This is an optimization exercise on Yosys and OpenROAD, whose aim is small area, a short achievable clock period and few clock cycles per item, not a production implementation. Where RTL was checked, it was by simulation tests only, not by an equivalence proof against the original. Not every run is shown, and edits may drop behaviour that the tests do not exercise. No functional check of the RTL was part of runs 2 to 11.

--- flow/design.v ---
module multiplicacao(A, B, MtoC, CtoM, High, Low, Clock, Reset);
  input [31:0] A;
  input [31:0] B;
  input CtoM;
  input Clock;
  input Reset;
  output reg MtoC;
  output reg [31:0] High;
  output reg [31:0] Low;
  reg [4:0] Counter;
  reg running;
  reg negate;
  reg Result_comp2;
  reg [63:0] Result, A_aux;
  reg [31:0] B_aux;
  wire [63:0] aux = A_aux << Counter;
  wire [63:0] ResultNeg = (~Result) + 64'b1;
  always @(posedge Clock) begin
    MtoC <= 1'b0;
    if (Reset) begin
      running <= 1'b0;
      negate <= 1'b0;
    end
    else if (CtoM) begin
      Counter <= 5'd0;
      Result <= 64'd0;
      running <= 1'b1;
      negate <= 1'b0;
      if (A[31]) A_aux <= {32'b0, (~A) + 32'b1};
      else A_aux <= {32'b0, A};
      if (B[31]) B_aux <= (~B) + 32'b1;
      else B_aux <= B;
      Result_comp2 <= A[31] ^ B[31];
    end
    else if (running) begin
      if (B_aux[Counter]) Result <= Result + aux;
      Counter <= Counter + 5'd1;
      if (Counter == 5'd31) begin
        running <= 1'b0;
        negate <= 1'b1;
      end
    end
    else if (negate) begin
      negate <= 1'b0;
      MtoC <= 1'b1;
      if (Result_comp2) begin
        High <= ResultNeg[63:32];
        Low <= ResultNeg[31:0];
      end
      else begin
        High <= Result[63:32];
        Low <= Result[31:0];
      end
    end
  end
endmodule
module div(A, B, DtoC, CtoD, High, Low, Clock, Reset, DivZero);
  input [31:0] A;
  input [31:0] B;
  input CtoD;
  input Clock;
  input Reset;
  output reg DtoC;
  output reg [31:0] High;
  output reg [31:0] Low;
  output reg DivZero;
  reg [4:0] Counter;
  reg running;
  reg finish;
  reg sgA;
  reg sgB;
  reg [31:0] quo;
  reg [31:0] rem;
  reg [31:0] Bb, Aa;
  wire [32:0] remS = {rem, Aa[Counter]};
  always @(posedge Clock) begin
    DtoC <= 1'b0;
    if (Reset) begin
      running <= 1'b0;
      finish <= 1'b0;
      DivZero <= 1'b0;
    end
    else if (CtoD) begin
      finish <= 1'b0;
      if (B == 32'b0) begin
        DivZero <= 1'b1;
        DtoC <= 1'b1;
        running <= 1'b0;
      end
      else begin
        DivZero <= 1'b0;
        running <= 1'b1;
        rem <= 32'b0;
        quo <= 32'b0;
        Counter <= 5'd31;
        sgA <= A[31];
        sgB <= B[31];
        if (A[31]) Aa <= (~A) + 32'b1;
        else Aa <= A;
        if (B[31]) Bb <= (~B) + 32'b1;
        else Bb <= B;
      end
    end
    else if (running) begin
      if (remS >= {1'b0, Bb}) begin
        rem <= remS[31:0] - Bb;
        quo[Counter] <= 1'b1;
      end
      else begin
        rem <= remS[31:0];
      end
      Counter <= Counter - 5'd1;
      if (Counter == 5'd0) begin
        running <= 1'b0;
        finish <= 1'b1;
      end
    end
    else if (finish) begin
      finish <= 1'b0;
      DtoC <= 1'b1;
      High <= (sgA ^ sgB) ? (~quo) + 32'b1 : quo;
      Low <= sgA ? (~rem) + 32'b1 : rem;
    end
  end
endmodule
module muldiv(clk, reset, CtoM, CtoD, A, B, High, Low, MtoC, DtoC, DivZero);
  input clk;
  input reset;
  input CtoM;
  input CtoD;
  input [31:0] A;
  input [31:0] B;
  output [31:0] High;
  output [31:0] Low;
  output MtoC;
  output DtoC;
  output DivZero;
  wire [31:0] mHigh, mLow, dHigh, dLow;
  reg divOrMul;
  always @(posedge clk) begin
    if (reset) divOrMul <= 1'b0;
    else if (CtoD) divOrMul <= 1'b1;
    else if (CtoM) divOrMul <= 1'b0;
  end
  multiplicacao MMul(.A(A), .B(B), .MtoC(MtoC), .CtoM(CtoM), .High(mHigh), .Low(mLow),
                     .Clock(clk), .Reset(reset));
  div MDiv(.A(A), .B(B), .DtoC(DtoC), .CtoD(CtoD), .High(dHigh), .Low(dLow),
           .Clock(clk), .Reset(reset), .DivZero(DivZero));
  assign High = divOrMul ? dHigh : mHigh;
  assign Low = divOrMul ? dLow : mLow;
endmodule
--- flow/run.sh ---
#!/bin/bash
# synth_recipe.tcl (not shown) runs the flow's synth.tcl, then flattens the netlist and writes it again
# the make line also repeats each setting of config.mk as NAME=value (left out here)
make -C /OpenROAD-flow-scripts/flow DESIGN_CONFIG=/design/flow/config.mk WORK_HOME=/design/flow/orfs CLKGATE_MAP_FILE= SYNTH_SCRIPT=/design/flow/synth_recipe.tcl finish
--- flow/config.mk ---
export PLATFORM = sky130hd
export DESIGN_NAME = muldiv
export DESIGN_NICKNAME = muldiv
export VERILOG_FILES = /design/flow/design.v
export SDC_FILE = /design/flow/constraint.sdc
export NUM_CORES = 4
export LEC_CHECK = 0
export CAP_MARGIN = 20
export CORE_MARGIN = 2
export CORE_UTILIZATION = 40
export SLEW_MARGIN = 20
--- flow/constraint.sdc ---
create_clock -name core_clock -period 8.0 [get_ports {clk}]
set_input_delay 1.6000 -clock core_clock [delete_from_list [all_inputs] [get_ports {clk}]]
set_output_delay 1.6000 -clock core_clock [all_outputs]
set_load 0.01 [all_outputs]
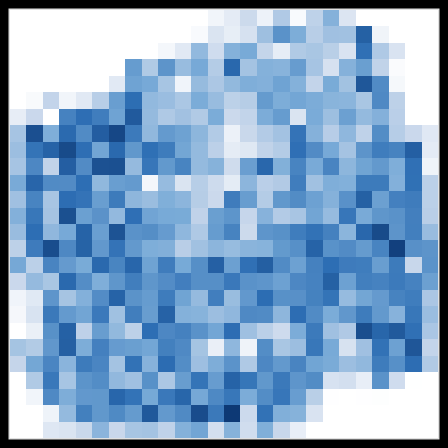
**Above:** run 1 (placement density heat map).
The die is cut into 26 by 26 equal tiles; white is low, dark blue is high, 0 to 100% covered.
fullest tile = 97%
tiles over 75% full = 8.4%
nearly empty tiles = 14%
utilization after layout: 46.1%
Core ar.: 0.0655 mm²
Initial Util: 40.2%

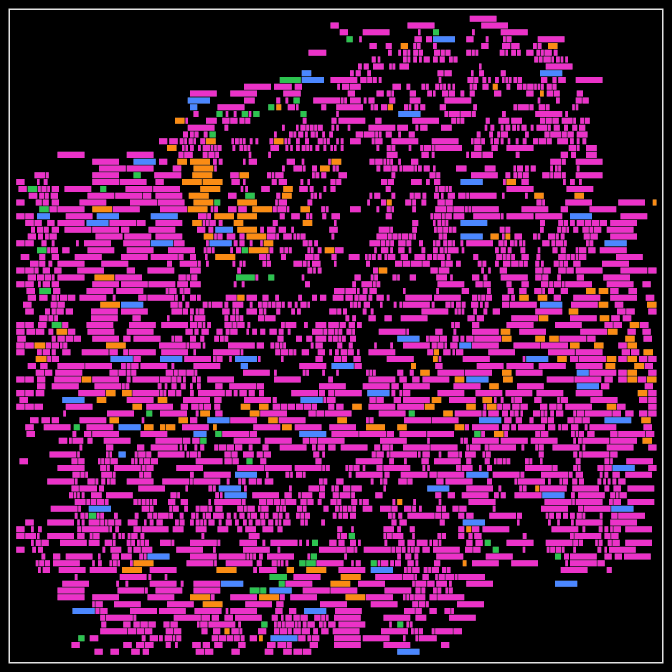
**Above:** run 1 (sizing map).
magenta -> _0 and _1 cells  # cells 2452
green -> _3 and _4 cells  # cells 46
orange -> _2 cells  # cells 143
blue -> _6 and larger  # cells 62
post-route setup slack: 1.96 ns
fin area: 0.0302 mm²
Signal buffers: 163
Area Growth Syn to Fin: 14.6%

==> impl_results.md, run 1 <==
- Status: finished clean
- Largest net degree at the start of global routing: 79
- IO Port Bufs: 134
- GRT busiest layer: met2
- Largest family of logic cells by synthesized area: compound AO/OA/AOI/OAI gates
- Crit path largest cell delay: 0.89 ns
- Area occupied by registers: 0.0121 mm²
- Post-place setup slack: 2.09 ns
- Antenna Nets Post-Route: 0
- Syn Area/Cell: 10.2 µm²
- Hold buffer count at cts: 0
- Num sequential: 405
- Mapped Area: 0.0263 mm²
- Netlist cell types: 74
- Synth Area in Compound Gates: 14.5%
- Hold endpoint: MDiv.DivZero
- Slew @ Worst Pin: 1.07 ns
- Instance count of the mapped netlist: 2572
- Uppermost layer routed: met4
- WHS: 0.472 ns
- Drt drc: 0
- GR Util met3: 4.70%
- Final Non-Filler Cells: 3568
- Placed instance area: 0.0286 mm²
- Placed insts: 3481
- R2r setup slk: 1.96 ns
- DP HPWL: 60600 µm
- Drt pass-1 iters: 6
- Height of the die: 261 µm
- Clk pin slew, worst setup/hold paths: 0.06 ns
- Routed WL: 78300 µm
- Post-Synth Adder-Cell Area: 5.24%
- Die Area: 0.0679 mm²
- Initial antenna violation count: 0
- Worst reg2reg endpoint: MMul.Result[59]
- CTS resizes: 0
- Syn nets: 2749
- GRT Residual Overflow: 0
- Wirelength per Cell: 21.9 µm
- Worst setup EP type: flip-flop
- Iter 0 DRT Violations: 2087
- Crit path buffers/inverters: 1
- Mux cell area share after synthesis: 8.00%
- Start point of the critical path: MMul.Counter[0]
- Row count: 94
- CP required: 8.34 ns
- CP Max Fanout: 21
- Period utilization: 75.5%
- Inverter count: 87
- Post-synthesis sequential area ratio: 45.9%
Testbench counts for the RTL of run 1, summed over its fixed seeds: cycles 108,800, ops 3,200.
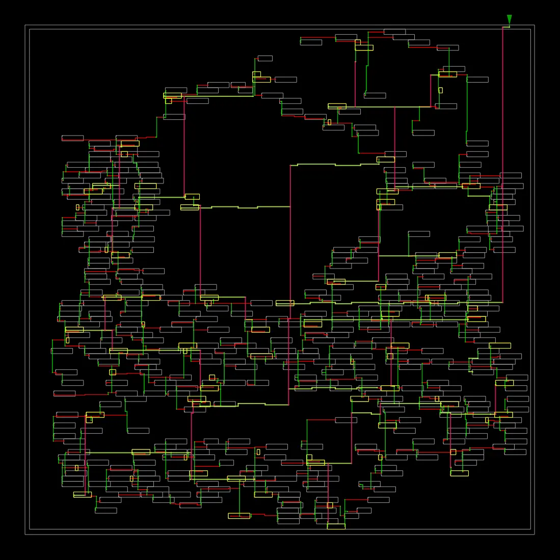
**Above:** run 1 (clock wiring as the flow saved it).
Sink Count: 405
worst skew pair latency: 0.60 ns
CTS Buf Count: 47

==> run 1: sequential cells by signal, summed over array words and instances, names as in the netlist, 5 cells and up <==
register      flops
MMul.A_aux       32
MDiv.rem         32
MMul.B_aux       32
MDiv.Aa          32
MDiv.Counter      5
MMul.Low         32
MMul.High        32
MDiv.quo         32
MMul.Counter      5
MDiv.Low         32
MMul.Result      64
MDiv.High        32
MDiv.Bb          32
==> run 1: cell usage after synthesis, drive strengths merged (36+ instances only) <==
master	number	area share (%)
inv	84	1.2
mux2	85	3.6
mux2i	45	1.7
or3	36	0.89
o31ai	48	1.4
clkbuf	104	1.5
nor3	46	0.87
a21o	42	1.2
o21ai	139	2.6
a21oi	201	3.8
xnor2	210	7.0
nor2	244	3.5
xor2	60	2.0
nand2	252	3.6
edfxtp	397	45
ha	107	5.1
**Run 1: routed metal, one colour a layer**

Two of the layers only.
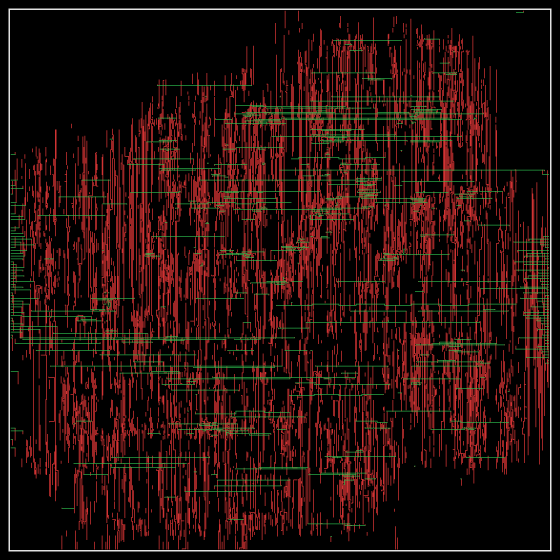

==> run 1 -> run 2 <==
==> flow/design.v (replaced) <==
module muldiv(clk, reset, CtoM, CtoD, A, B, High, Low, MtoC, DtoC, DivZero);
  input clk;
  input reset;
  input CtoM;
  input CtoD;
  input [31:0] A;
  input [31:0] B;
  output [31:0] High;
  output [31:0] Low;
  output MtoC;
  output DtoC;
  output DivZero;
  localparam IDLE = 3'd0, ABS = 3'd1, SETUP = 3'd2, ITER = 3'd3, FIX = 3'd4;
  reg [2:0] st;
  reg [31:0] H, L, M;
  reg [5:0] cnt;
  reg isdiv, sA, sB;
  reg mdone, ddone, dzero;
  assign High = H;
  assign Low = L;
  assign MtoC = mdone;
  assign DtoC = ddone;
  assign DivZero = dzero;
  function [5:0] blen;
    input [31:0] x;
    integer i;
    begin
      blen = 6'd0;
      for (i = 0; i < 32; i = i + 1)
        if (x[i]) blen = i + 1;
    end
  endfunction
  wire [5:0] la = blen(L);
  wire [5:0] lb = blen(H);
  wire a_short = (la <= lb);
  wire [5:0] n = a_short ? la : lb;
  wire [5:0] ldiff = la - lb;
  wire [31:0] sh_in = (!isdiv && a_short) ? L : H;
  wire [4:0] sh_amt = isdiv ? ldiff[4:0] : (6'd32 - n);
  wire [31:0] sh_out = sh_in << sh_amt;
  wire in_abs = (st == ABS);
  wire in_iter = (st == ITER);
  wire in_fix = (st == FIX);
  wire mstep = in_iter && !isdiv;
  wire dstep = in_iter && isdiv;
  wire [31:0] ax = mstep ? {L[30:0], 1'b0} :
                   (in_abs ? (L ^ {32{sA}}) : (dstep ? L : ~L));
  wire [31:0] ay = mstep ? (H[31] ? M : 32'd0) : (dstep ? ~M : 32'd0);
  wire acin = in_abs ? sA : !mstep;
  wire [32:0] asum = {1'b0, ax} + {1'b0, ay} + {32'd0, acin};
  wire ac = asum[32];
  wire [31:0] hx = mstep ? {H[30:0], L[31]} : (in_abs ? (H ^ {32{sB}}) : ~H);
  wire hci = in_abs ? sB : ((mstep || !isdiv) ? ac : 1'b1);
  wire [31:0] hsum = hx + {31'd0, hci};
  wire negH = sA ^ sB;
  wire negL = isdiv ? sA : (sA ^ sB);
  wire last = (cnt == 6'd1);
  always @(posedge clk) begin
    mdone <= 1'b0;
    ddone <= 1'b0;
    if (reset) begin
      st <= IDLE;
      dzero <= 1'b0;
    end
    else begin
      case (st)
        IDLE: begin
          if (CtoM || CtoD) begin
            H <= B;
            L <= A;
            sA <= A[31];
            sB <= B[31];
            isdiv <= CtoD;
            st <= ABS;
          end
        end
        ABS: begin
          L <= asum[31:0];
          H <= hsum;
          st <= SETUP;
        end
        SETUP: begin
          if (!isdiv) begin
            M <= a_short ? H : L;
            H <= sh_out;
            L <= 32'd0;
            cnt <= n;
            if (n == 6'd0) begin
              H <= 32'd0;
              st <= IDLE;
              mdone <= 1'b1;
            end
            else st <= ITER;
          end
          else begin
            M <= sh_out;
            H <= 32'd0;
            cnt <= ldiff + 6'd1;
            if (lb == 6'd0) begin
              st <= IDLE;
              ddone <= 1'b1;
              dzero <= 1'b1;
            end
            else if (la < lb) begin
              dzero <= 1'b0;
              if (sA) st <= FIX;
              else begin
                st <= IDLE;
                ddone <= 1'b1;
              end
            end
            else begin
              dzero <= 1'b0;
              st <= ITER;
            end
          end
        end
        ITER: begin
          cnt <= cnt - 6'd1;
          if (isdiv) begin
            if (ac) L <= asum[31:0];
            H <= {H[30:0], ac};
            M <= {1'b0, M[31:1]};
          end
          else begin
            L <= asum[31:0];
            H <= hsum;
          end
          if (last) begin
            if (isdiv ? (sA || sB) : (sA ^ sB)) st <= FIX;
            else begin
              st <= IDLE;
              mdone <= !isdiv;
              ddone <= isdiv;
            end
          end
        end
        FIX: begin
          if (negL) L <= asum[31:0];
          if (negH) H <= hsum;
          st <= IDLE;
          mdone <= !isdiv;
          ddone <= isdiv;
        end
        default: st <= IDLE;
      endcase
    end
  end
endmodule
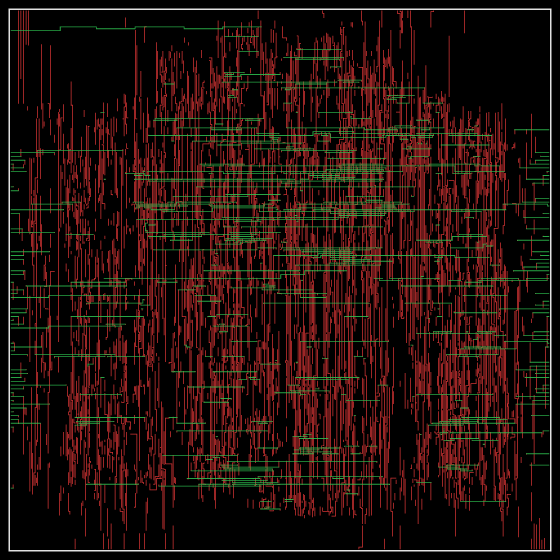
**Above:** run 2 (routed metal, one colour a layer).
Two of the layers only.
green -> metal 3  # wire length 5310 µm
red -> metal 2  # wire length 24.0 mm
Wirelength per Cell: 23.9 µm
Routed WL: 56800 µm

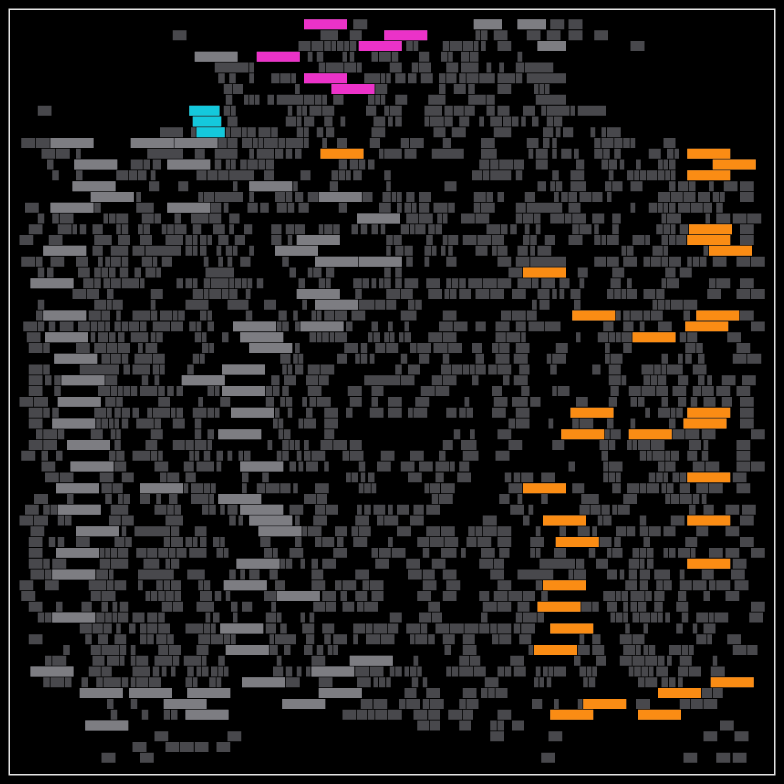
**Above:** run 2 (sequential cells grouped by signal name).
orange -> `H`  # placed flops 32, where a column on the right
magenta -> `cnt`  # placed flops 6, where top middle
cyan -> `st`  # placed flops 3
not coloured = 70
fraction of area in registers: 19.9%
utilization after layout: 46.5%
area occupied by registers: 0.00327 mm²

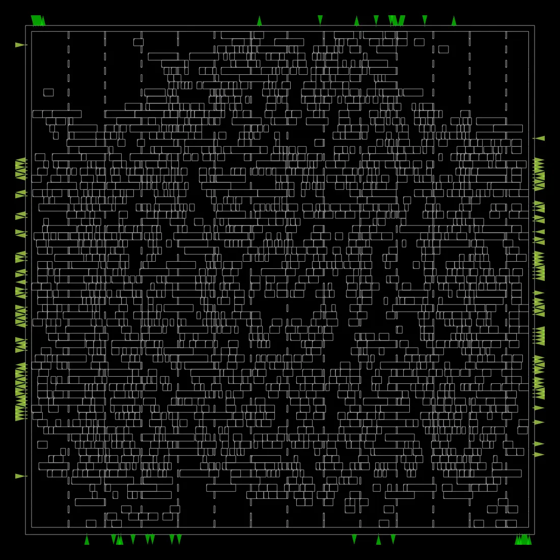
**Above:** run 2 (placement view).
Core ar.: 0.0353 mm²
Tap Cells: 461
row count: 69

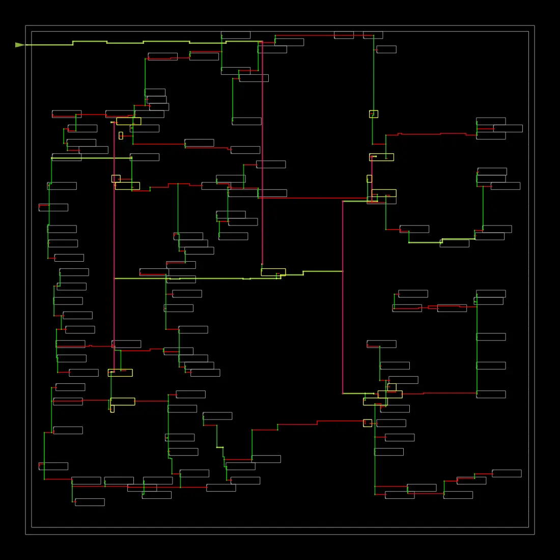
**Above:** run 2 (clock wiring as the flow saved it).
clock buffer count: 9
Clock Skew: 0.0142 ns
CTS Buf Count: 9

==> impl_results.md, run 2 <==
- Most common cell in the netlist: nand2_1
- IO Port Bufs: 134 (unchanged)
- Height of the die: 193 µm (-26%)
- Post-route setup slack: 0.566 ns (-1.39 ns)
- Synth Area in Compound Gates: 29.8% (+15 points)
- Drt drc: 0 (unchanged)
- Top area cells in the synthesized netlist: edfxtp_1, mux2i_1, o21ai_0
- GRT busiest layer: met2
- Worst EP arrival: 7.67 ns
- Netlist cell types: 81 (+9.5%)
- Gr usage total: 30.1%
- CP required: 8.24 ns (-0.10 ns)
- Finish-stage setup viols: 0
- DP HPWL: 41900 µm (-31%)
- Post-place setup slack: 0.0160 ns (-2.07 ns)
- CP Max Fanout: 5 (-76%)
- Sink Count: 111 (-73%)
- Placed instance area: 0.0161 mm² (-44%)
- Worst setup EP type: flip-flop
- Post-Synth Adder-Cell Area: 4.20% (-1.0 points)
- Iter 0 DRT Violations: 1864 (-11%)
- Area Growth Syn to Fin: 15.3%
- Regs by FF count: H: 32 flops, L: 32 flops, M: 32 flops
- Post-synthesis sequential area ratio: 23.0% (-23 points)
- WHS: 0.492 ns (+0.0203 ns)
- Initial Util: 40.3% (+0.14 points)
- Period utilization: 92.9% (+17 points)
- Largest net degree at the start of global routing: 92 (+16%)
- Syn Area/Cell: 7.61 µm² (-26%)
- Syn nets: 1984 (-28%)
- Final Non-Filler Cells: 2375 (-33%)
- Antenna Nets Post-Route: 0 (unchanged)
- Status: finished clean
- Cell family with most CP delay: compound AO/OA/AOI/OAI gates
- Initial antenna violation count: 0 (unchanged)
- Fillers: 3506
- GRT Residual Overflow: 0 (unchanged)
- Instance count of the mapped netlist: 1870 (-27%)
- Worst skew pair latency: 0.39 ns (-0.21 ns)
- Die Area: 0.0371 mm² (-45%)
- Top_reg_cell synth: edfxtp_1
- Top-area cell type share of the netlist area: 22.1% (-23 points)
- Hold buffer count at cts: 0 (unchanged)
- Synth area leader: edfxtp_1
- Crit path largest cell delay: 0.48 ns (-0.41 ns)
- Crit path buffers/inverters: 0 (-1)
- Fin area: 0.0164 mm² (-46%)
- Clk pin slew, worst setup/hold paths: 0.09 ns (+0.03 ns)
- Placed insts: 2358 (-32%)
- Mux cell area share after synthesis: 12.2% (+4.2 points)
run 2: cell type report:
class                   instances  area [µm²]  area share [%]
multi-input cells            1527       10100            61.7
flip-flops and latches        111        3270            19.9
repair buffers                218        2000            12.2
well taps                     461         577            3.51
clock buffers                   9         225            1.37
inverters                      42         158           0.960
clock inverters                 7        47.5           0.290
run 2: what timing repair did:
action	4_1_cts	5_1_grt
resized for setup	1	9
buffers inserted	0	0
setup endpoints to repair	1	12
endpoints found under the hold margin	0	0
cloned	0	0
run 2: path summary, 6_finish.rpt:
check / from / endpoint / slack [ns] / cells past startpoint
setup / recovery: isdiv / H[28] / 0.57 / 34
setup reg to reg: isdiv / H[28] / 0.57 / 34
hold reg to reg: dzero / dzero / 0.49 / 2
hold / removal: dzero / dzero / 0.49 / 2
run 2: routing by layer:
metal	share of wire, %	vias up
met2	42	781
met1	45	7187
met3	9.4	88
met5	0	-
li1	-	7047
met4	3.0	0
run 2: worst register-to-register path, delay by kind of cell, from the launching register on:
kind | cells | cell delay (ns)
AO/OA/AOI/OAI | 19 | 3.26
AND/OR/NAND/NOR | 10 | 2.01
XOR/XNOR | 1 | 0.16
flip-flops | 1 | 0.44
adder cells (fa/ha/maj) | 4 | 1.44
**Run 2: sizing map**

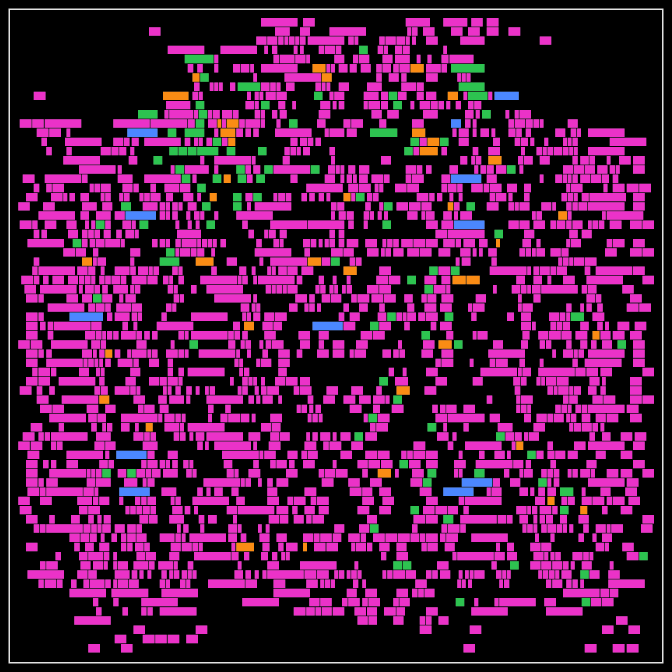

==> run 2 -> run 3 <==
--- a/flow/config.mk
+++ b/flow/config.mk
@@ -5,7 +5,9 @@
 export SDC_FILE = /design/flow/constraint.sdc
 export NUM_CORES = 4
 export LEC_CHECK = 0
+export ABC_CLOCK_PERIOD_IN_PS = 3500
 export CAP_MARGIN = 20
 export CORE_MARGIN = 2
 export CORE_UTILIZATION = 40
+export SETUP_SLACK_MARGIN = 4.5
 export SLEW_MARGIN = 20
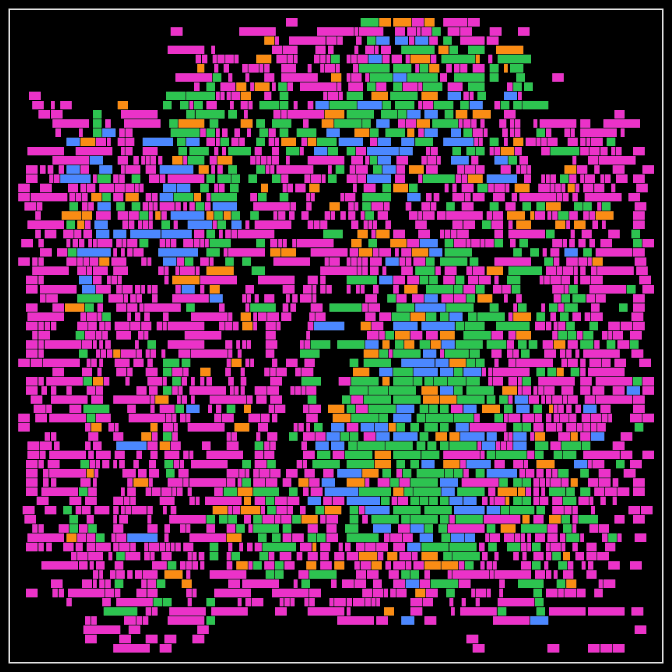
**Above:** run 3 (sizing map).
green -> _3 and _4 cells  # cells 449
orange -> _2 cells  # cells 160
magenta -> _0 and _1 cells  # cells 1506
blue -> _6 and larger  # cells 130
Area Growth Syn to Fin: 51.9%
post-route setup slack: 1.21 ns

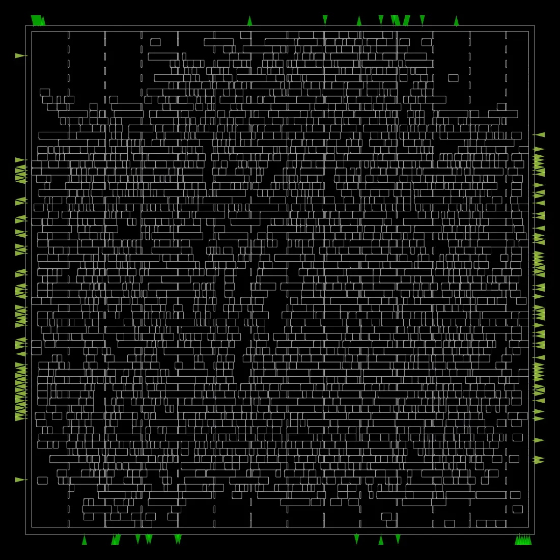
**Above:** run 3 (placement view).
fraction of area in registers: 15.2%
num sequential: 111
fillers: 2961

==> impl_results.md, run 3 <==
- Cell family with most CP delay: compound AO/OA/AOI/OAI gates
- Commonest cells after routing, fill and taps aside: buf_4, nand2_1, o21ai_0
- CP required: 8.12 ns (-0.12 ns)
- Core ar.: 0.0353 mm² (unchanged)
- Worst EP arrival: 6.91 ns (-0.76 ns)
- Mux cell area share after synthesis: 12.2% (unchanged)
- Post-Synth Adder-Cell Area: 4.20% (unchanged)
- Fin area: 0.0216 mm² (+32%)
- Largest net degree at the start of global routing: 99 (+7.6%)
- Sink Count: 111 (unchanged)
- Post-synthesis sequential area ratio: 23.0% (unchanged)
- Most common cell in the netlist: nand2_1
- Height of the die: 193 µm (unchanged)
- Instance count of the mapped netlist: 1870 (unchanged)
- Netlist cell types: 81 (unchanged)
- Synth area leader: edfxtp_1
- Placed instance area: 0.0162 mm² (+0.69%)
- Top_reg_cell synth: edfxtp_1
- WHS: 0.524 ns (+0.0316 ns)
- Initial Util: 40.3% (unchanged)
- Final Non-Filler Cells: 2706 (+14%)
- R2r startpoint: isdiv
- Die Area: 0.0371 mm² (unchanged)
- Regs by FF count: H: 32 flops, L: 32 flops, M: 32 flops
- CP Max Fanout: 8 (+3)
- Worst reg2reg endpoint: H[20]
- Crit path largest cell delay: 0.46 ns (-0.02 ns)
- Hold path depth: 2 (unchanged)
- Placed insts: 2327 (-1.3%)
- Synth Area in Compound Gates: 29.8% (unchanged)
- Vias in the first global route: 15637
- Syn Area/Cell: 7.61 µm² (unchanged)
- IO Port Bufs: 134 (unchanged)
- Top-area cell type share of the netlist area: 22.1% (unchanged)
- Worst setup EP type: flip-flop
- Hold endpoint: dzero
- GRT Residual Overflow: 0 (unchanged)
- Row count: 69 (unchanged)
- CTS Buf Count: 9 (unchanged)
- Clk pin slew, worst setup/hold paths: 0.08 ns (about the same)
- Syn nets: 1984 (unchanged)
- Hold buffer count at cts: 0 (unchanged)
- Crit path buffers/inverters: 3 (+3)
- Finish-stage setup viols: 0 (unchanged)
- R2R cell count: 32 (-5.9%)
- Top area cells in the synthesized netlist: edfxtp_1, mux2i_1, o21ai_0
- Setup Buffers After CTS: 238 (+238)
- Status: finished clean
- Antenna Nets Post-Route: 0 (unchanged)
- Drt drc: 0 (unchanged)
- CTS resizes: 296 (+295)
- Initial antenna violation count: 2 (+2)
- DP HPWL: 42100 µm (+0.55%)
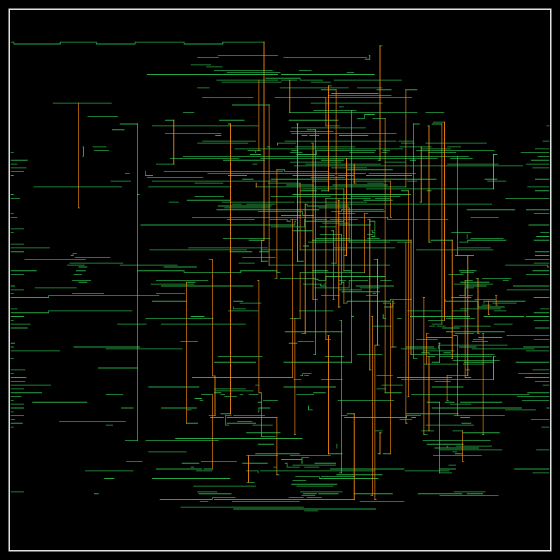
**Above:** run 3 (routed metal, one colour a layer).
Two of the layers only.
green -> metal 3  # wire length 6940 µm
orange -> metal 4  # wire length 2980 µm
Via Count: 17358
gr usage total: 34.0%
Wirelength per Cell: 24.6 µm
Routed WL: 66600 µm

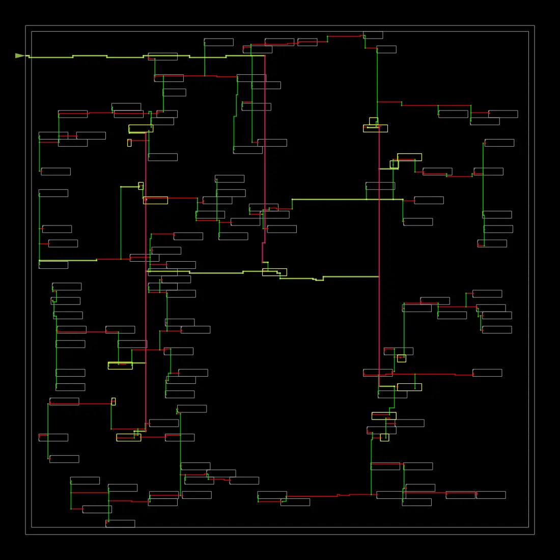
**Above:** run 3 (clock wiring as the flow saved it).
Clock Skew: 0.0101 ns

==> run 3: cell counts after synthesis <==
Identical to the previous run, type by type.
==> run 3: worst max path at each step <==
stage          cells after the start  start     to
2_1_floorplan                     39  isdiv  H[26]
3_3_place_gp                      32  st[1]  H[26]
3_5_place_dp                      32  st[1]  H[26]
4_1_cts                           34  isdiv  H[26]
5_1_grt                           34  isdiv  H[28]
6_report                          32  isdiv  H[20]
==> run 3: cell type report <==
type	instances	area, µm²
fillers	2961	13700
clock inverters	6	43.8
repair buffers	548	5180
well taps	461	577
inverters	42	165
clock buffers	10	229
flip-flops and latches	111	3280
multi-input cells	1528	12100
==> run 3: per-layer routing <==
layer	vias up	part of all wire [%]	global-route usage, %
li1	7726	-	-
met1	8364	41	47.0
met2	1095	44	51.8
met3	171	10	6.46
met4	2	4.5	14.3
met5	-	0.017	0
**Run 3: cell classes on the final placement**

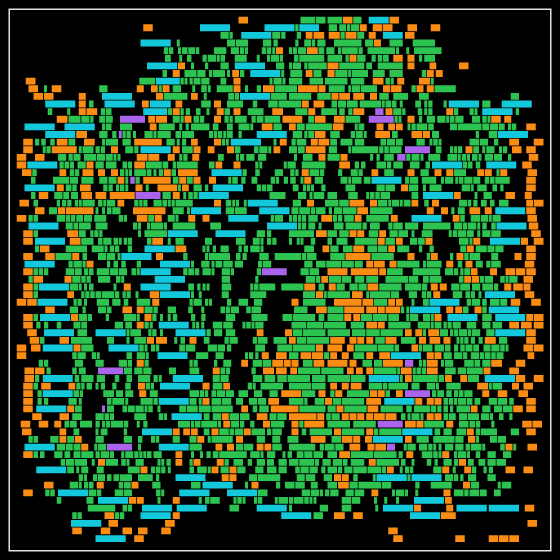

==> run 3 -> run 4 <==
==> flow/config.mk (replaced) <==
export PLATFORM = sky130hd
export DESIGN_NAME = muldiv
export DESIGN_NICKNAME = muldiv
export VERILOG_FILES = /design/flow/design.v
export SDC_FILE = /design/flow/constraint.sdc
export NUM_CORES = 4
export LEC_CHECK = 0
export ABC_CLOCK_PERIOD_IN_PS = 4500
export CAP_MARGIN = 20
export CORE_MARGIN = 2
export CORE_UTILIZATION = 40
export SETUP_SLACK_MARGIN = 3.5
export SLEW_MARGIN = 20
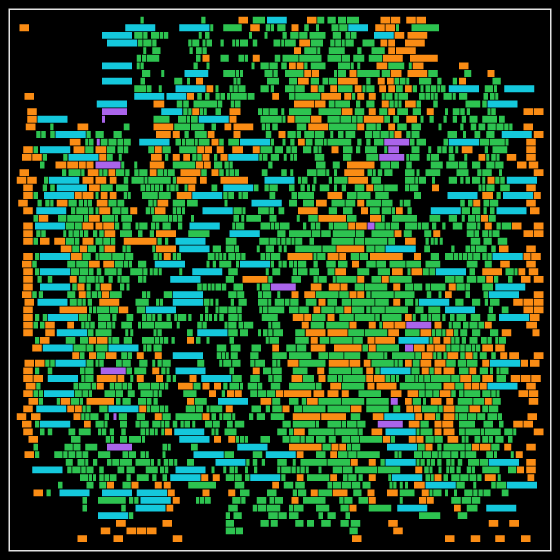
**Above:** run 4 (cell classes on the final placement).
cyan -> sequential cells  # cells 111, share of their area 16%
orange -> remaining buffers and delay cells  # cells 515, share of their area 25%
green -> combinational and other logic  # cells 1571, share of their area 58%
purple -> clock drivers and dummy loads  # cells 16, share of their area 1.3%
fin area: 0.0215 mm²
utilization after layout: 60.8%
fraction of area in registers: 15.3%

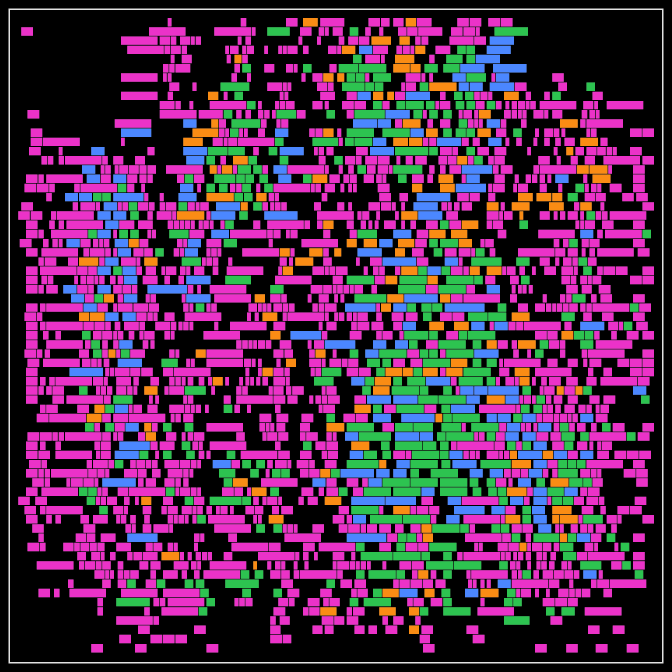
**Above:** run 4 (sizing map).
green -> _3 and _4 cells  # cells 352
blue -> _6 and larger  # cells 169
magenta -> _0 and _1 cells  # cells 1543
orange -> _2 cells  # cells 149
post-route setup slack: 1.22 ns
Area Growth Syn to Fin: 50.8%
Signal buffers: 515

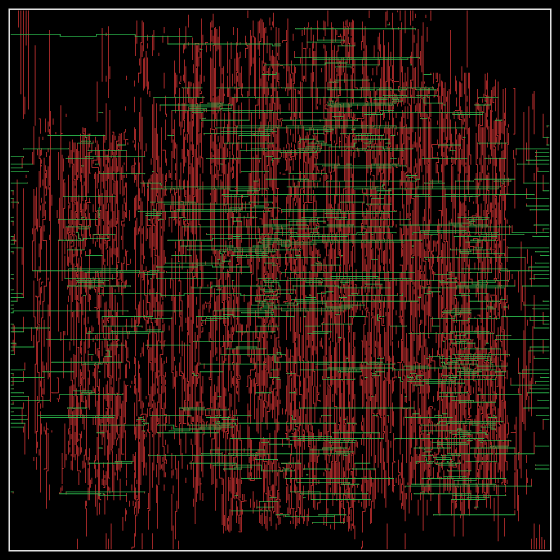
**Above:** run 4 (routed metal, one colour a layer).
Two of the layers only.
green -> metal 3  # wire length 7430 µm
red -> metal 2  # wire length 30.4 mm
Via Count: 17374
gr usage total: 35.4%
Routed WL: 68900 µm
Wirelength per Cell: 25.8 µm

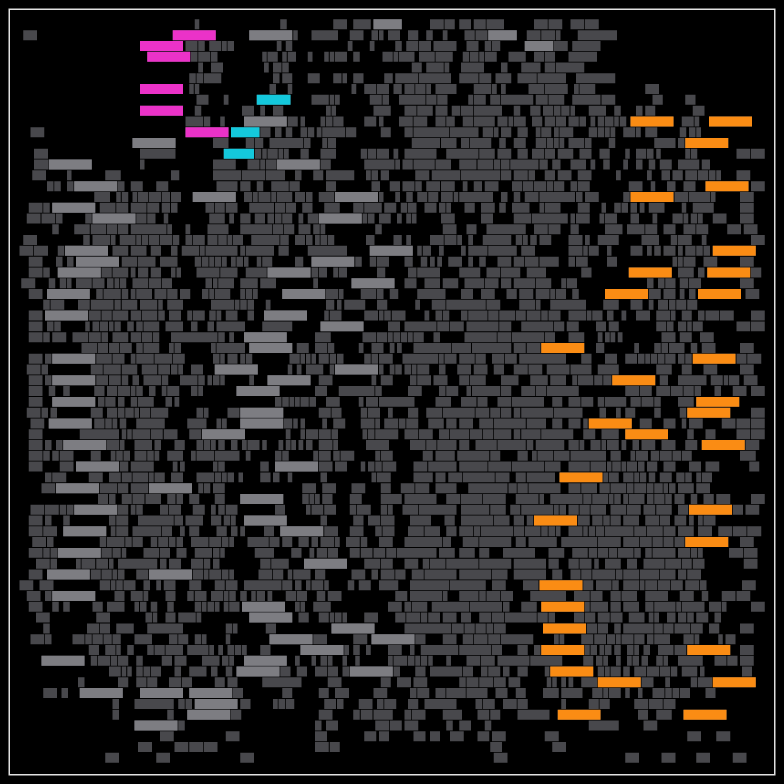
**Above:** run 4 (sequential cells grouped by signal name).
magenta -> `cnt`  # placed flops 6, where top left
cyan -> `st`  # placed flops 3
orange -> `H`  # placed flops 32, where a column on the right
not coloured = 70
area occupied by registers: 0.00328 mm²

==> impl_results.md, run 4 <==
- Die Area: 0.0371 mm² (unchanged)
- Drt drc: 0 (unchanged)
- Clock Skew: 0.0191 ns (+0.00899 ns)
- Commonest cells after routing, fill and taps aside: buf_4, nand2_1, o21ai_0
- GRT busiest layer: met2
- Sink Count: 111 (unchanged)
- Top area cells in the synthesized netlist: edfxtp_1, mux2i_1, o21ai_0
- Netlist cell types: 81 (unchanged)
- Clock-cell share of area: 1.26% (+0.0035 points)
- Status: finished clean
- Regs by FF count: H: 32 flops, L: 32 flops, M: 32 flops
- R2R cell count: 35 (+9.4%)
- Worst setup path endpoint: H[30]
- Height of the die: 193 µm (unchanged)
- Row count: 69 (unchanged)
- Clk pin slew, worst setup/hold paths: 0.09 ns (about the same)
- Met3 wire len: 7430 µm (+7.1%)
- Worst EP arrival: 6.92 ns (about the same)
- GR Util met3: 5.55% (-0.91 points)
- Worst reg2reg endpoint: H[30]
- Uppermost layer routed: met4
- CTS Buf Count: 9 (unchanged)
- Instance count of the mapped netlist: 1870 (unchanged)
- Num sequential: 111 (unchanged)
- Top_reg_cell synth: edfxtp_1
- NonClk Buf Share: 24.7% (+0.75 points)
- Met2 GRT Util: 55.1% (+3.3 points)
- Most common cell in the netlist: nand2_1
- Antenna Nets Post-Route: 0 (unchanged)
- Setup Buffers After CTS: 233 (-2.1%)
- IO Port Bufs: 134 (unchanged)
- Initial Util: 40.3% (unchanged)
- CP Max Fanout: 3 (-5)
- Inverter count: 42 (unchanged)
- Tap Cells: 461 (unchanged)
- Worst setup EP type: flip-flop
- R2r startpoint: isdiv
==> run 4: cell counts after synthesis <==
No cell type changed its count.
==> run 4: cells by family (layout without fill, tap and decap cells) <==
family	count (synthesis)	count (layout)	share of synthesized area, %
AO/OA/AOI/OAI	660	661	29.8
XOR/XNOR	118	118	7.39
adder cells (fa/ha/maj)	46	46	4.20
buffers and inverters	232	573	6.71
flip-flops	111	111	23.0
multiplexers	171	171	12.2
AND/OR/NAND/NOR	532	533	16.8
==> run 4: worst max-delay path, delay by kind of cell (launching register included) <==
family	cells	cell delay (ns)
buffers and inverters	2	0.26
DFF	1	0.44
and+or+nand+nor	12	1.79
xor gates and xnor gates	2	0.30
AOI/OAI and AO/OA	15	2.57
adders and majority gates	4	1.14
==> run 4: stage by stage <==
stage | hold slack [ns] | cells | setup WS (ns)
3_3_place_gp | 0.475 | 2334 | 0.633
2_1_floorplan | 0.524 | 1870 | 1.11
3_5_place_dp | 0.489 | 2334 | 0.505
6_report | 0.514 | 2674 | 1.22
4_1_cts | 0.510 | 2596 | 1.41
5_1_grt | 0.566 | 2674 | 0.954
**Run 4: clock wiring as the flow saved it**

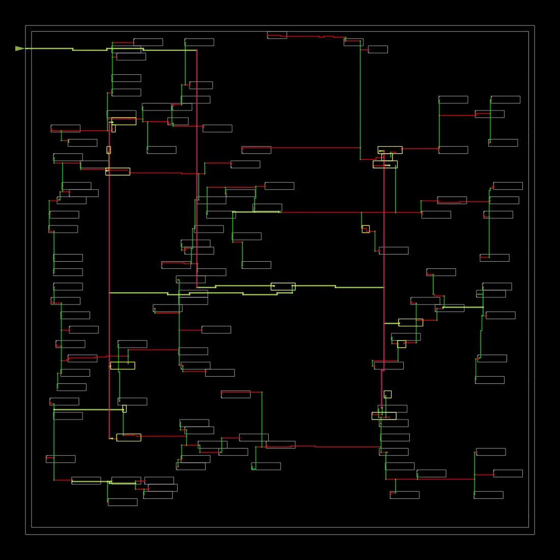

==> run 5: a larger rewrite; changed files in full <==
==> flow/design.v <==
module muldiv(clk, reset, CtoM, CtoD, A, B, High, Low, MtoC, DtoC, DivZero);
  input clk;
  input reset;
  input CtoM;
  input CtoD;
  input [31:0] A;
  input [31:0] B;
  output [31:0] High;
  output [31:0] Low;
  output MtoC;
  output DtoC;
  output DivZero;
  reg s_abs, s_setup, s_iter, s_fix;
  reg [31:0] H, L, M;
  reg [5:0] cnt;
  reg [4:0] shamt;
  reg ashort, bzero;
  reg isdiv, sA, sB;
  reg mdone, ddone, dzero;
  assign High = H;
  assign Low = L;
  assign MtoC = mdone;
  assign DtoC = ddone;
  assign DivZero = dzero;
  function [5:0] blen;
    input [31:0] x;
    reg [15:0] h;
    reg [7:0] q;
    reg [3:0] o;
    reg [1:0] t;
    reg [4:0] z;
    begin
      z[4] = (x[31:16] == 16'd0);
      h = z[4] ? x[15:0] : x[31:16];
      z[3] = (h[15:8] == 8'd0);
      q = z[3] ? h[7:0] : h[15:8];
      z[2] = (q[7:4] == 4'd0);
      o = z[2] ? q[3:0] : q[7:4];
      z[1] = (o[3:2] == 2'd0);
      t = z[1] ? o[1:0] : o[3:2];
      z[0] = !t[1];
      blen = (x == 32'd0) ? 6'd0 : (6'd32 - {1'b0, z});
    end
  endfunction
  function [5:0] alen;
    input [31:0] x;
    reg [31:0] c;
    begin
      c = x ^ {32{x[31]}};
      alen = blen(c) + {5'd0, x[31] && ((c[31:1] & ~c[30:0]) == 31'd0)};
    end
  endfunction
  wire [5:0] la = alen(L);
  wire [5:0] lb = alen(H);
  wire a_sh = (la <= lb);
  wire [5:0] n = a_sh ? la : lb;
  wire [5:0] ldiff = la - lb;
  wire [5:0] nshift = 6'd32 - n;
  wire [31:0] sh_in = (!isdiv && ashort) ? L : H;
  wire [31:0] sh_out = sh_in << shamt;
  wire mstep = s_iter && !isdiv;
  wire dstep = s_iter && isdiv;
  wire [31:0] ax = mstep ? {L[30:0], 1'b0} :
                   (s_abs ? (L ^ {32{sA}}) : (dstep ? L : ~L));
  wire [31:0] ay = mstep ? (H[31] ? M : 32'd0) : (dstep ? ~M : 32'd0);
  wire acin = s_abs ? sA : !mstep;
  wire [32:0] asum = {1'b0, ax} + {1'b0, ay} + {32'd0, acin};
  wire ac = asum[32];
  wire [31:0] hx = mstep ? {H[30:0], L[31]} : (s_abs ? (H ^ {32{sB}}) : ~H);
  wire [31:0] hx1 = hx + 32'd1;
  wire lzero = (L == 32'd0);
  wire hci = s_abs ? sB : (mstep ? ac : (isdiv || lzero));
  wire [31:0] hsum = hci ? hx1 : hx;
  wire negH = sA ^ sB;
  wire negL = isdiv ? sA : (sA ^ sB);
  wire last = (cnt == 6'd1);
  wire czero = (cnt == 6'd0);
  always @(posedge clk) begin
    mdone <= 1'b0;
    ddone <= 1'b0;
    if (reset) begin
      s_abs <= 1'b0;
      s_setup <= 1'b0;
      s_iter <= 1'b0;
      s_fix <= 1'b0;
      dzero <= 1'b0;
    end
    else begin
      if (CtoM || CtoD) begin
        H <= B;
        L <= A;
        sA <= A[31];
        sB <= B[31];
        isdiv <= CtoD;
        s_abs <= 1'b1;
      end
      if (s_abs) begin
        L <= asum[31:0];
        H <= hsum;
        ashort <= a_sh;
        bzero <= (lb == 6'd0);
        if (isdiv) begin
          shamt <= ldiff[4:0];
          cnt <= (la < lb) ? 6'd0 : ldiff + 6'd1;
        end
        else begin
          shamt <= nshift[4:0];
          cnt <= n;
        end
        s_abs <= 1'b0;
        s_setup <= 1'b1;
      end
      if (s_setup) begin
        s_setup <= 1'b0;
        if (!isdiv) begin
          M <= ashort ? H : L;
          H <= czero ? 32'd0 : sh_out;
          L <= 32'd0;
          if (czero) mdone <= 1'b1;
          else s_iter <= 1'b1;
        end
        else begin
          M <= sh_out;
          H <= 32'd0;
          dzero <= bzero;
          if (bzero) ddone <= 1'b1;
          else if (czero) begin
            if (sA) s_fix <= 1'b1;
            else ddone <= 1'b1;
          end
          else s_iter <= 1'b1;
        end
      end
      if (s_iter) begin
        cnt <= cnt - 6'd1;
        if (isdiv) begin
          if (ac) L <= asum[31:0];
          H <= {H[30:0], ac};
          M <= {1'b0, M[31:1]};
        end
        else begin
          L <= asum[31:0];
          H <= hsum;
        end
        if (last) begin
          s_iter <= 1'b0;
          if (isdiv ? (sA || sB) : (sA ^ sB)) s_fix <= 1'b1;
          else begin
            mdone <= !isdiv;
            ddone <= isdiv;
          end
        end
      end
      if (s_fix) begin
        if (negL) L <= asum[31:0];
        if (negH) H <= hsum;
        s_fix <= 1'b0;
        mdone <= !isdiv;
        ddone <= isdiv;
      end
    end
  end
endmodule
==> flow/config.mk <==
export PLATFORM = sky130hd
export DESIGN_NAME = muldiv
export DESIGN_NICKNAME = muldiv
export VERILOG_FILES = /design/flow/design.v
export SDC_FILE = /design/flow/constraint.sdc
export NUM_CORES = 4
export LEC_CHECK = 0
export ABC_CLOCK_PERIOD_IN_PS = 3000
export CAP_MARGIN = 20
export CORE_MARGIN = 2
export CORE_UTILIZATION = 40
export SETUP_SLACK_MARGIN = 5.0
export SLEW_MARGIN = 20
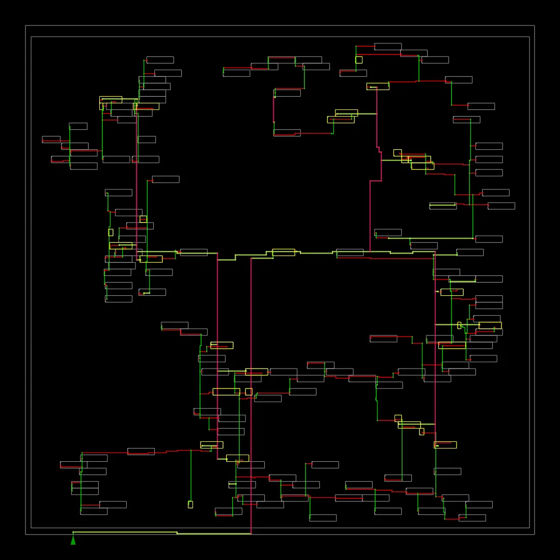
**Above:** run 5 (clock wiring as the flow saved it).
num sequential: 119
Sink Count: 119

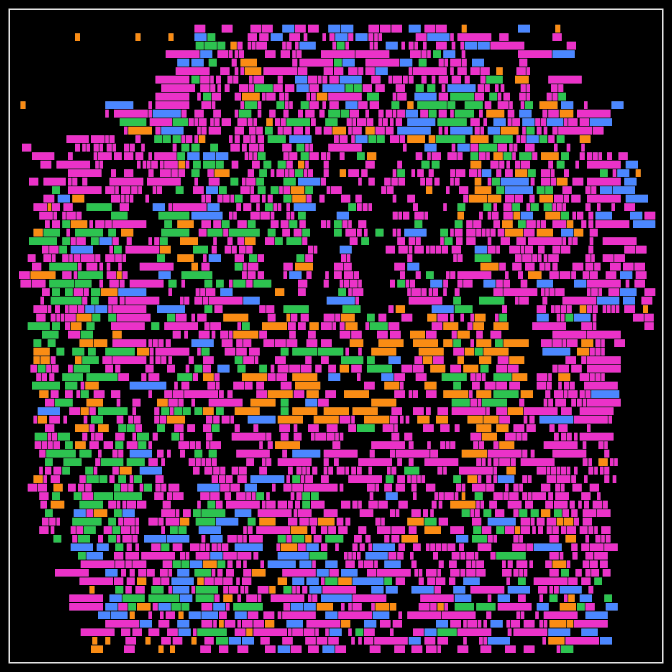
**Above:** run 5 (sizing map).
post-route setup slack: 2.39 ns
Area Growth Syn to Fin: 43.0%
fin area: 0.0239 mm²
Signal buffers: 497

==> impl_results.md, run 5 <==
- Cell family with most CP delay: compound AO/OA/AOI/OAI gates
- Met3 wire len: 11400 µm (+53%)
- Met1 usage: 51.8%
- Ratio of cells with drive above 1 in the final layout: 29.7%
- Clk pin slew, worst setup/hold paths: 0.06 ns (-0.03 ns)
- Placed instance area: 0.0189 mm²
- Largest net degree at the start of global routing: 62
- Tap Cells: 532 (+15%)
- Placed insts: 2734 (+17%)
- CTS Buf Count: 17 (+8)
- Inverter count: 72 (+71%)
- Netlist cell types: 102 (+26%)
- Flops & latches, synth: 119
- IO Port Bufs: 134 (unchanged)
- WHS: 0.465 ns (-0.0487 ns)
- Top area cells in the synthesized netlist: edfxtp_1, mux2i_1, nand2_1
- Wirelength per Cell: 28.3 µm (+9.7%)
- Vias per std cell: 6.63
- Status: finished clean
- Slew HR: 18.1%
- Die width: 209 µm
- Final Non-Filler Cells: 3071 (+15%)
- Regs by FF count: H: 32 flops, L: 32 flops, M: 32 flops
- Fraction of registers with async set or reset after synthesis: 0%
- Post-synthesis sequential area ratio: 20.9%
- DP HPWL: 56200 µm
- Number of synthesized flops with an enable pin: 112
- Syn nets: 2329
- Uppermost layer routed: met5
- NonClk Buf Share: 21.1% (-3.6 points)
- RSZ-0062 raised after global routing: true
- Initial antenna violation count: 6
- Met2 GRT Util: 56.0% (+0.94 points)
- CP Max Fanout: 21 (+18)
- Crit path buffers/inverters: 4 (+2)
- Drt pass-1 iters: 8
- Instance count of the mapped netlist: 2211 (+18%)
- GRT busiest layer: met2
- Area occupied by registers: 0.00351 mm² (+7.0%)
- Top_reg_cell synth: edfxtp_1
- Clock-cell share of area: 2.46% (+1.2 points)
- GR Util met3: 11.6% (+6.1 points)
- Drt drc: 0 (unchanged)
- Initial Util: 40.7% (+0.41 points)
- I/O pin cnt: 135
- Worst EP arrival: 5.82 ns (-1.10 ns)
- Antenna Nets Post-Route: 0 (unchanged)
- Most common cell in the netlist: nand2_1
- Die Area: 0.0435 mm² (+17%)
- Clock Skew: 0.0133 ns (-0.00577 ns)
- Worst setup EP type: flip-flop
- Slew @ Worst Pin: 1.23 ns
- Height of the die: 209 µm (+8.3%)
- Commonest cells after routing, fill and taps aside: nand2_1, buf_4, a21oi_1
- Post-place setup slack: 1.11 ns (+0.602 ns)
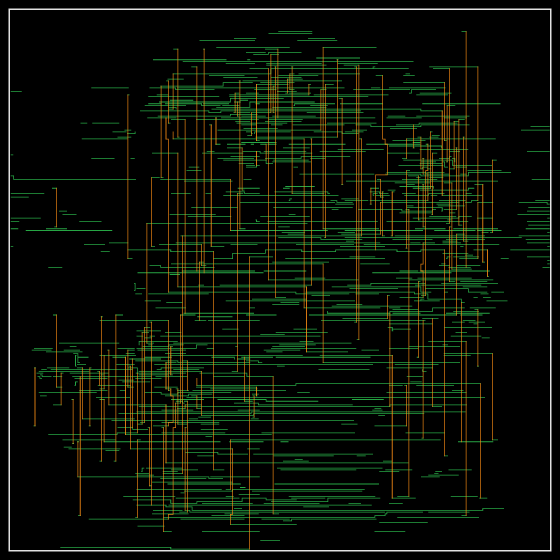
**Above:** run 5 (routed metal, one colour a layer).
Two of the layers only.
green -> metal 3  # wire length 11400 µm
orange -> metal 4  # wire length 4860 µm
Via Count: 20348
Routed WL: 86800 µm
gr usage total: 38.6%

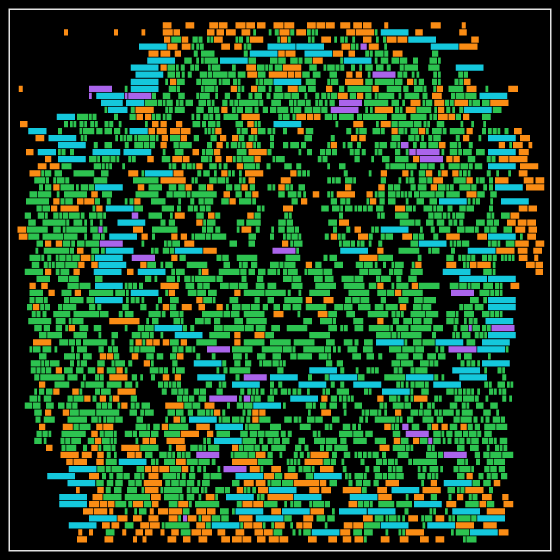
**Above:** run 5 (cell classes on the final placement).
cyan -> sequential cells  # cells 119, share of their area 15%
orange -> remaining buffers and delay cells  # cells 497, share of their area 22%
green -> combinational and other logic  # cells 1886, share of their area 61%
purple -> clock drivers and dummy loads  # cells 32, share of their area 2.5%
row count: 74
Core ar.: 0.0411 mm²
fraction of area in registers: 14.7%
utilization after layout: 58.2%

run 5: logic make-up after synthesis:
family / Yosys count / share of synthesized area (%)
buffers and inverters: 287 / 6.74
multiplexers: 180 / 12.8
AND/OR/NAND/NOR: 705 / 19.3
XOR/XNOR: 147 / 7.73
flip-flops: 119 / 20.9
adder cells (fa/ha/maj): 51 / 3.93
AO/OA/AOI/OAI: 722 / 28.6
run 5: repair_timing:
action                                  4_1_cts  5_1_grt
buffers inserted                            235       49
endpoints found under the setup margin      270      218
gates resized for setup                     608       84
endpoints found under the hold margin         0        0
pin swaps                                    77       38
cloned                                       14        0
run 5: worst paths after layout:
kind | from | to | slack, ns | cells past startpoint
min reg2reg | dzero | dzero | 0.47 | 2
max | L[31] | shamt[4] | 2.39 | 24
min | dzero | dzero | 0.47 | 2
max reg2reg | L[31] | shamt[4] | 2.39 | 24
**Run 5: sequential cells grouped by signal name**

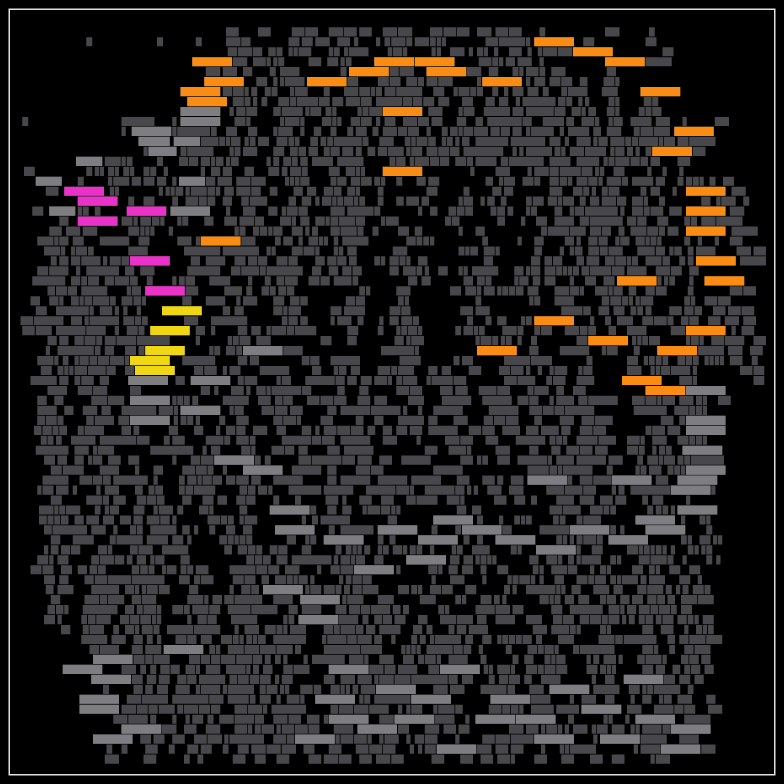

==> run 5 -> run 6 <==
==> flow/config.mk (replaced) <==
export PLATFORM = sky130hd
export DESIGN_NAME = muldiv
export DESIGN_NICKNAME = muldiv
export VERILOG_FILES = /design/flow/design.v
export SDC_FILE = /design/flow/constraint.sdc
export NUM_CORES = 4
export LEC_CHECK = 0
export ABC_CLOCK_PERIOD_IN_PS = 5000
export CAP_MARGIN = 20
export CORE_MARGIN = 2
export CORE_UTILIZATION = 40
export SETUP_SLACK_MARGIN = 3.0
export SLEW_MARGIN = 20
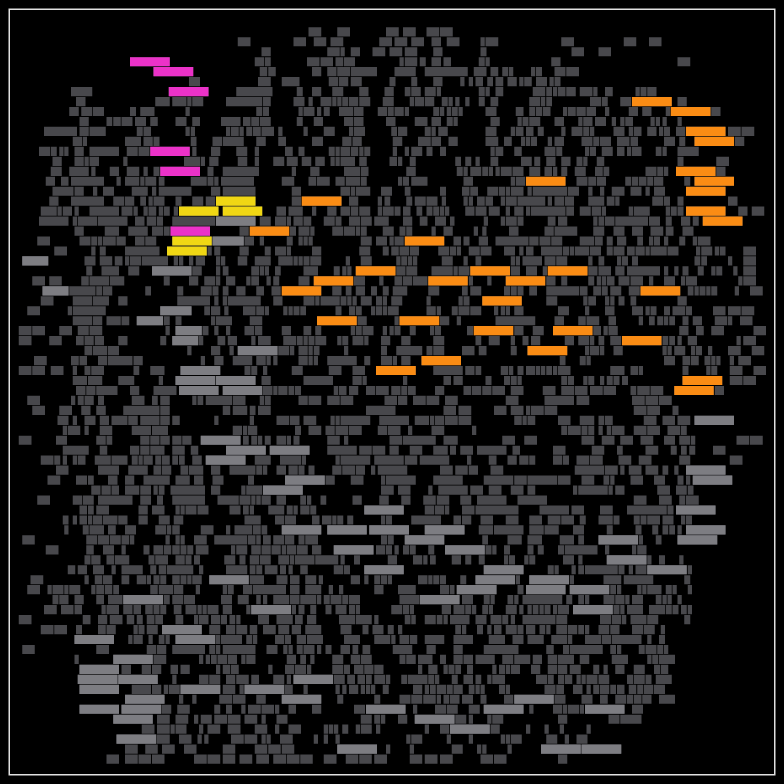
**Above:** run 6 (sequential cells grouped by signal name).
orange -> `H`  # placed flops 32
yellow -> `shamt`  # placed flops 5, where top left
magenta -> `cnt`  # placed flops 6, where top left
not coloured = 76
utilization after layout: 51.5%
area occupied by registers: 0.00351 mm²

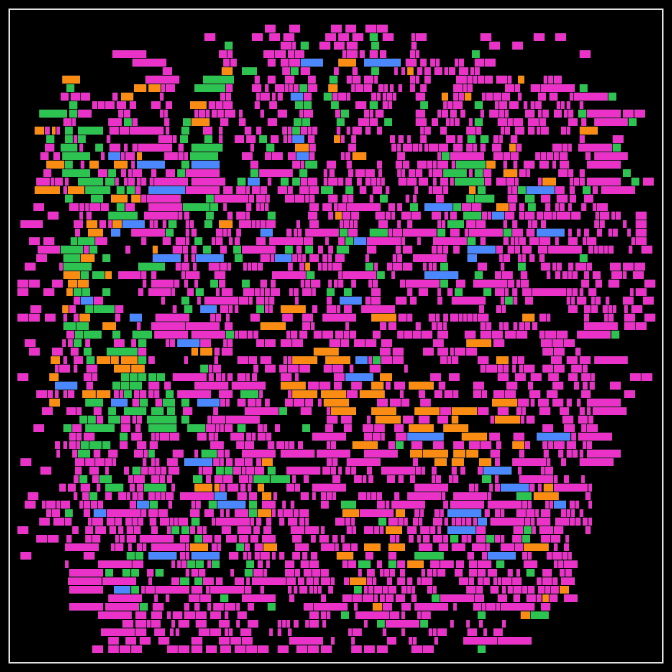
**Above:** run 6 (sizing map).
fin area: 0.0212 mm²
Area Growth Syn to Fin: 26.3%

==> impl_results.md, run 6 <==
- Slew @ Worst Pin: 1.07 ns (-0.162 ns)
- CP Max Fanout: 12 (-43%)
- Syn nets: 2329 (unchanged)
- Met1 usage: 47.9% (-3.9 points)
- Sink Count: 119 (unchanged)
- Synth Area in Compound Gates: 28.6% (unchanged)
- Slew HR: 28.3% (+10 points)
- GRT busiest layer: met2
- Post-place setup slack: 1.17 ns (+0.0677 ns)
- IO Port Bufs: 134 (unchanged)
- Post-Synth Adder-Cell Area: 3.93% (unchanged)
- Core ar.: 0.0411 mm² (unchanged)
- Worst EP arrival: 5.98 ns (+0.16 ns)
- Placed instance area: 0.0186 mm² (-1.4%)
- Met3 wire len: 10100 µm (-11%)
- Drt pass-1 iters: 6 (-2)
- Ratio of cells with drive above 1 in the final layout: 18.3% (-11 points)
- Instance count of the mapped netlist: 2211 (unchanged)
- Die Area: 0.0435 mm² (unchanged)
- Status: finished clean
- I/O pin cnt: 135 (unchanged)
- CTS Buf Count: 17 (unchanged)
- Netlist cell types: 102 (unchanged)
- Cell family with most CP delay: compound AO/OA/AOI/OAI gates
- Synth Area in XOR/XNOR: 7.73% (unchanged)
- RSZ-0062 raised after global routing: true
- Commonest cells after routing, fill and taps aside: nand2_1, a21oi_1, buf_4
- Clk pin slew, worst setup/hold paths: 0.07 ns (about the same)
- Post-synthesis sequential area ratio: 20.9% (unchanged)
- Flops & latches, synth: 119 (unchanged)
- Largest family of logic cells by synthesized area: compound AO/OA/AOI/OAI gates
- R2r setup slk: 2.23 ns (-0.16 ns)
- Drt drc: 0 (unchanged)
- Top_reg_cell synth: edfxtp_1
- Vias per std cell: 6.64 (+0.29%)
- Top area cells in the synthesized netlist: edfxtp_1, mux2i_1, nand2_1
- Most common cell in the netlist: nand2_1
- GR Util met3: 8.78% (-2.8 points)
- Die width: 209 µm (unchanged)
- Largest net degree at the start of global routing: 57 (-8.1%)
- Row count: 74 (unchanged)
- Initial Util: 40.7% (unchanged)
- Initial antenna violation count: 1 (-5)
- Antenna Nets Post-Route: 0 (unchanged)
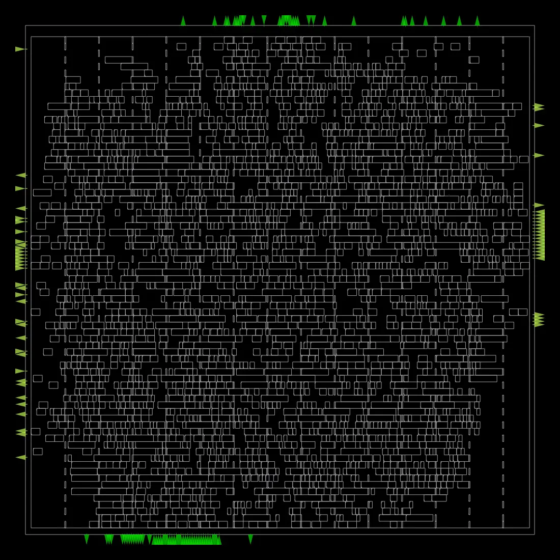
**Above:** run 6 (placement view).
fillers: 3950
Final Non-Filler Cells: 2918

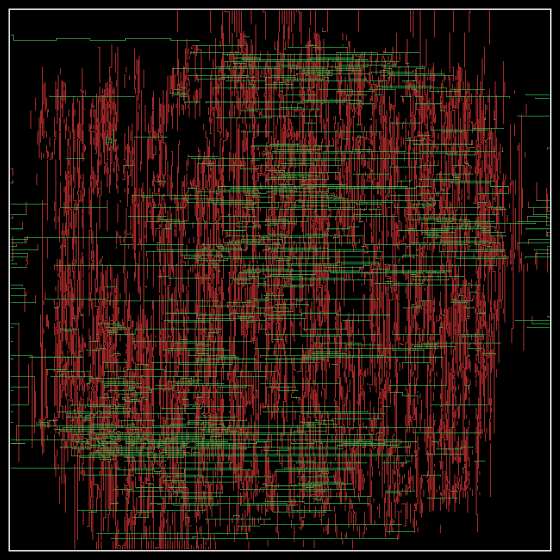
**Above:** run 6 (routed metal, one colour a layer).
Two of the layers only.
green -> metal 3  # wire length 10100 µm
red -> metal 2  # wire length 32.8 mm
Routed WL: 78300 µm
Wirelength per Cell: 26.8 µm
gr usage total: 34.7%
Via Count: 19390

[run 6: layout make-up]
class                      instances  area [µm²]
fill                            3950       20000
multi-input combinational       1810       12900
sequential                       119        3510
timing repair buffer             354        3230
tap                              532         666
clock buffer                      17         425
inverter                          71         284
clock inverter                    15         179
[run 6: path summary, 6_finish.rpt]
check / start / to / cells after the start
max: H[28] / shamt[4] / 26
min: dzero / dzero / 2
max reg2reg: H[28] / shamt[4] / 26
min reg2reg: dzero / dzero / 2
[run 6: stage by stage]
stage,hold slack (ns),std cells
final,0.501,2918
after global routing,0.538,2918
after CTS,0.495,2891
after detailed placement,0.477,2730
after global placement,0.483,2730
after floorplan,0.473,2211
[run 6: what timing repair did]
action | 4_1_cts | 5_1_grt
pin swaps | 50 | 37
hold buffers | 0 | 0
gates resized for setup | 111 | 43
setup buffers | 121 | 26
gates cloned | 8 | 1
setup endpoints to repair | 76 | 47
**Run 6: cell classes on the final placement**

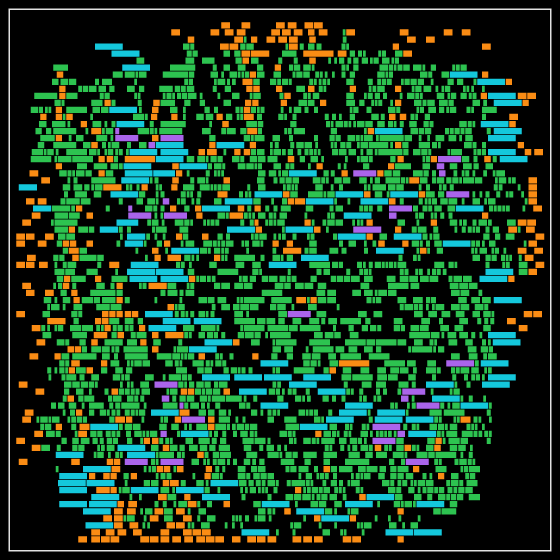

## Run 7: files that changed since run 6, shown whole
==> flow/design.v <==
module muldiv(clk, reset, CtoM, CtoD, A, B, High, Low, MtoC, DtoC, DivZero);
  input clk;
  input reset;
  input CtoM;
  input CtoD;
  input [31:0] A;
  input [31:0] B;
  output [31:0] High;
  output [31:0] Low;
  output MtoC;
  output DtoC;
  output DivZero;
  reg s_abs, s_setup, s_iter, s_fix;
  reg [31:0] H, L;
  reg [32:0] M;
  reg [4:0] cnt, shamt;
  reg ashort, zflag, bzero;
  reg isdiv, sA, sB;
  reg mdone, ddone, dzero;
  assign High = H;
  assign Low = L;
  assign MtoC = mdone;
  assign DtoC = ddone;
  assign DivZero = dzero;
  function [5:0] lzc;
    input [31:0] x;
    reg [15:0] h;
    reg [7:0] q;
    reg [3:0] o;
    reg [1:0] t;
    reg [4:0] z;
    begin
      z[4] = (x[31:16] == 16'd0);
      h = z[4] ? x[15:0] : x[31:16];
      z[3] = (h[15:8] == 8'd0);
      q = z[3] ? h[7:0] : h[15:8];
      z[2] = (q[7:4] == 4'd0);
      o = z[2] ? q[3:0] : q[7:4];
      z[1] = (o[3:2] == 2'd0);
      t = z[1] ? o[1:0] : o[3:2];
      z[0] = !t[1];
      lzc = (x == 32'd0) ? 6'd32 : {1'b0, z};
    end
  endfunction
  wire [31:0] uA = sA ? {L[30:0], 1'b1} : L;
  wire [31:0] wB = (sB && !isdiv) ? {H[30:0], 1'b1} : {H[31:1], H[0] | sB};
  wire [5:0] zA = lzc(uA);
  wire [5:0] zB = lzc(wB);
  wire [6:0] zd = {1'b0, zB} - {1'b0, zA};
  wire zd_neg = zd[6];
  wire [31:0] sh_in = (!isdiv && ashort) ? L : H;
  wire [32:0] sh_out = {1'b0, sh_in} << shamt;
  wire mstep = s_iter && !isdiv;
  wire dstep = s_iter && isdiv;
  wire [31:0] ax = (mstep ? {L[30:0], 1'b0} : L) ^ {32{s_fix}};
  wire [31:0] ay = (M[31:0] & {32{(mstep && H[31]) || dstep}}) ^ {32{dstep}};
  wire acin = s_abs ? sA : (dstep || s_fix);
  wire [32:0] asum = {1'b0, ax} + {1'b0, ay} + {32'd0, acin};
  wire ac = asum[32];
  wire ge = ac && !M[32];
  wire [31:0] hx = (s_iter ? {H[30:0], L[31] && !isdiv} : H) ^ {32{s_fix}};
  wire [31:0] hx1 = hx + 32'd1;
  wire hci = s_abs ? sB : (mstep ? ac : (dstep ? ge : (isdiv || (L == 32'd0))));
  wire [31:0] hsum = hci ? hx1 : hx;
  wire negH = sA ^ sB;
  wire negL = isdiv ? sA : (sA ^ sB);
  wire last = (cnt == 5'd31);
  always @(posedge clk) begin
    mdone <= 1'b0;
    ddone <= 1'b0;
    if (reset) begin
      s_abs <= 1'b0;
      s_setup <= 1'b0;
      s_iter <= 1'b0;
      s_fix <= 1'b0;
      dzero <= 1'b0;
    end
    else begin
      if (CtoM || CtoD) begin
        L <= A ^ {32{A[31]}};
        H <= B ^ {32{B[31]}};
        sA <= A[31];
        sB <= B[31];
        isdiv <= CtoD;
        s_abs <= 1'b1;
      end
      if (s_abs) begin
        L <= asum[31:0];
        H <= hsum;
        ashort <= zd_neg;
        bzero <= zB[5];
        if (isdiv) begin
          shamt <= zd[4:0];
          cnt <= ~zd[4:0];
          zflag <= zd_neg;
        end
        else begin
          shamt <= zd_neg ? zA[4:0] : zB[4:0];
          cnt <= zd_neg ? zA[4:0] : zB[4:0];
          zflag <= zd_neg ? zA[5] : zB[5];
        end
        s_abs <= 1'b0;
        s_setup <= 1'b1;
      end
      if (s_setup) begin
        s_setup <= 1'b0;
        if (!isdiv) begin
          M <= {1'b0, ashort ? H : L};
          H <= zflag ? 32'd0 : sh_out[31:0];
          L <= 32'd0;
          if (zflag) mdone <= 1'b1;
          else s_iter <= 1'b1;
        end
        else begin
          M <= sh_out;
          H <= 32'd0;
          dzero <= bzero;
          if (bzero) ddone <= 1'b1;
          else if (zflag) begin
            if (sA) s_fix <= 1'b1;
            else ddone <= 1'b1;
          end
          else s_iter <= 1'b1;
        end
      end
      if (s_iter) begin
        cnt <= cnt + 5'd1;
        if (isdiv) begin
          if (ge) L <= asum[31:0];
          H <= hsum;
          M <= {1'b0, M[32:1]};
        end
        else begin
          L <= asum[31:0];
          H <= hsum;
        end
        if (last) begin
          s_iter <= 1'b0;
          if (isdiv ? (sA || sB) : (sA ^ sB)) s_fix <= 1'b1;
          else begin
            mdone <= !isdiv;
            ddone <= isdiv;
          end
        end
      end
      if (s_fix) begin
        if (negL) L <= asum[31:0];
        if (negH) H <= hsum;
        s_fix <= 1'b0;
        mdone <= !isdiv;
        ddone <= isdiv;
      end
    end
  end
endmodule
==> flow/config.mk <==
export PLATFORM = sky130hd
export DESIGN_NAME = muldiv
export DESIGN_NICKNAME = muldiv
export VERILOG_FILES = /design/flow/design.v
export SDC_FILE = /design/flow/constraint.sdc
export NUM_CORES = 4
export LEC_CHECK = 0
export CAP_MARGIN = 20
export CORE_MARGIN = 2
export CORE_UTILIZATION = 40
export SLEW_MARGIN = 20
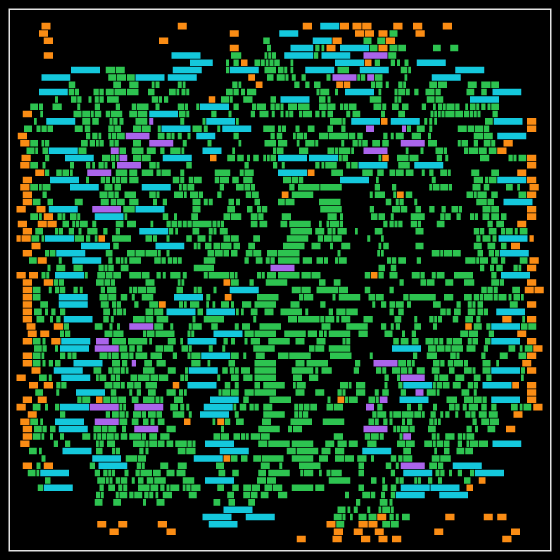
**Above:** run 7 (cell classes on the final placement).
orange -> remaining buffers and delay cells  # cells 162, share of their area 9.1%
purple -> clock drivers and dummy loads  # cells 32, share of their area 3.6%
cyan -> sequential cells  # cells 120, share of their area 21%
green -> combinational and other logic  # cells 1533, share of their area 66%
fin area: 0.0175 mm²
utilization after layout: 46.3%
fraction of area in registers: 20.2%
row count: 71
Core ar.: 0.0378 mm²

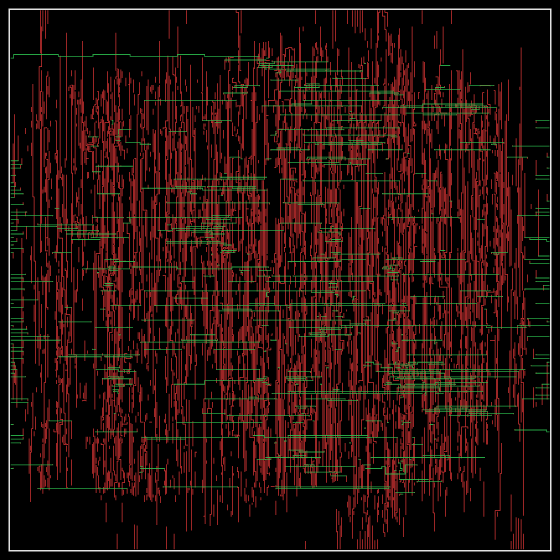
**Above:** run 7 (routed metal, one colour a layer).
Two of the layers only.
red -> metal 2  # wire length 27.2 mm
green -> metal 3  # wire length 4820 µm
Routed WL: 60700 µm
gr usage total: 29.6%
Wirelength per Cell: 25.8 µm

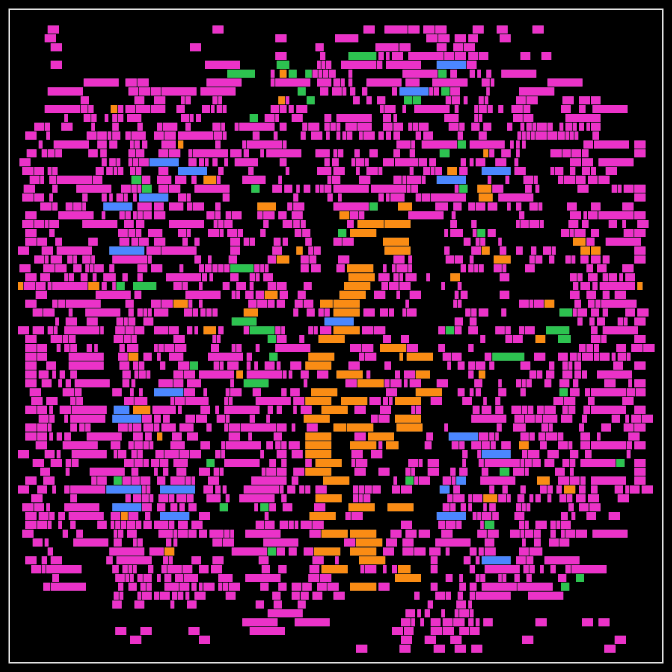
**Above:** run 7 (sizing map).
orange -> _2 cells  # cells 96
blue -> _6 and larger  # cells 23
magenta -> _0 and _1 cells  # cells 1681
green -> _3 and _4 cells  # cells 47
post-route setup slack: 2.05 ns
Area Growth Syn to Fin: 13.4%
Signal buffers: 162

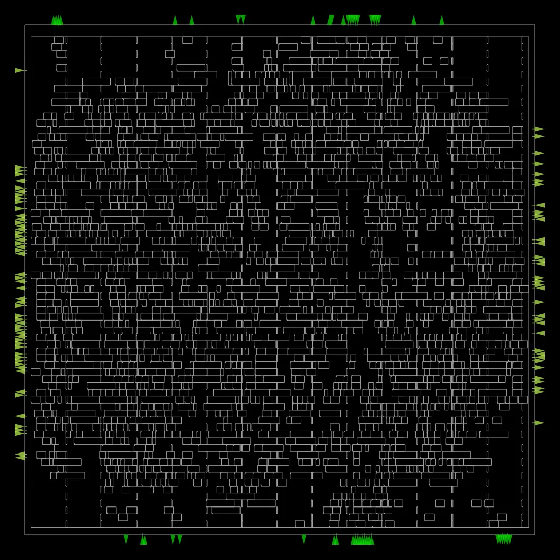
**Above:** run 7 (placement view).
Final Non-Filler Cells: 2358
fillers: 3801
num sequential: 120
Tap Cells: 511

==> impl_results.md, run 7 <==
- Status: finished clean
- Largest family of logic cells by synthesized area: compound AO/OA/AOI/OAI gates
- Met3 wire len: 4820 µm (-52%)
- WHS: 0.457 ns (-0.0437 ns)
- Synth Area in Compound Gates: 24.2% (-4.4 points)
- GR Util met3: 4.16% (-4.6 points)
- CP Max Fanout: 30 (+18)
- Post-Synth Adder-Cell Area: 3.71% (-0.22 points)
- Critical Path Stages: 17 (-35%)
- Placed instance area: 0.0169 mm² (-9.1%)
- Syn nets: 1950 (-16%)
- Via Count: 15022 (-23%)
- Worst setup path endpoint: cnt[0]
- Post-synthesis sequential area ratio: 22.9% (+2.0 points)
- Hold path depth: 2 (unchanged)
- Clk pin slew, worst setup/hold paths: 0.07 ns (about the same)
- R2R cell count: 17 (-35%)
- Initial antenna violation count: 0 (-1)
- IO Port Bufs: 134 (unchanged)
- R2r startpoint: sA
- Initial Util: 40.8% (+0.066 points)
- GRT busiest layer: met2
- R2r setup slk: 2.05 ns (-0.18 ns)
- Largest net degree at the start of global routing: 66 (+16%)
==> run 7: stage by stage <==
| step | utilization (%) | instances | setup slack, ns |
|---|---|---|---|
| detailed placement | 44.6 | 2326 | 2.13 |
| CTS | 46.3 | 2358 | 2.10 |
| global route | 46.3 | 2358 | 1.60 |
| floorplan | - | 1838 | 2.50 |
| finish | 46.3 | 2358 | 2.05 |
| global placement | 44.6 | 2326 | 2.16 |
==> run 7: layout make-up <==
type / instances / area [µm²]
fillers: 3801 / 20300
multi-input cells: 1492 / 11000
flip-flops and latches: 120 / 3540
repair buffers: 162 / 1540
well taps: 511 / 639
clock buffers: 18 / 439
clock inverters: 14 / 174
inverters: 41 / 156
==> run 7: tightest hold or removal path: cells and delay by family, from the launching register on <==
family	cells	cell delay, ns
compound gates	1	0.05
flops	1	0.31
simple gates	1	0.05
**Run 7: clock wiring as the flow saved it**

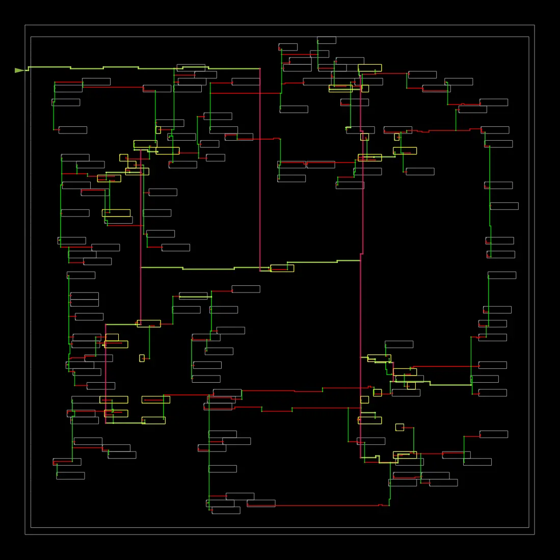

==> run 7 -> run 8 <==
--- a/flow/config.mk
+++ b/flow/config.mk
@@ -5,7 +5,9 @@
 export SDC_FILE = /design/flow/constraint.sdc
 export NUM_CORES = 4
 export LEC_CHECK = 0
+export ABC_CLOCK_PERIOD_IN_PS = 3000
 export CAP_MARGIN = 20
 export CORE_MARGIN = 2
 export CORE_UTILIZATION = 40
+export SETUP_SLACK_MARGIN = 4.5
 export SLEW_MARGIN = 20
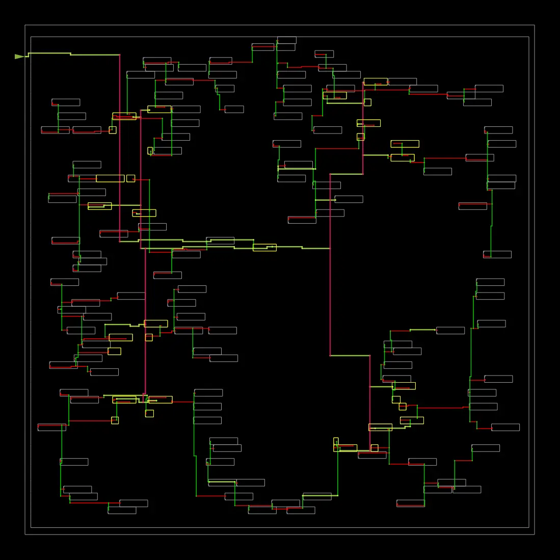
**Above:** run 8 (clock wiring as the flow saved it).
CTS Buf Count: 17
clock buffer count: 18

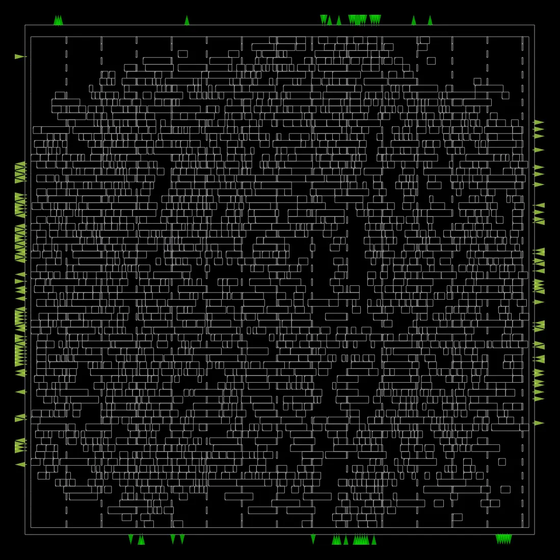
**Above:** run 8 (placement view).
utilization after layout: 53.5%
fraction of area in registers: 17.5%
fillers: 3522

==> impl_results.md, run 8 <==
- Status: finished clean
- Inverter count: 44 (+7.3%)
- Syn Area/Cell: 8.40 µm²
- Placed instance area: 0.0171 mm² (+1.2%)
- Largest net degree at the start of global routing: 67 (+1.5%)
- Final Non-Filler Cells: 2570 (+9.0%)
- Row count: 71 (unchanged)
- Placed insts: 2329 (+0.13%)
- Post-synthesis sequential area ratio: 22.9% (unchanged)
- Final hold vios: 0
- Worst setup path endpoint: cnt[3]
- IO Port Bufs: 134 (unchanged)
- Gr usage total: 33.4% (+3.8 points)
- Clock-cell share of area: 2.91% (-0.59 points)
- Largest cell class: multi-input combinational cells
- Top-area cell type share of the netlist area: 22.0%
- Initial antenna violation count: 0 (unchanged)
- CP Max Fanout: 7 (-77%)
- Start point of the critical path: H[21]
- WHS: 0.453 ns (-0.00345 ns)
- Diode count: 0
- Via Count: 16659 (+11%)
- Initial Util: 40.8% (unchanged)
- Worst EP arrival: 4.72 ns
- Max Fclk: 0.221 GHz
- Post-place setup slack: 2.51 ns (+0.381 ns)
- Commonest cells after routing, fill and taps aside: buf_4, nor2_1, xnor2_1
- Fraction of area in multi-input gates: 58.9% (-4.0 points)
- Most common cell after layout, fill and taps aside: buf_4
- Core ar.: 0.0378 mm² (unchanged)
- R2R cell count: 20 (+3)
- Final Max Slew Viols: 0
- Num sequential: 120 (unchanged)
- Slew @ Worst Pin: 1.09 ns
- R2r setup slk: 3.48 ns (+1.43 ns)
- R2r startpoint: H[21]
- NonClk Buf Share: 16.4% (+7.6 points)
- Hold path depth: 2 (unchanged)
- Count of multi-input gates: 1503 (+0.74%)
- Multi-input gate area: 0.0119 mm² (+8.1%)
- Tap Cells: 511 (unchanged)
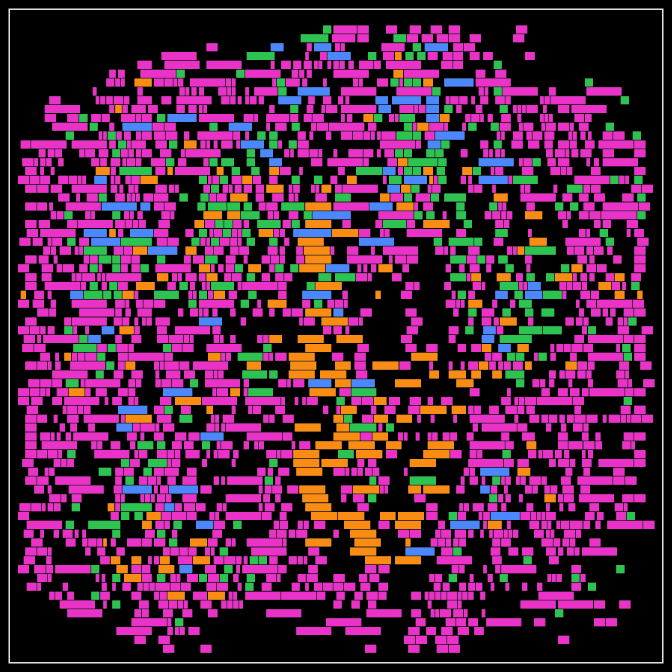
**Above:** run 8 (sizing map).
blue -> _6 and larger  # cells 66
magenta -> _0 and _1 cells  # cells 1569
green -> _3 and _4 cells  # cells 262
orange -> _2 cells  # cells 162
Signal buffers: 360
post-route setup slack: 3.48 ns
fin area: 0.0202 mm²
Area Growth Syn to Fin: 31.0%

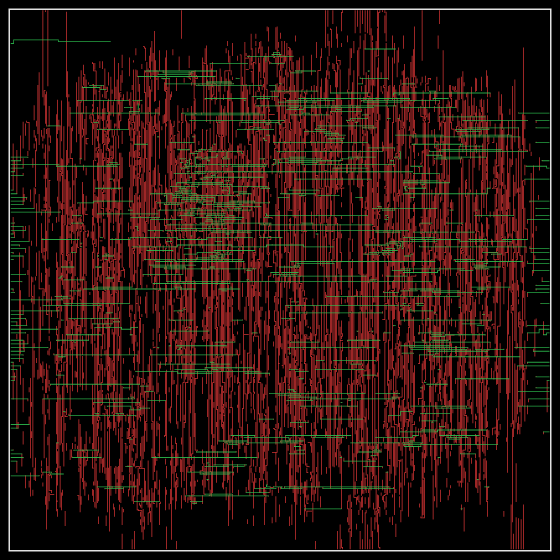
**Above:** run 8 (routed metal, one colour a layer).
Two of the layers only.
Routed WL: 69800 µm
Wirelength per Cell: 27.1 µm

-- run 8: critical path: stages, from the launching register on --
cell and delay [ns]:
edfxtp_1 0.44, or4_4 0.55, a211oi_4 0.26, buf_6 0.15, buf_8 0.12, a311oi_2 0.11
a22o_1 0.29, a22oi_2 0.19, a211o_1 0.19, o211ai_1 0.11, ha_2 0.22, fa_2 0.38
nor2b_2 0.15, o21ai_2 0.09, a21oi_2 0.18, o21ai_2 0.11, nand2b_4 0.15, mux2i_4 0.27
a21boi_1 0.09, nor2_1 0.13, a21oi_1 0.06
-- run 8: cell families after synthesis --
| group | Yosys count | share of synthesized area [%] |
|---|---|---|
| xor+xnor | 176 | 9.98 |
| mux | 208 | 17.6 |
| simple gates | 500 | 15.6 |
| buf+inv | 226 | 6.01 |
| fa+ha+maj | 44 | 3.71 |
| compound gates | 564 | 24.2 |
| flops | 120 | 22.9 |
-- run 8: routing by layer --
layer	routed length, µm	GRT usage [%]	vias up
met3	6160	5.24	242
li1	-	-	7309
met2	31800	53.9	1059
met4	4180	17.2	0
met5	0	0	-
met1	27600	43.4	8049
**Run 8: sequential cells grouped by signal name**

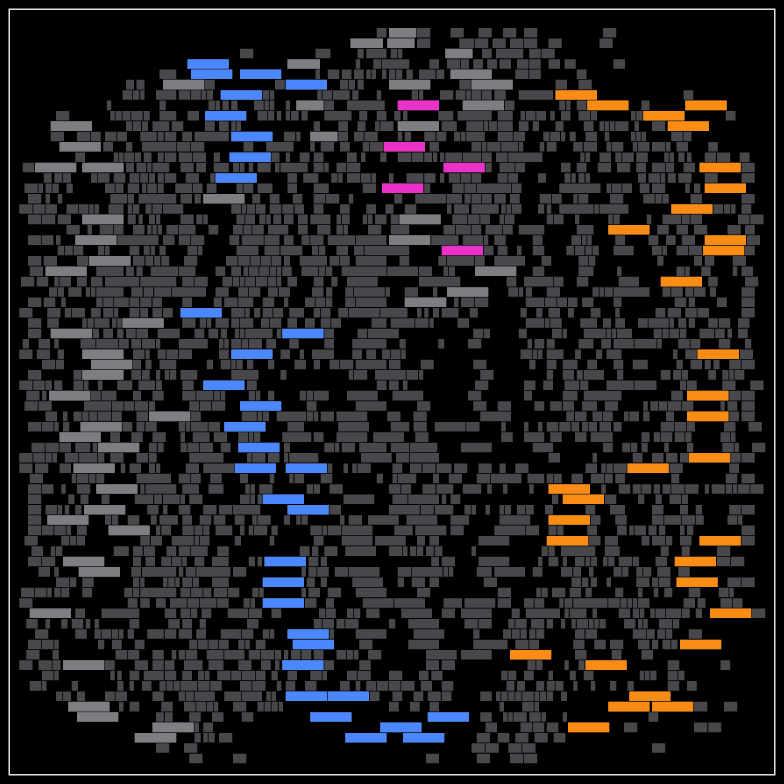

--- run 9 (changed files replaced; the others as in run 8) ---
==> flow/design.v <==
module muldiv(clk, reset, CtoM, CtoD, A, B, High, Low, MtoC, DtoC, DivZero);
  input clk;
  input reset;
  input CtoM;
  input CtoD;
  input [31:0] A;
  input [31:0] B;
  output [31:0] High;
  output [31:0] Low;
  output MtoC;
  output DtoC;
  output DivZero;
  reg s_abs, s_setup, s_iter, s_fix;
  reg [31:0] H, L;
  reg [32:0] M;
  reg [4:0] cnt, shamt;
  reg za5, zb5;
  reg isdiv, sA, sB;
  reg mdone, ddone, dzero;
  assign High = H;
  assign Low = L;
  assign MtoC = mdone;
  assign DtoC = ddone;
  assign DivZero = dzero;
  function [5:0] lzc;
    input [31:0] x;
    reg [7:0] nz;
    reg [1:0] c [0:7];
    reg [3:0] v;
    integer i;
    begin
      for (i = 0; i < 8; i = i + 1) begin
        v = x[4*i +: 4];
        nz[i] = |v;
        c[i] = v[3] ? 2'd0 : v[2] ? 2'd1 : v[1] ? 2'd2 : 2'd3;
      end
      lzc = nz[7] ? {3'd0, c[7]} :
            nz[6] ? {3'd1, c[6]} :
            nz[5] ? {3'd2, c[5]} :
            nz[4] ? {3'd3, c[4]} :
            nz[3] ? {3'd4, c[3]} :
            nz[2] ? {3'd5, c[2]} :
            nz[1] ? {3'd6, c[1]} :
            nz[0] ? {3'd7, c[0]} : 6'd32;
    end
  endfunction
  function [32:0] add32;
    input [31:0] a;
    input [31:0] b;
    input ci;
    reg [31:0] g, p, gg, pp;
    integer i, l;
    begin
      g = a & b;
      p = a ^ b;
      gg = g;
      pp = p;
      gg[0] = g[0] | (p[0] & ci);
      for (l = 0; l < 5; l = l + 1)
        for (i = 0; i < 32; i = i + 1)
          if ((i >> l) & 1) begin
            gg[i] = gg[i] | (pp[i] & gg[((i >> l) << l) - 1]);
            pp[i] = pp[i] & pp[((i >> l) << l) - 1];
          end
      add32 = {gg[31], p ^ {gg[30:0], ci}};
    end
  endfunction
  function [31:0] inc32;
    input [31:0] x;
    reg [31:0] pp;
    integer i, l;
    begin
      pp = x;
      for (l = 0; l < 5; l = l + 1)
        for (i = 0; i < 32; i = i + 1)
          if ((i >> l) & 1)
            pp[i] = pp[i] & pp[((i >> l) << l) - 1];
      inc32 = x ^ {pp[30:0], 1'b1};
    end
  endfunction
  wire [31:0] uA = sA ? {L[30:0], 1'b1} : L;
  wire [31:0] wB = (sB && !isdiv) ? {H[30:0], 1'b1} : {H[31:1], H[0] | sB};
  wire [5:0] zA_n = lzc(uA);
  wire [5:0] zB_n = lzc(wB);
  wire [5:0] zA = {za5, shamt};
  wire [5:0] zB = {zb5, cnt};
  wire [6:0] zd = {1'b0, zB} - {1'b0, zA};
  wire ash = zd[6];
  wire [4:0] amt = isdiv ? zd[4:0] : (ash ? zA[4:0] : zB[4:0]);
  wire zflag = isdiv ? ash : (ash ? za5 : zb5);
  wire [31:0] sh_in = (!isdiv && ash) ? L : H;
  wire [32:0] sh_out = {1'b0, sh_in} << amt;
  wire mstep = s_iter && !isdiv;
  wire dstep = s_iter && isdiv;
  wire [31:0] ax = (mstep ? {L[30:0], 1'b0} : L) ^ {32{s_fix}};
  wire [31:0] ay = (M[31:0] & {32{(mstep && H[31]) || dstep}}) ^ {32{dstep}};
  wire acin = s_abs ? sA : (dstep || s_fix);
  wire [32:0] asum = add32(ax, ay, acin);
  wire ac = asum[32];
  wire ge = ac && !M[32];
  wire [31:0] hx = (s_iter ? {H[30:0], L[31] && !isdiv} : H) ^ {32{s_fix}};
  wire [31:0] hx1 = inc32(hx);
  wire hci = s_abs ? sB : (mstep ? ac : (dstep ? ge : (isdiv || (L == 32'd0))));
  wire [31:0] hsum = hci ? hx1 : hx;
  wire negH = sA ^ sB;
  wire negL = isdiv ? sA : (sA ^ sB);
  wire last = (cnt == 5'd31);
  always @(posedge clk) begin
    mdone <= 1'b0;
    ddone <= 1'b0;
    if (reset) begin
      s_abs <= 1'b0;
      s_setup <= 1'b0;
      s_iter <= 1'b0;
      s_fix <= 1'b0;
      dzero <= 1'b0;
    end
    else begin
      if (CtoM || CtoD) begin
        L <= A ^ {32{A[31]}};
        H <= B ^ {32{B[31]}};
        sA <= A[31];
        sB <= B[31];
        isdiv <= CtoD;
        s_abs <= 1'b1;
      end
      if (s_abs) begin
        L <= asum[31:0];
        H <= hsum;
        {za5, shamt} <= zA_n;
        {zb5, cnt} <= zB_n;
        s_abs <= 1'b0;
        s_setup <= 1'b1;
      end
      if (s_setup) begin
        s_setup <= 1'b0;
        cnt <= isdiv ? ~amt : amt;
        if (!isdiv) begin
          M <= {1'b0, ash ? H : L};
          H <= zflag ? 32'd0 : sh_out[31:0];
          L <= 32'd0;
          if (zflag) mdone <= 1'b1;
          else s_iter <= 1'b1;
        end
        else begin
          M <= sh_out;
          H <= 32'd0;
          dzero <= zb5;
          if (zb5) ddone <= 1'b1;
          else if (zflag) begin
            if (sA) s_fix <= 1'b1;
            else ddone <= 1'b1;
          end
          else s_iter <= 1'b1;
        end
      end
      if (s_iter) begin
        cnt <= cnt + 5'd1;
        if (isdiv) begin
          if (ge) L <= asum[31:0];
          H <= hsum;
          M <= {1'b0, M[32:1]};
        end
        else begin
          L <= asum[31:0];
          H <= hsum;
        end
        if (last) begin
          s_iter <= 1'b0;
          if (isdiv ? (sA || sB) : (sA ^ sB)) s_fix <= 1'b1;
          else begin
            mdone <= !isdiv;
            ddone <= isdiv;
          end
        end
      end
      if (s_fix) begin
        if (negL) L <= asum[31:0];
        if (negH) H <= hsum;
        s_fix <= 1'b0;
        mdone <= !isdiv;
        ddone <= isdiv;
      end
    end
  end
endmodule
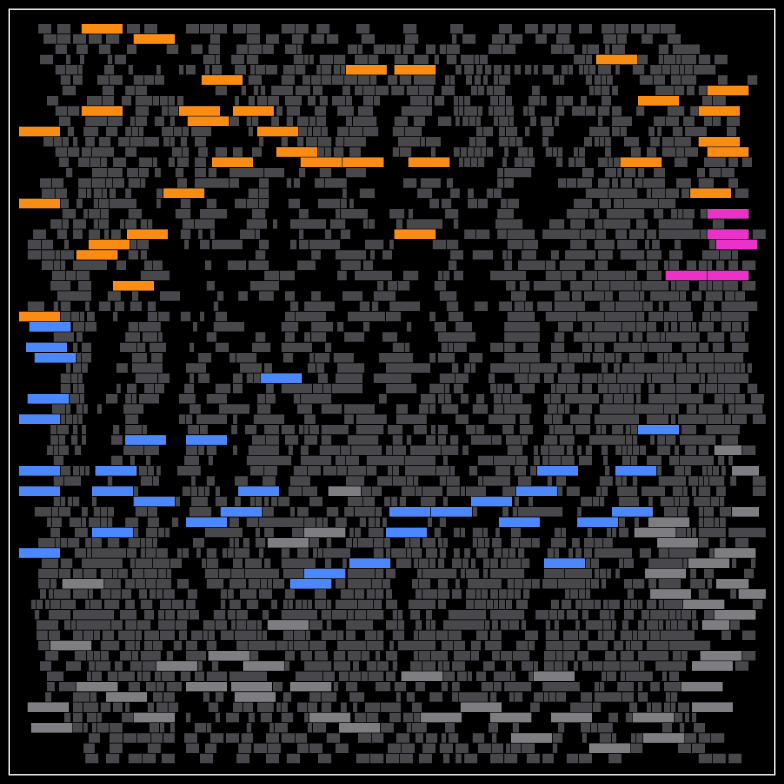
**Above:** run 9 (sequential cells grouped by signal name).
utilization after layout: 61.1%
fraction of area in registers: 14.8%

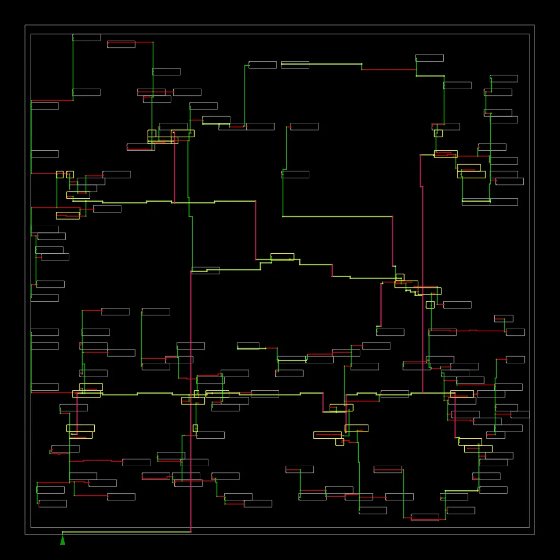
**Above:** run 9 (clock wiring as the flow saved it).
num sequential: 119
clock buffer count: 17
worst skew pair latency: 0.48 ns

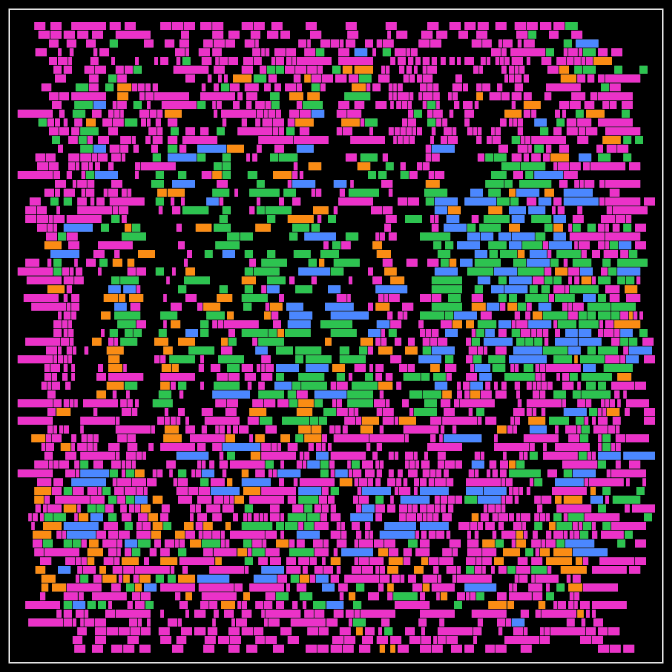
**Above:** run 9 (sizing map).
magenta -> _0 and _1 cells  # cells 1648
orange -> _2 cells  # cells 200
green -> _3 and _4 cells  # cells 397
blue -> _6 and larger  # cells 155
fin area: 0.0237 mm²
Area Growth Syn to Fin: 50.7%
Signal buffers: 493
post-route setup slack: 3.85 ns

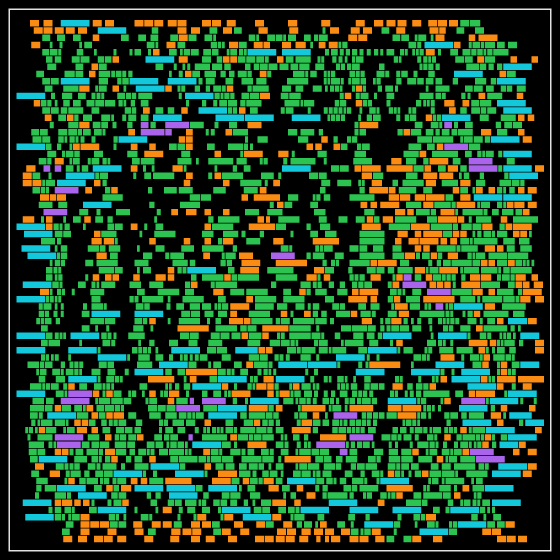
**Above:** run 9 (cell classes on the final placement).
row count: 72
Core ar.: 0.0387 mm²

==> impl_results.md, run 9 <==
- Top-area cell type share of the netlist area: 21.4% (-0.56 points)
- Via Count: 19060 (+14%)
- Cell family with most CP delay: compound AO/OA/AOI/OAI gates
- Most common cell after layout, fill and taps aside: buf_4
- Placed instance area: 0.0176 mm² (+2.7%)
- Count of multi-input gates: 1682 (+12%)
- Largest family of logic cells by synthesized area: compound AO/OA/AOI/OAI gates
- CTS Buf Count: 17 (unchanged)
- Routed WL: 85400 µm (+22%)
- Post-Synth Adder-Cell Area: 4.40% (+0.69 points)
- Crit path buffers/inverters: 4 (+2)
- Initial Util: 40.5% (-0.26 points)
- Status: finished clean
- Post-place setup slack: 2.32 ns (-0.190 ns)
- Largest net degree at the start of global routing: 65 (-3.0%)
- Number of synthesized flops with an enable pin: 112
- Wirelength per Cell: 29.3 µm (+7.9%)
- Gr usage total: 40.0% (+6.6 points)
- Final hold vios: 0 (unchanged)
- Post-synthesis sequential area ratio: 22.3% (-0.58 points)
- WHS: 0.455 ns (+0.00135 ns)
- NonClk Buf Share: 21.9% (+5.5 points)
- Initial antenna violation count: 0 (unchanged)
- Fillers: 3391 (-3.7%)
- Final Non-Filler Cells: 2918 (+14%)
- Fraction of area in multi-input gates: 56.6% (-2.3 points)
- Tap Cells: 518 (+1.4%)
- Inverter count: 74 (+68%)
- Vias in the first global route: 17524
- IO Port Bufs: 134 (unchanged)
- CP max stage cell: a2111o_1
- Largest cell class: multi-input combinational cells
- Mux cell area share after synthesis: 10.4% (-7.2 points)
- Uppermost layer routed: met5
- Diode count: 0 (unchanged)
- CP Max Fanout: 6 (-1)
- Clock-cell share of area: 2.75% (-0.15 points)
- Final Max Slew Viols: 0 (unchanged)
- Slew @ Worst Pin: 1.15 ns (+0.0608 ns)
- Multi-input gate area: 0.0134 mm² (+12%)
- Commonest cells after routing, fill and taps aside: buf_4, nand2_1, a21oi_1
- Syn Area/Cell: 7.61 µm² (-9.4%)
- Met3 wire len: 8840 µm (+43%)
- Reg with most FFs: M
- Synth Area in Compound Gates: 27.5% (+3.3 points)
- Worst EP arrival: 4.36 ns (-0.36 ns)
- Max Fclk: 0.241 GHz (+9.0%)
[run 9: timing repair]
action                     in CTS  in global routing
resized for setup             378                189
setup endpoints to repair     179                105
buffers inserted              206                 85
gates cloned                   19                  2
pin swaps                     122                112
[run 9: worst reg2reg max path, stage by stage (launching register included)]
cell        delay (ns)
dfxtp_4           0.38
clkinvlp_4        0.17
nor2_4            0.18
buf_8             0.18
buf_16            0.15
nor2_1            0.05
a21oi_2           0.18
xnor2_2           0.10
ha_1              0.34
a21o_1            0.17
a21oi_2           0.16
a21boi_2          0.11
o31a_1            0.37
buf_4             0.18
o2111ai_4         0.24
a21oi_2           0.12
a21o_1            0.23
a2111o_1          0.41
o21ai_1           0.08
nor3_1            0.07
[run 9: path summary, 6_finish.rpt]
path	to	from	cells after the start	slack [ns]
worst max-delay path	L[31]	s_iter	19	3.85
worst min-delay path	dzero	dzero	2	0.45
worst max register to register	L[31]	s_iter	19	3.85
worst min register to register	dzero	dzero	2	0.45
[run 9: layer usage]
metal	up-vias	GRT usage [%]
met4	2	20.3
met3	291	9.05
met2	1221	59.8
met5	-	0
li1	8217	-
met1	9329	54.1
**Run 9: placement view**

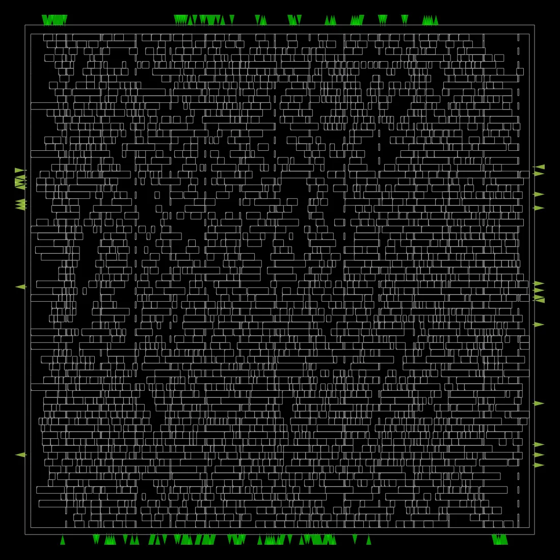

==> run 9 -> run 10 <==
==> flow/config.mk (replaced) <==
export PLATFORM = sky130hd
export DESIGN_NAME = muldiv
export DESIGN_NICKNAME = muldiv
export VERILOG_FILES = /design/flow/design.v
export SDC_FILE = /design/flow/constraint.sdc
export NUM_CORES = 4
export LEC_CHECK = 0
export ABC_AREA = 1
export CAP_MARGIN = 20
export CORE_MARGIN = 2
export CORE_UTILIZATION = 40
export SETUP_SLACK_MARGIN = 4.0
export SLEW_MARGIN = 20
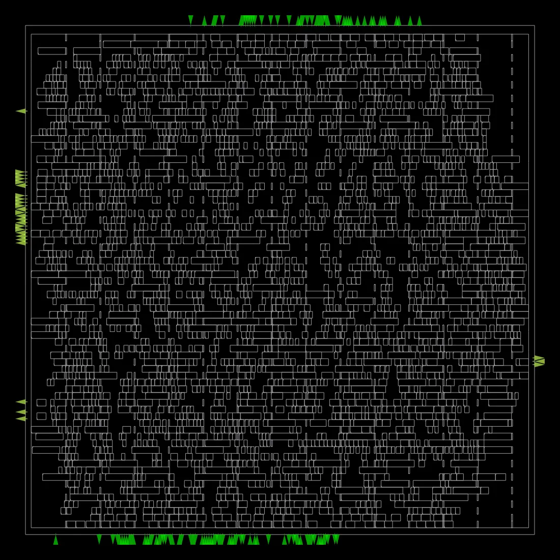
**Above:** run 10 (placement view).
utilization after layout: 50.4%
fillers: 4078
Core ar.: 0.0397 mm²

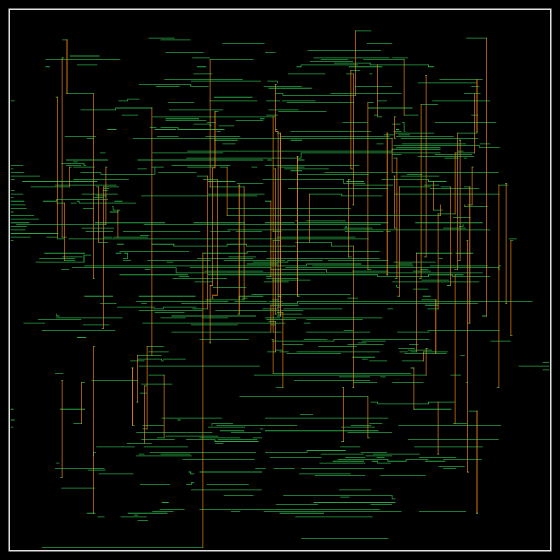
**Above:** run 10 (routed metal, one colour a layer).
Two of the layers only.
green -> metal 3  # wire length 7980 µm
orange -> metal 4  # wire length 3100 µm
gr usage total: 35.0%
Routed WL: 77300 µm
Via Count: 19743
Wirelength per Cell: 23.6 µm

==> impl_results.md, run 10 <==
- Setup Buffers After CTS: 29 (-86%)
- Status: finished clean
- Commonest cells after routing, fill and taps aside: nand2_1, nand3_1, o21ai_0
- Critical Path Stages: 27 (+8)
- Clock-cell share of area: 3.01% (+0.26 points)
- Final Max Slew Viols: 0 (unchanged)
- CP max stage cell: edfxtp_1
- Final hold vios: 0 (unchanged)
- Initial antenna violation count: 2 (+2)
- Cell family with most CP delay: simple AND/OR/NAND/NOR gates
- Syn Area/Cell: 6.10 µm² (-20%)
- Largest cell class: multi-input combinational cells
- Top-area cell type share of the netlist area: 20.9% (-0.56 points)
- Diode count: 1 (+1)
- WHS: 0.595 ns (+0.140 ns)
- Post-place setup slack: 2.15 ns (-0.172 ns)
- IO Port Bufs: 134 (unchanged)
- Hold Startpoint: M[8]
- Num sequential: 119 (unchanged)
- Largest net degree at the start of global routing: 83 (+28%)
- Most common cell after layout, fill and taps aside: nand2_1
- Start point of the critical path: isdiv
- Worst EP arrival: 4.21 ns (-0.15 ns)
- Hold path depth: 2 (unchanged)
- Placed instance area: 0.0177 mm² (+0.63%)
- CP Max Fanout: 6 (unchanged)
- Uppermost layer routed: met5
- Count of multi-input gates: 2113 (+26%)
- Max Fclk: 0.250 GHz (+3.7%)
- Number of synthesized flops with an enable pin: 112 (unchanged)
- Multi-input gate area: 0.0116 mm² (-14%)
- Fraction of area in multi-input gates: 57.8% (+1.2 points)
- Vias in the first global route: 17731 (+1.2%)
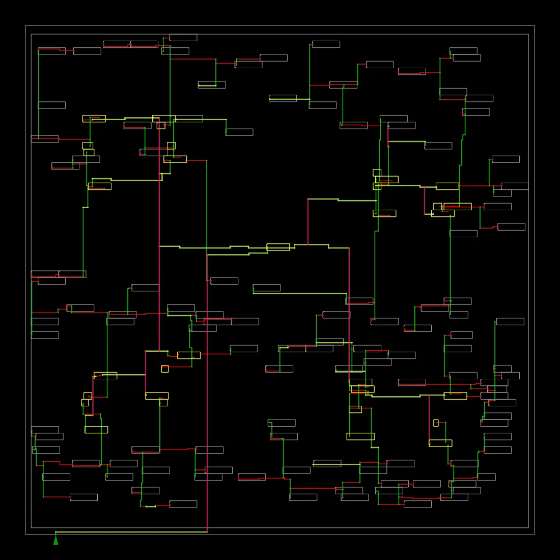
**Above:** run 10 (clock wiring as the flow saved it).
clock buffer count: 18
Clock Skew: 0.0177 ns

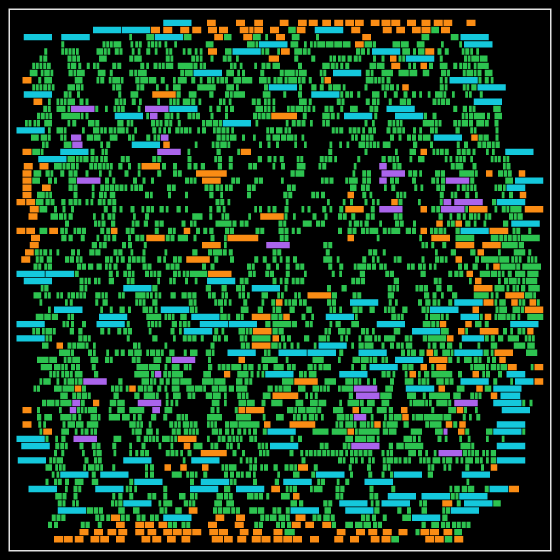
**Above:** run 10 (cell classes on the final placement).
row count: 73
fin area: 0.0200 mm²
fraction of area in registers: 17.5%

-- run 10: worst reg2reg max path, delay by kind of cell, from the launching register on --
kind | cells | cell delay [ns]
simple gates | 17 | 1.43
buf+inv | 6 | 0.89
flops | 1 | 0.42
fa+ha+maj | 2 | 0.77
compound gates | 1 | 0.07
xor+xnor | 1 | 0.17
-- run 10: cell families (layout without fill, tap and decap cells) --
kind of cell    Yosys count  in the layout  synth area share [%]
other cells               0              1                     0
fa+ha+maj                51             51                  4.28
flops                   119            119                  21.7
xor+xnor                152            152                  8.30
simple gates           1317           1323                  35.3
buf+inv                 418            521                  10.4
compound gates          586            587                  19.9
-- run 10: path summary, 6_finish.rpt --
kind / slack [ns] / end
hold reg to reg: 0.59 / M[7]
hold / removal: 0.59 / M[7]
setup / recovery: 4.00 / L[3]
setup reg to reg: 4.00 / L[3]
-- run 10: per-layer routing --
metal	track usage, %	up-vias
li1	-	9170
met1	48.5	9332
met2	53.0	1063
met3	6.49	176
met4	14.6	2
met5	0	-
**Run 10: sizing map**

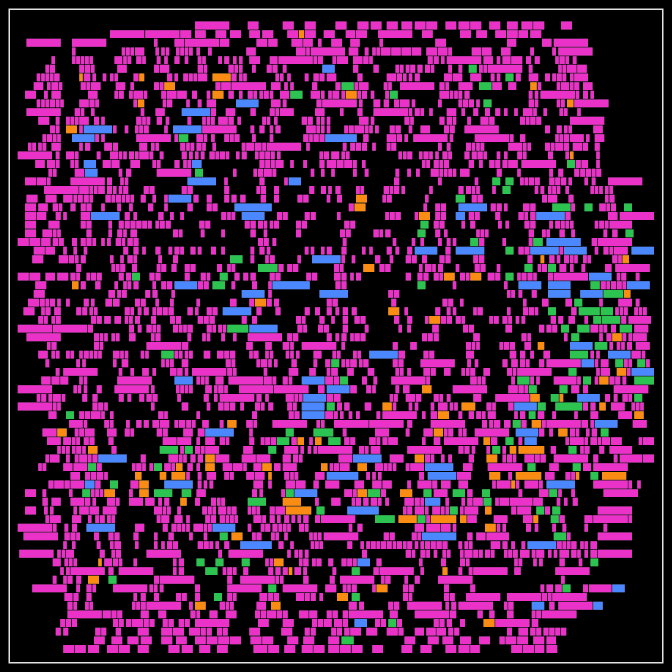

--- run 11: outline of the changes from run 10 ---
flow/design.v: 186 -> 227 lines; modules unchanged: 0
  muldiv: edited, 186 -> 227 lines
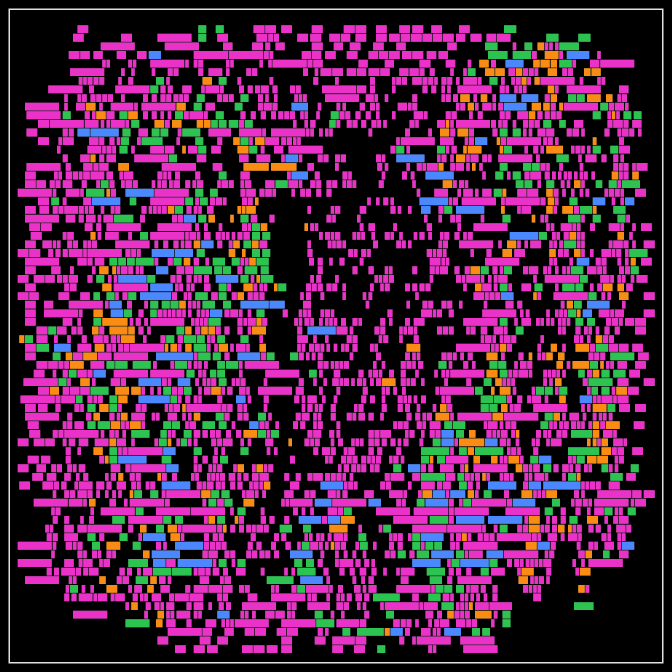
**Above:** run 11 (sizing map).
blue -> _6 and larger  # cells 91
magenta -> _0 and _1 cells  # cells 2305
green -> _3 and _4 cells  # cells 336
orange -> _2 cells  # cells 243
post-route setup slack: 3.49 ns
Area Growth Syn to Fin: 36.4%
fin area: 0.0223 mm²
Signal buffers: 430

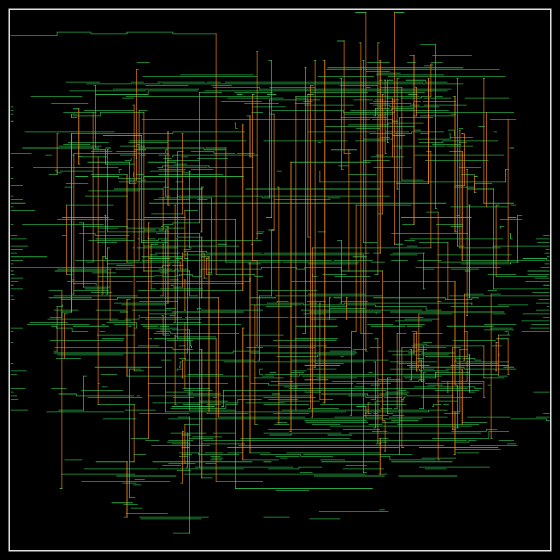
**Above:** run 11 (routed metal, one colour a layer).
Two of the layers only.
Wirelength per Cell: 25.5 µm
Routed WL: 89400 µm
gr usage total: 40.7%
Via Count: 21748

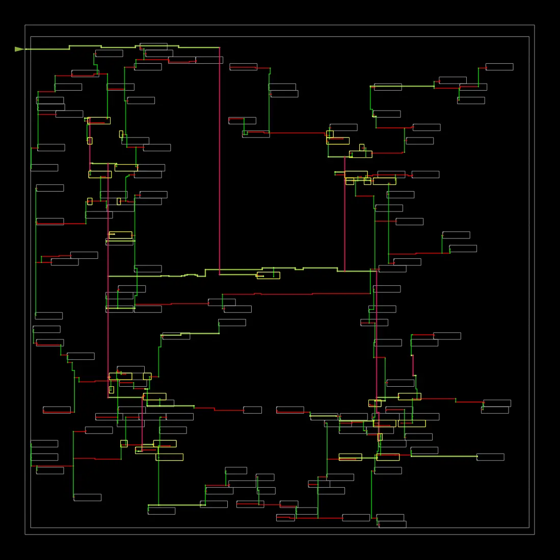
**Above:** run 11 (clock wiring as the flow saved it).
clock buffer count: 20
worst skew pair latency: 0.46 ns

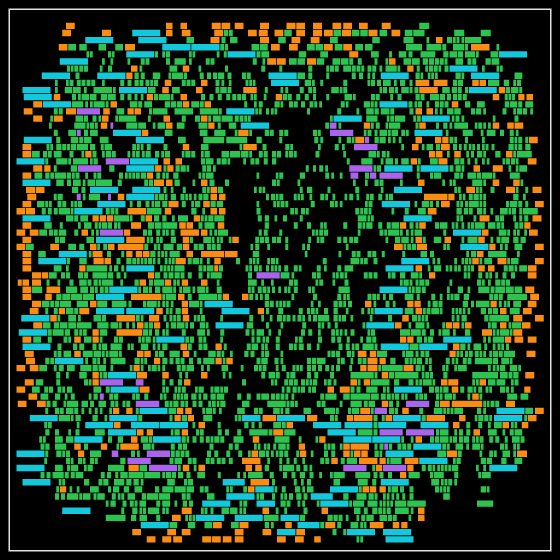
**Above:** run 11 (cell classes on the final placement).
purple -> clock drivers and dummy loads  # cells 32, share of their area 2.6%
cyan -> sequential cells  # cells 121, share of their area 17%
green -> combinational and other logic  # cells 2392, share of their area 62%
orange -> remaining buffers and delay cells  # cells 430, share of their area 19%
utilization after layout: 55.6%
Core ar.: 0.0400 mm²
fraction of area in registers: 16.0%

==> impl_results.md, run 11 <==
- Status: finished clean
- Syn Area/Cell: 6.10 µm² (about the same)
- Count of multi-input gates: 2167 (+2.6%)
- Post-Synth Adder-Cell Area: 4.78% (+0.50 points)
- Worst setup path endpoint: L[19]
- Post-Synth Simple-Gate Area: 27.5% (-7.8 points)
- Diode count: 2 (+1)
- Hold Startpoint: s_setup
- Worst EP arrival: 4.72 ns (+0.51 ns)
- Start point of the critical path: cnt[1]
- Max Fclk: 0.222 GHz (-11%)
- CP max stage cell: edfxtp_1
- Critical Path Stages: 28 (+3.7%)
- GRT busiest layer: met2
- Synth Area in XOR/XNOR: 8.05% (-0.25 points)
- Post-place setup slack: 2.01 ns (-0.138 ns)
- Largest net degree at the start of global routing: 80 (-3.6%)
- Fraction of area in multi-input gates: 56.1% (-1.7 points)
- Setup Buffers After CTS: 190 (+560%)
- Synth Area in Compound Gates: 28.0% (+8.0 points)
- Cell family with most CP delay: compound AO/OA/AOI/OAI gates
- Worst reg2reg endpoint: L[19]
- WHS: 0.479 ns (-0.116 ns)
- Row count: 73 (unchanged)
- Largest family of logic cells by synthesized area: compound AO/OA/AOI/OAI gates
- Final Max Slew Viols: 0 (unchanged)
- Most common cell after layout, fill and taps aside: nand2_1
- Met2 GRT Util: 59.2% (+6.2 points)
- Top-area cell type share of the netlist area: 20.8% (-0.061 points)
- Num sequential: 121 (+1.7%)
- Multi-input gate area: 0.0125 mm² (+7.8%)
- Hold path depth: 1 (-1)
- Commonest cells after routing, fill and taps aside: nand2_1, o21ai_0, buf_4
- Initial antenna violation count: 7 (+5)
- R2r setup slk: 3.49 ns (-0.51 ns)
- Hold endpoint: s_setup
- Final hold vios: 0 (unchanged)
==> run 11: cell types whose count changed in the layout (fill, tap and decap cells not counted), sizes merged, moves of 11 or more <==
| cell | previous run | this run |
|---|---|---|
| a32oi | 0 | 12 |
| a211oi | 19 | 8 |
| o21bai | 17 | 6 |
| nand2 | 702 | 733 |
| xor2 | 127 | 111 |
| xnor2 | 25 | 39 |
| a21oi | 185 | 214 |
| buf | 102 | 293 |
| o21ai | 286 | 487 |
| nand4 | 62 | 14 |
| nand3 | 363 | 97 |
| nor2 | 157 | 228 |
| inv | 239 | 214 |
| o22ai | 10 | 47 |
==> run 11: logic make-up (layout without fill, tap and decap cells) <==
logic type	Yosys count	after routing
AOI/OAI and AO/OA	842	844
xor gates and xnor gates	150	150
adders and majority gates	57	57
buffers and inverters	394	687
DFF	121	121
muxes	6	6
other	0	2
and+or+nand+nor	1107	1110

==> layout pictures side by side <==
Placement view.
image #1
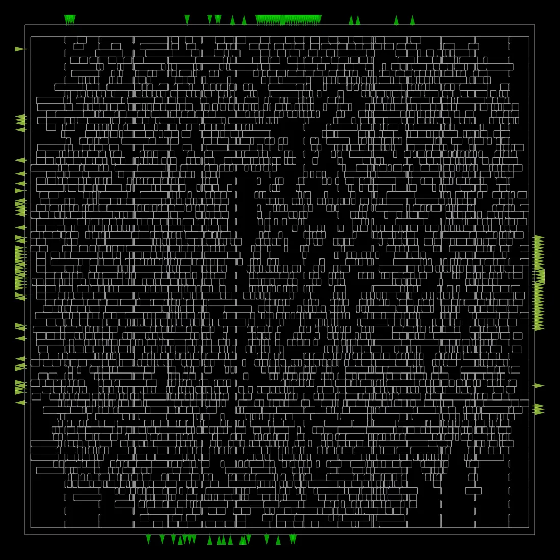
image #2
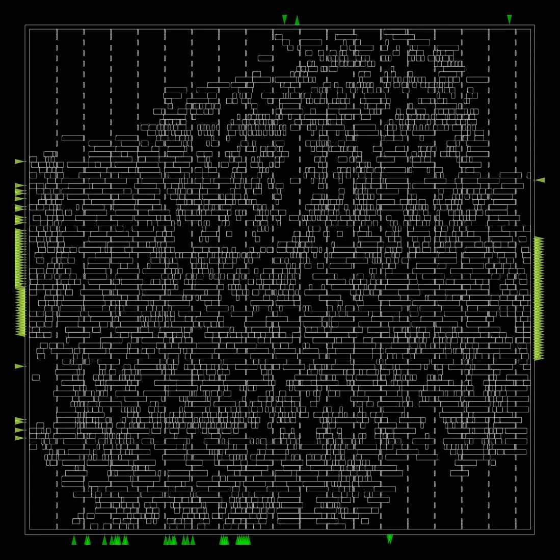
image #3
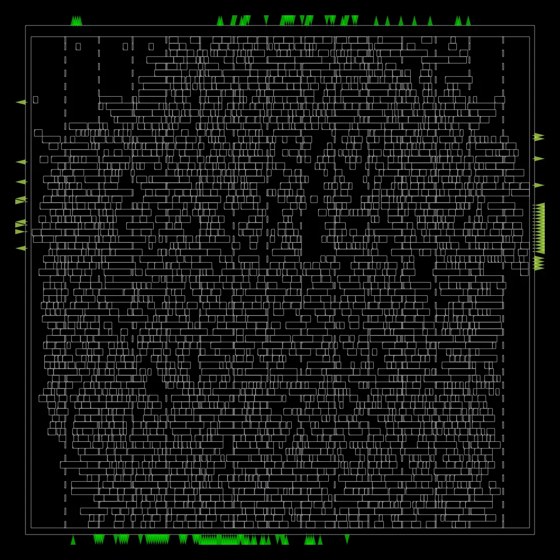
image #4
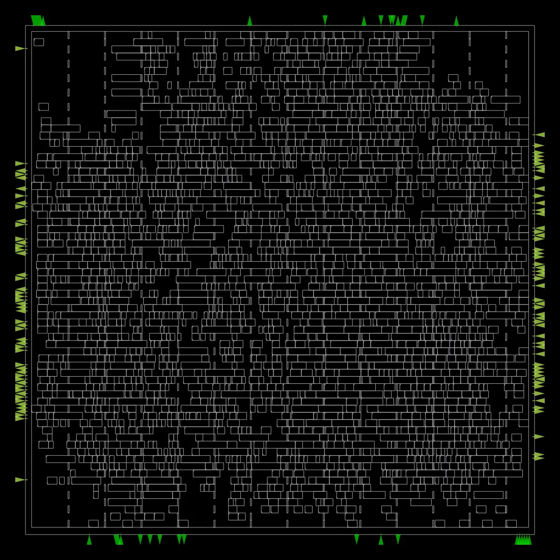
run 4: image #4
run 5: image #3
run 11: image #1
run 1: image #2
- lowest utilization: image #2


==> gallery <==
Sequential cells grouped by signal name.
Plate I
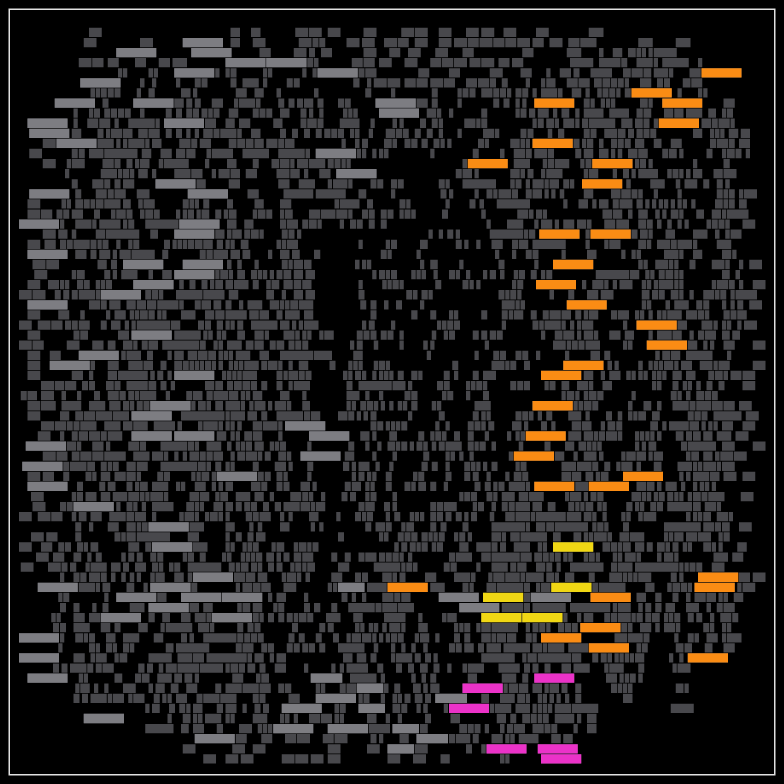
Plate II
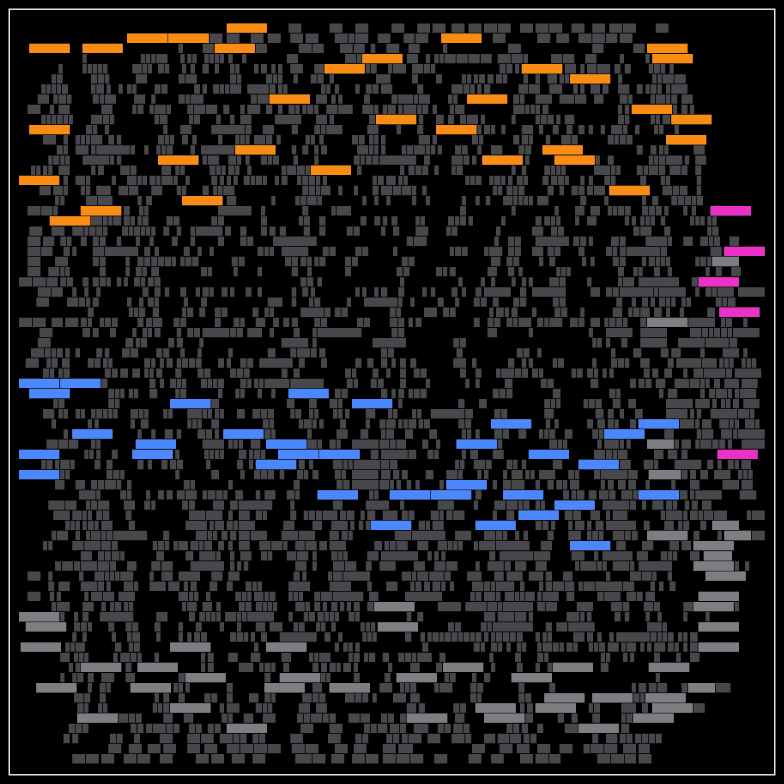
run 10: Plate II
run 11: Plate I

[re-timing with driven ports]
In the flow no input, the clock included, has a driving cell. The finished layouts below were timed again as built, in two steps. Step 1 (the two cells are an assumption about what drives the block):
set clk [get_ports {clk}]
set_driving_cell -lib_cell sky130_fd_sc_hd__clkbuf_16 $clk
set_driving_cell -lib_cell sky130_fd_sc_hd__buf_2 [delete_from_list [all_inputs] $clk]
Step 2 also shifts input and output timing later by t, the mid clock arrival at the registers, as if the neighbouring blocks saw the same clock. Three values: ideal ports, drivers, drivers and shift; two values: the first two.
| run | shift t [ns] | setup slack, ns | worst setup path after step 2 | slew at the worst register clock pin (ns) | worst slew at a driven data input, ns |
|---|---|---|---|---|---|
| run 1 | 0.657 | 1.959 / 1.959 / 1.959 | register to register | 0.07 / 0.07 | 0.04 |
| run 2 | 0.433 | 0.566 / 0.566 / 0.566 | register to register | 0.09 / 0.09 | 0.08 |
| run 3 | 0.444 | 1.212 / 1.212 / 1.212 | register to register | 0.09 / 0.09 | 0.07 |
| run 4 | 0.449 | 1.218 / 1.218 / 1.218 | register to register | 0.10 / 0.10 | 0.05 |
| run 5 | 0.519 | 2.393 / 2.393 / 2.393 | register to register | 0.07 / 0.07 | 0.08 |
| run 6 | 0.512 | 2.234 / 2.234 / 2.234 | register to register | 0.07 / 0.07 | 0.07 |
| run 7 | 0.511 | 2.052 / 2.052 / 2.052 | register to register | 0.08 / 0.08 | 0.04 |
| run 8 | 0.516 | 3.481 / 3.481 / 3.481 | register to register | 0.07 / 0.07 | 0.04 |
| run 9 | 0.528 | 3.854 / 3.854 / 3.745 | input to register | 0.07 / 0.07 | 0.05 |
| run 10 | 0.526 | 4.000 / 4.000 / 3.605 | input to register | 0.08 / 0.08 | 0.07 |
| run 11 | 0.512 | 3.493 / 3.493 / 3.293 | input to register | 0.07 / 0.07 | 0.10 |
After both steps setup and hold are still met in every run listed. The setup slack of run 10, which loses most, moves by 0.000 ns with the drivers and by -0.395 ns with both steps.
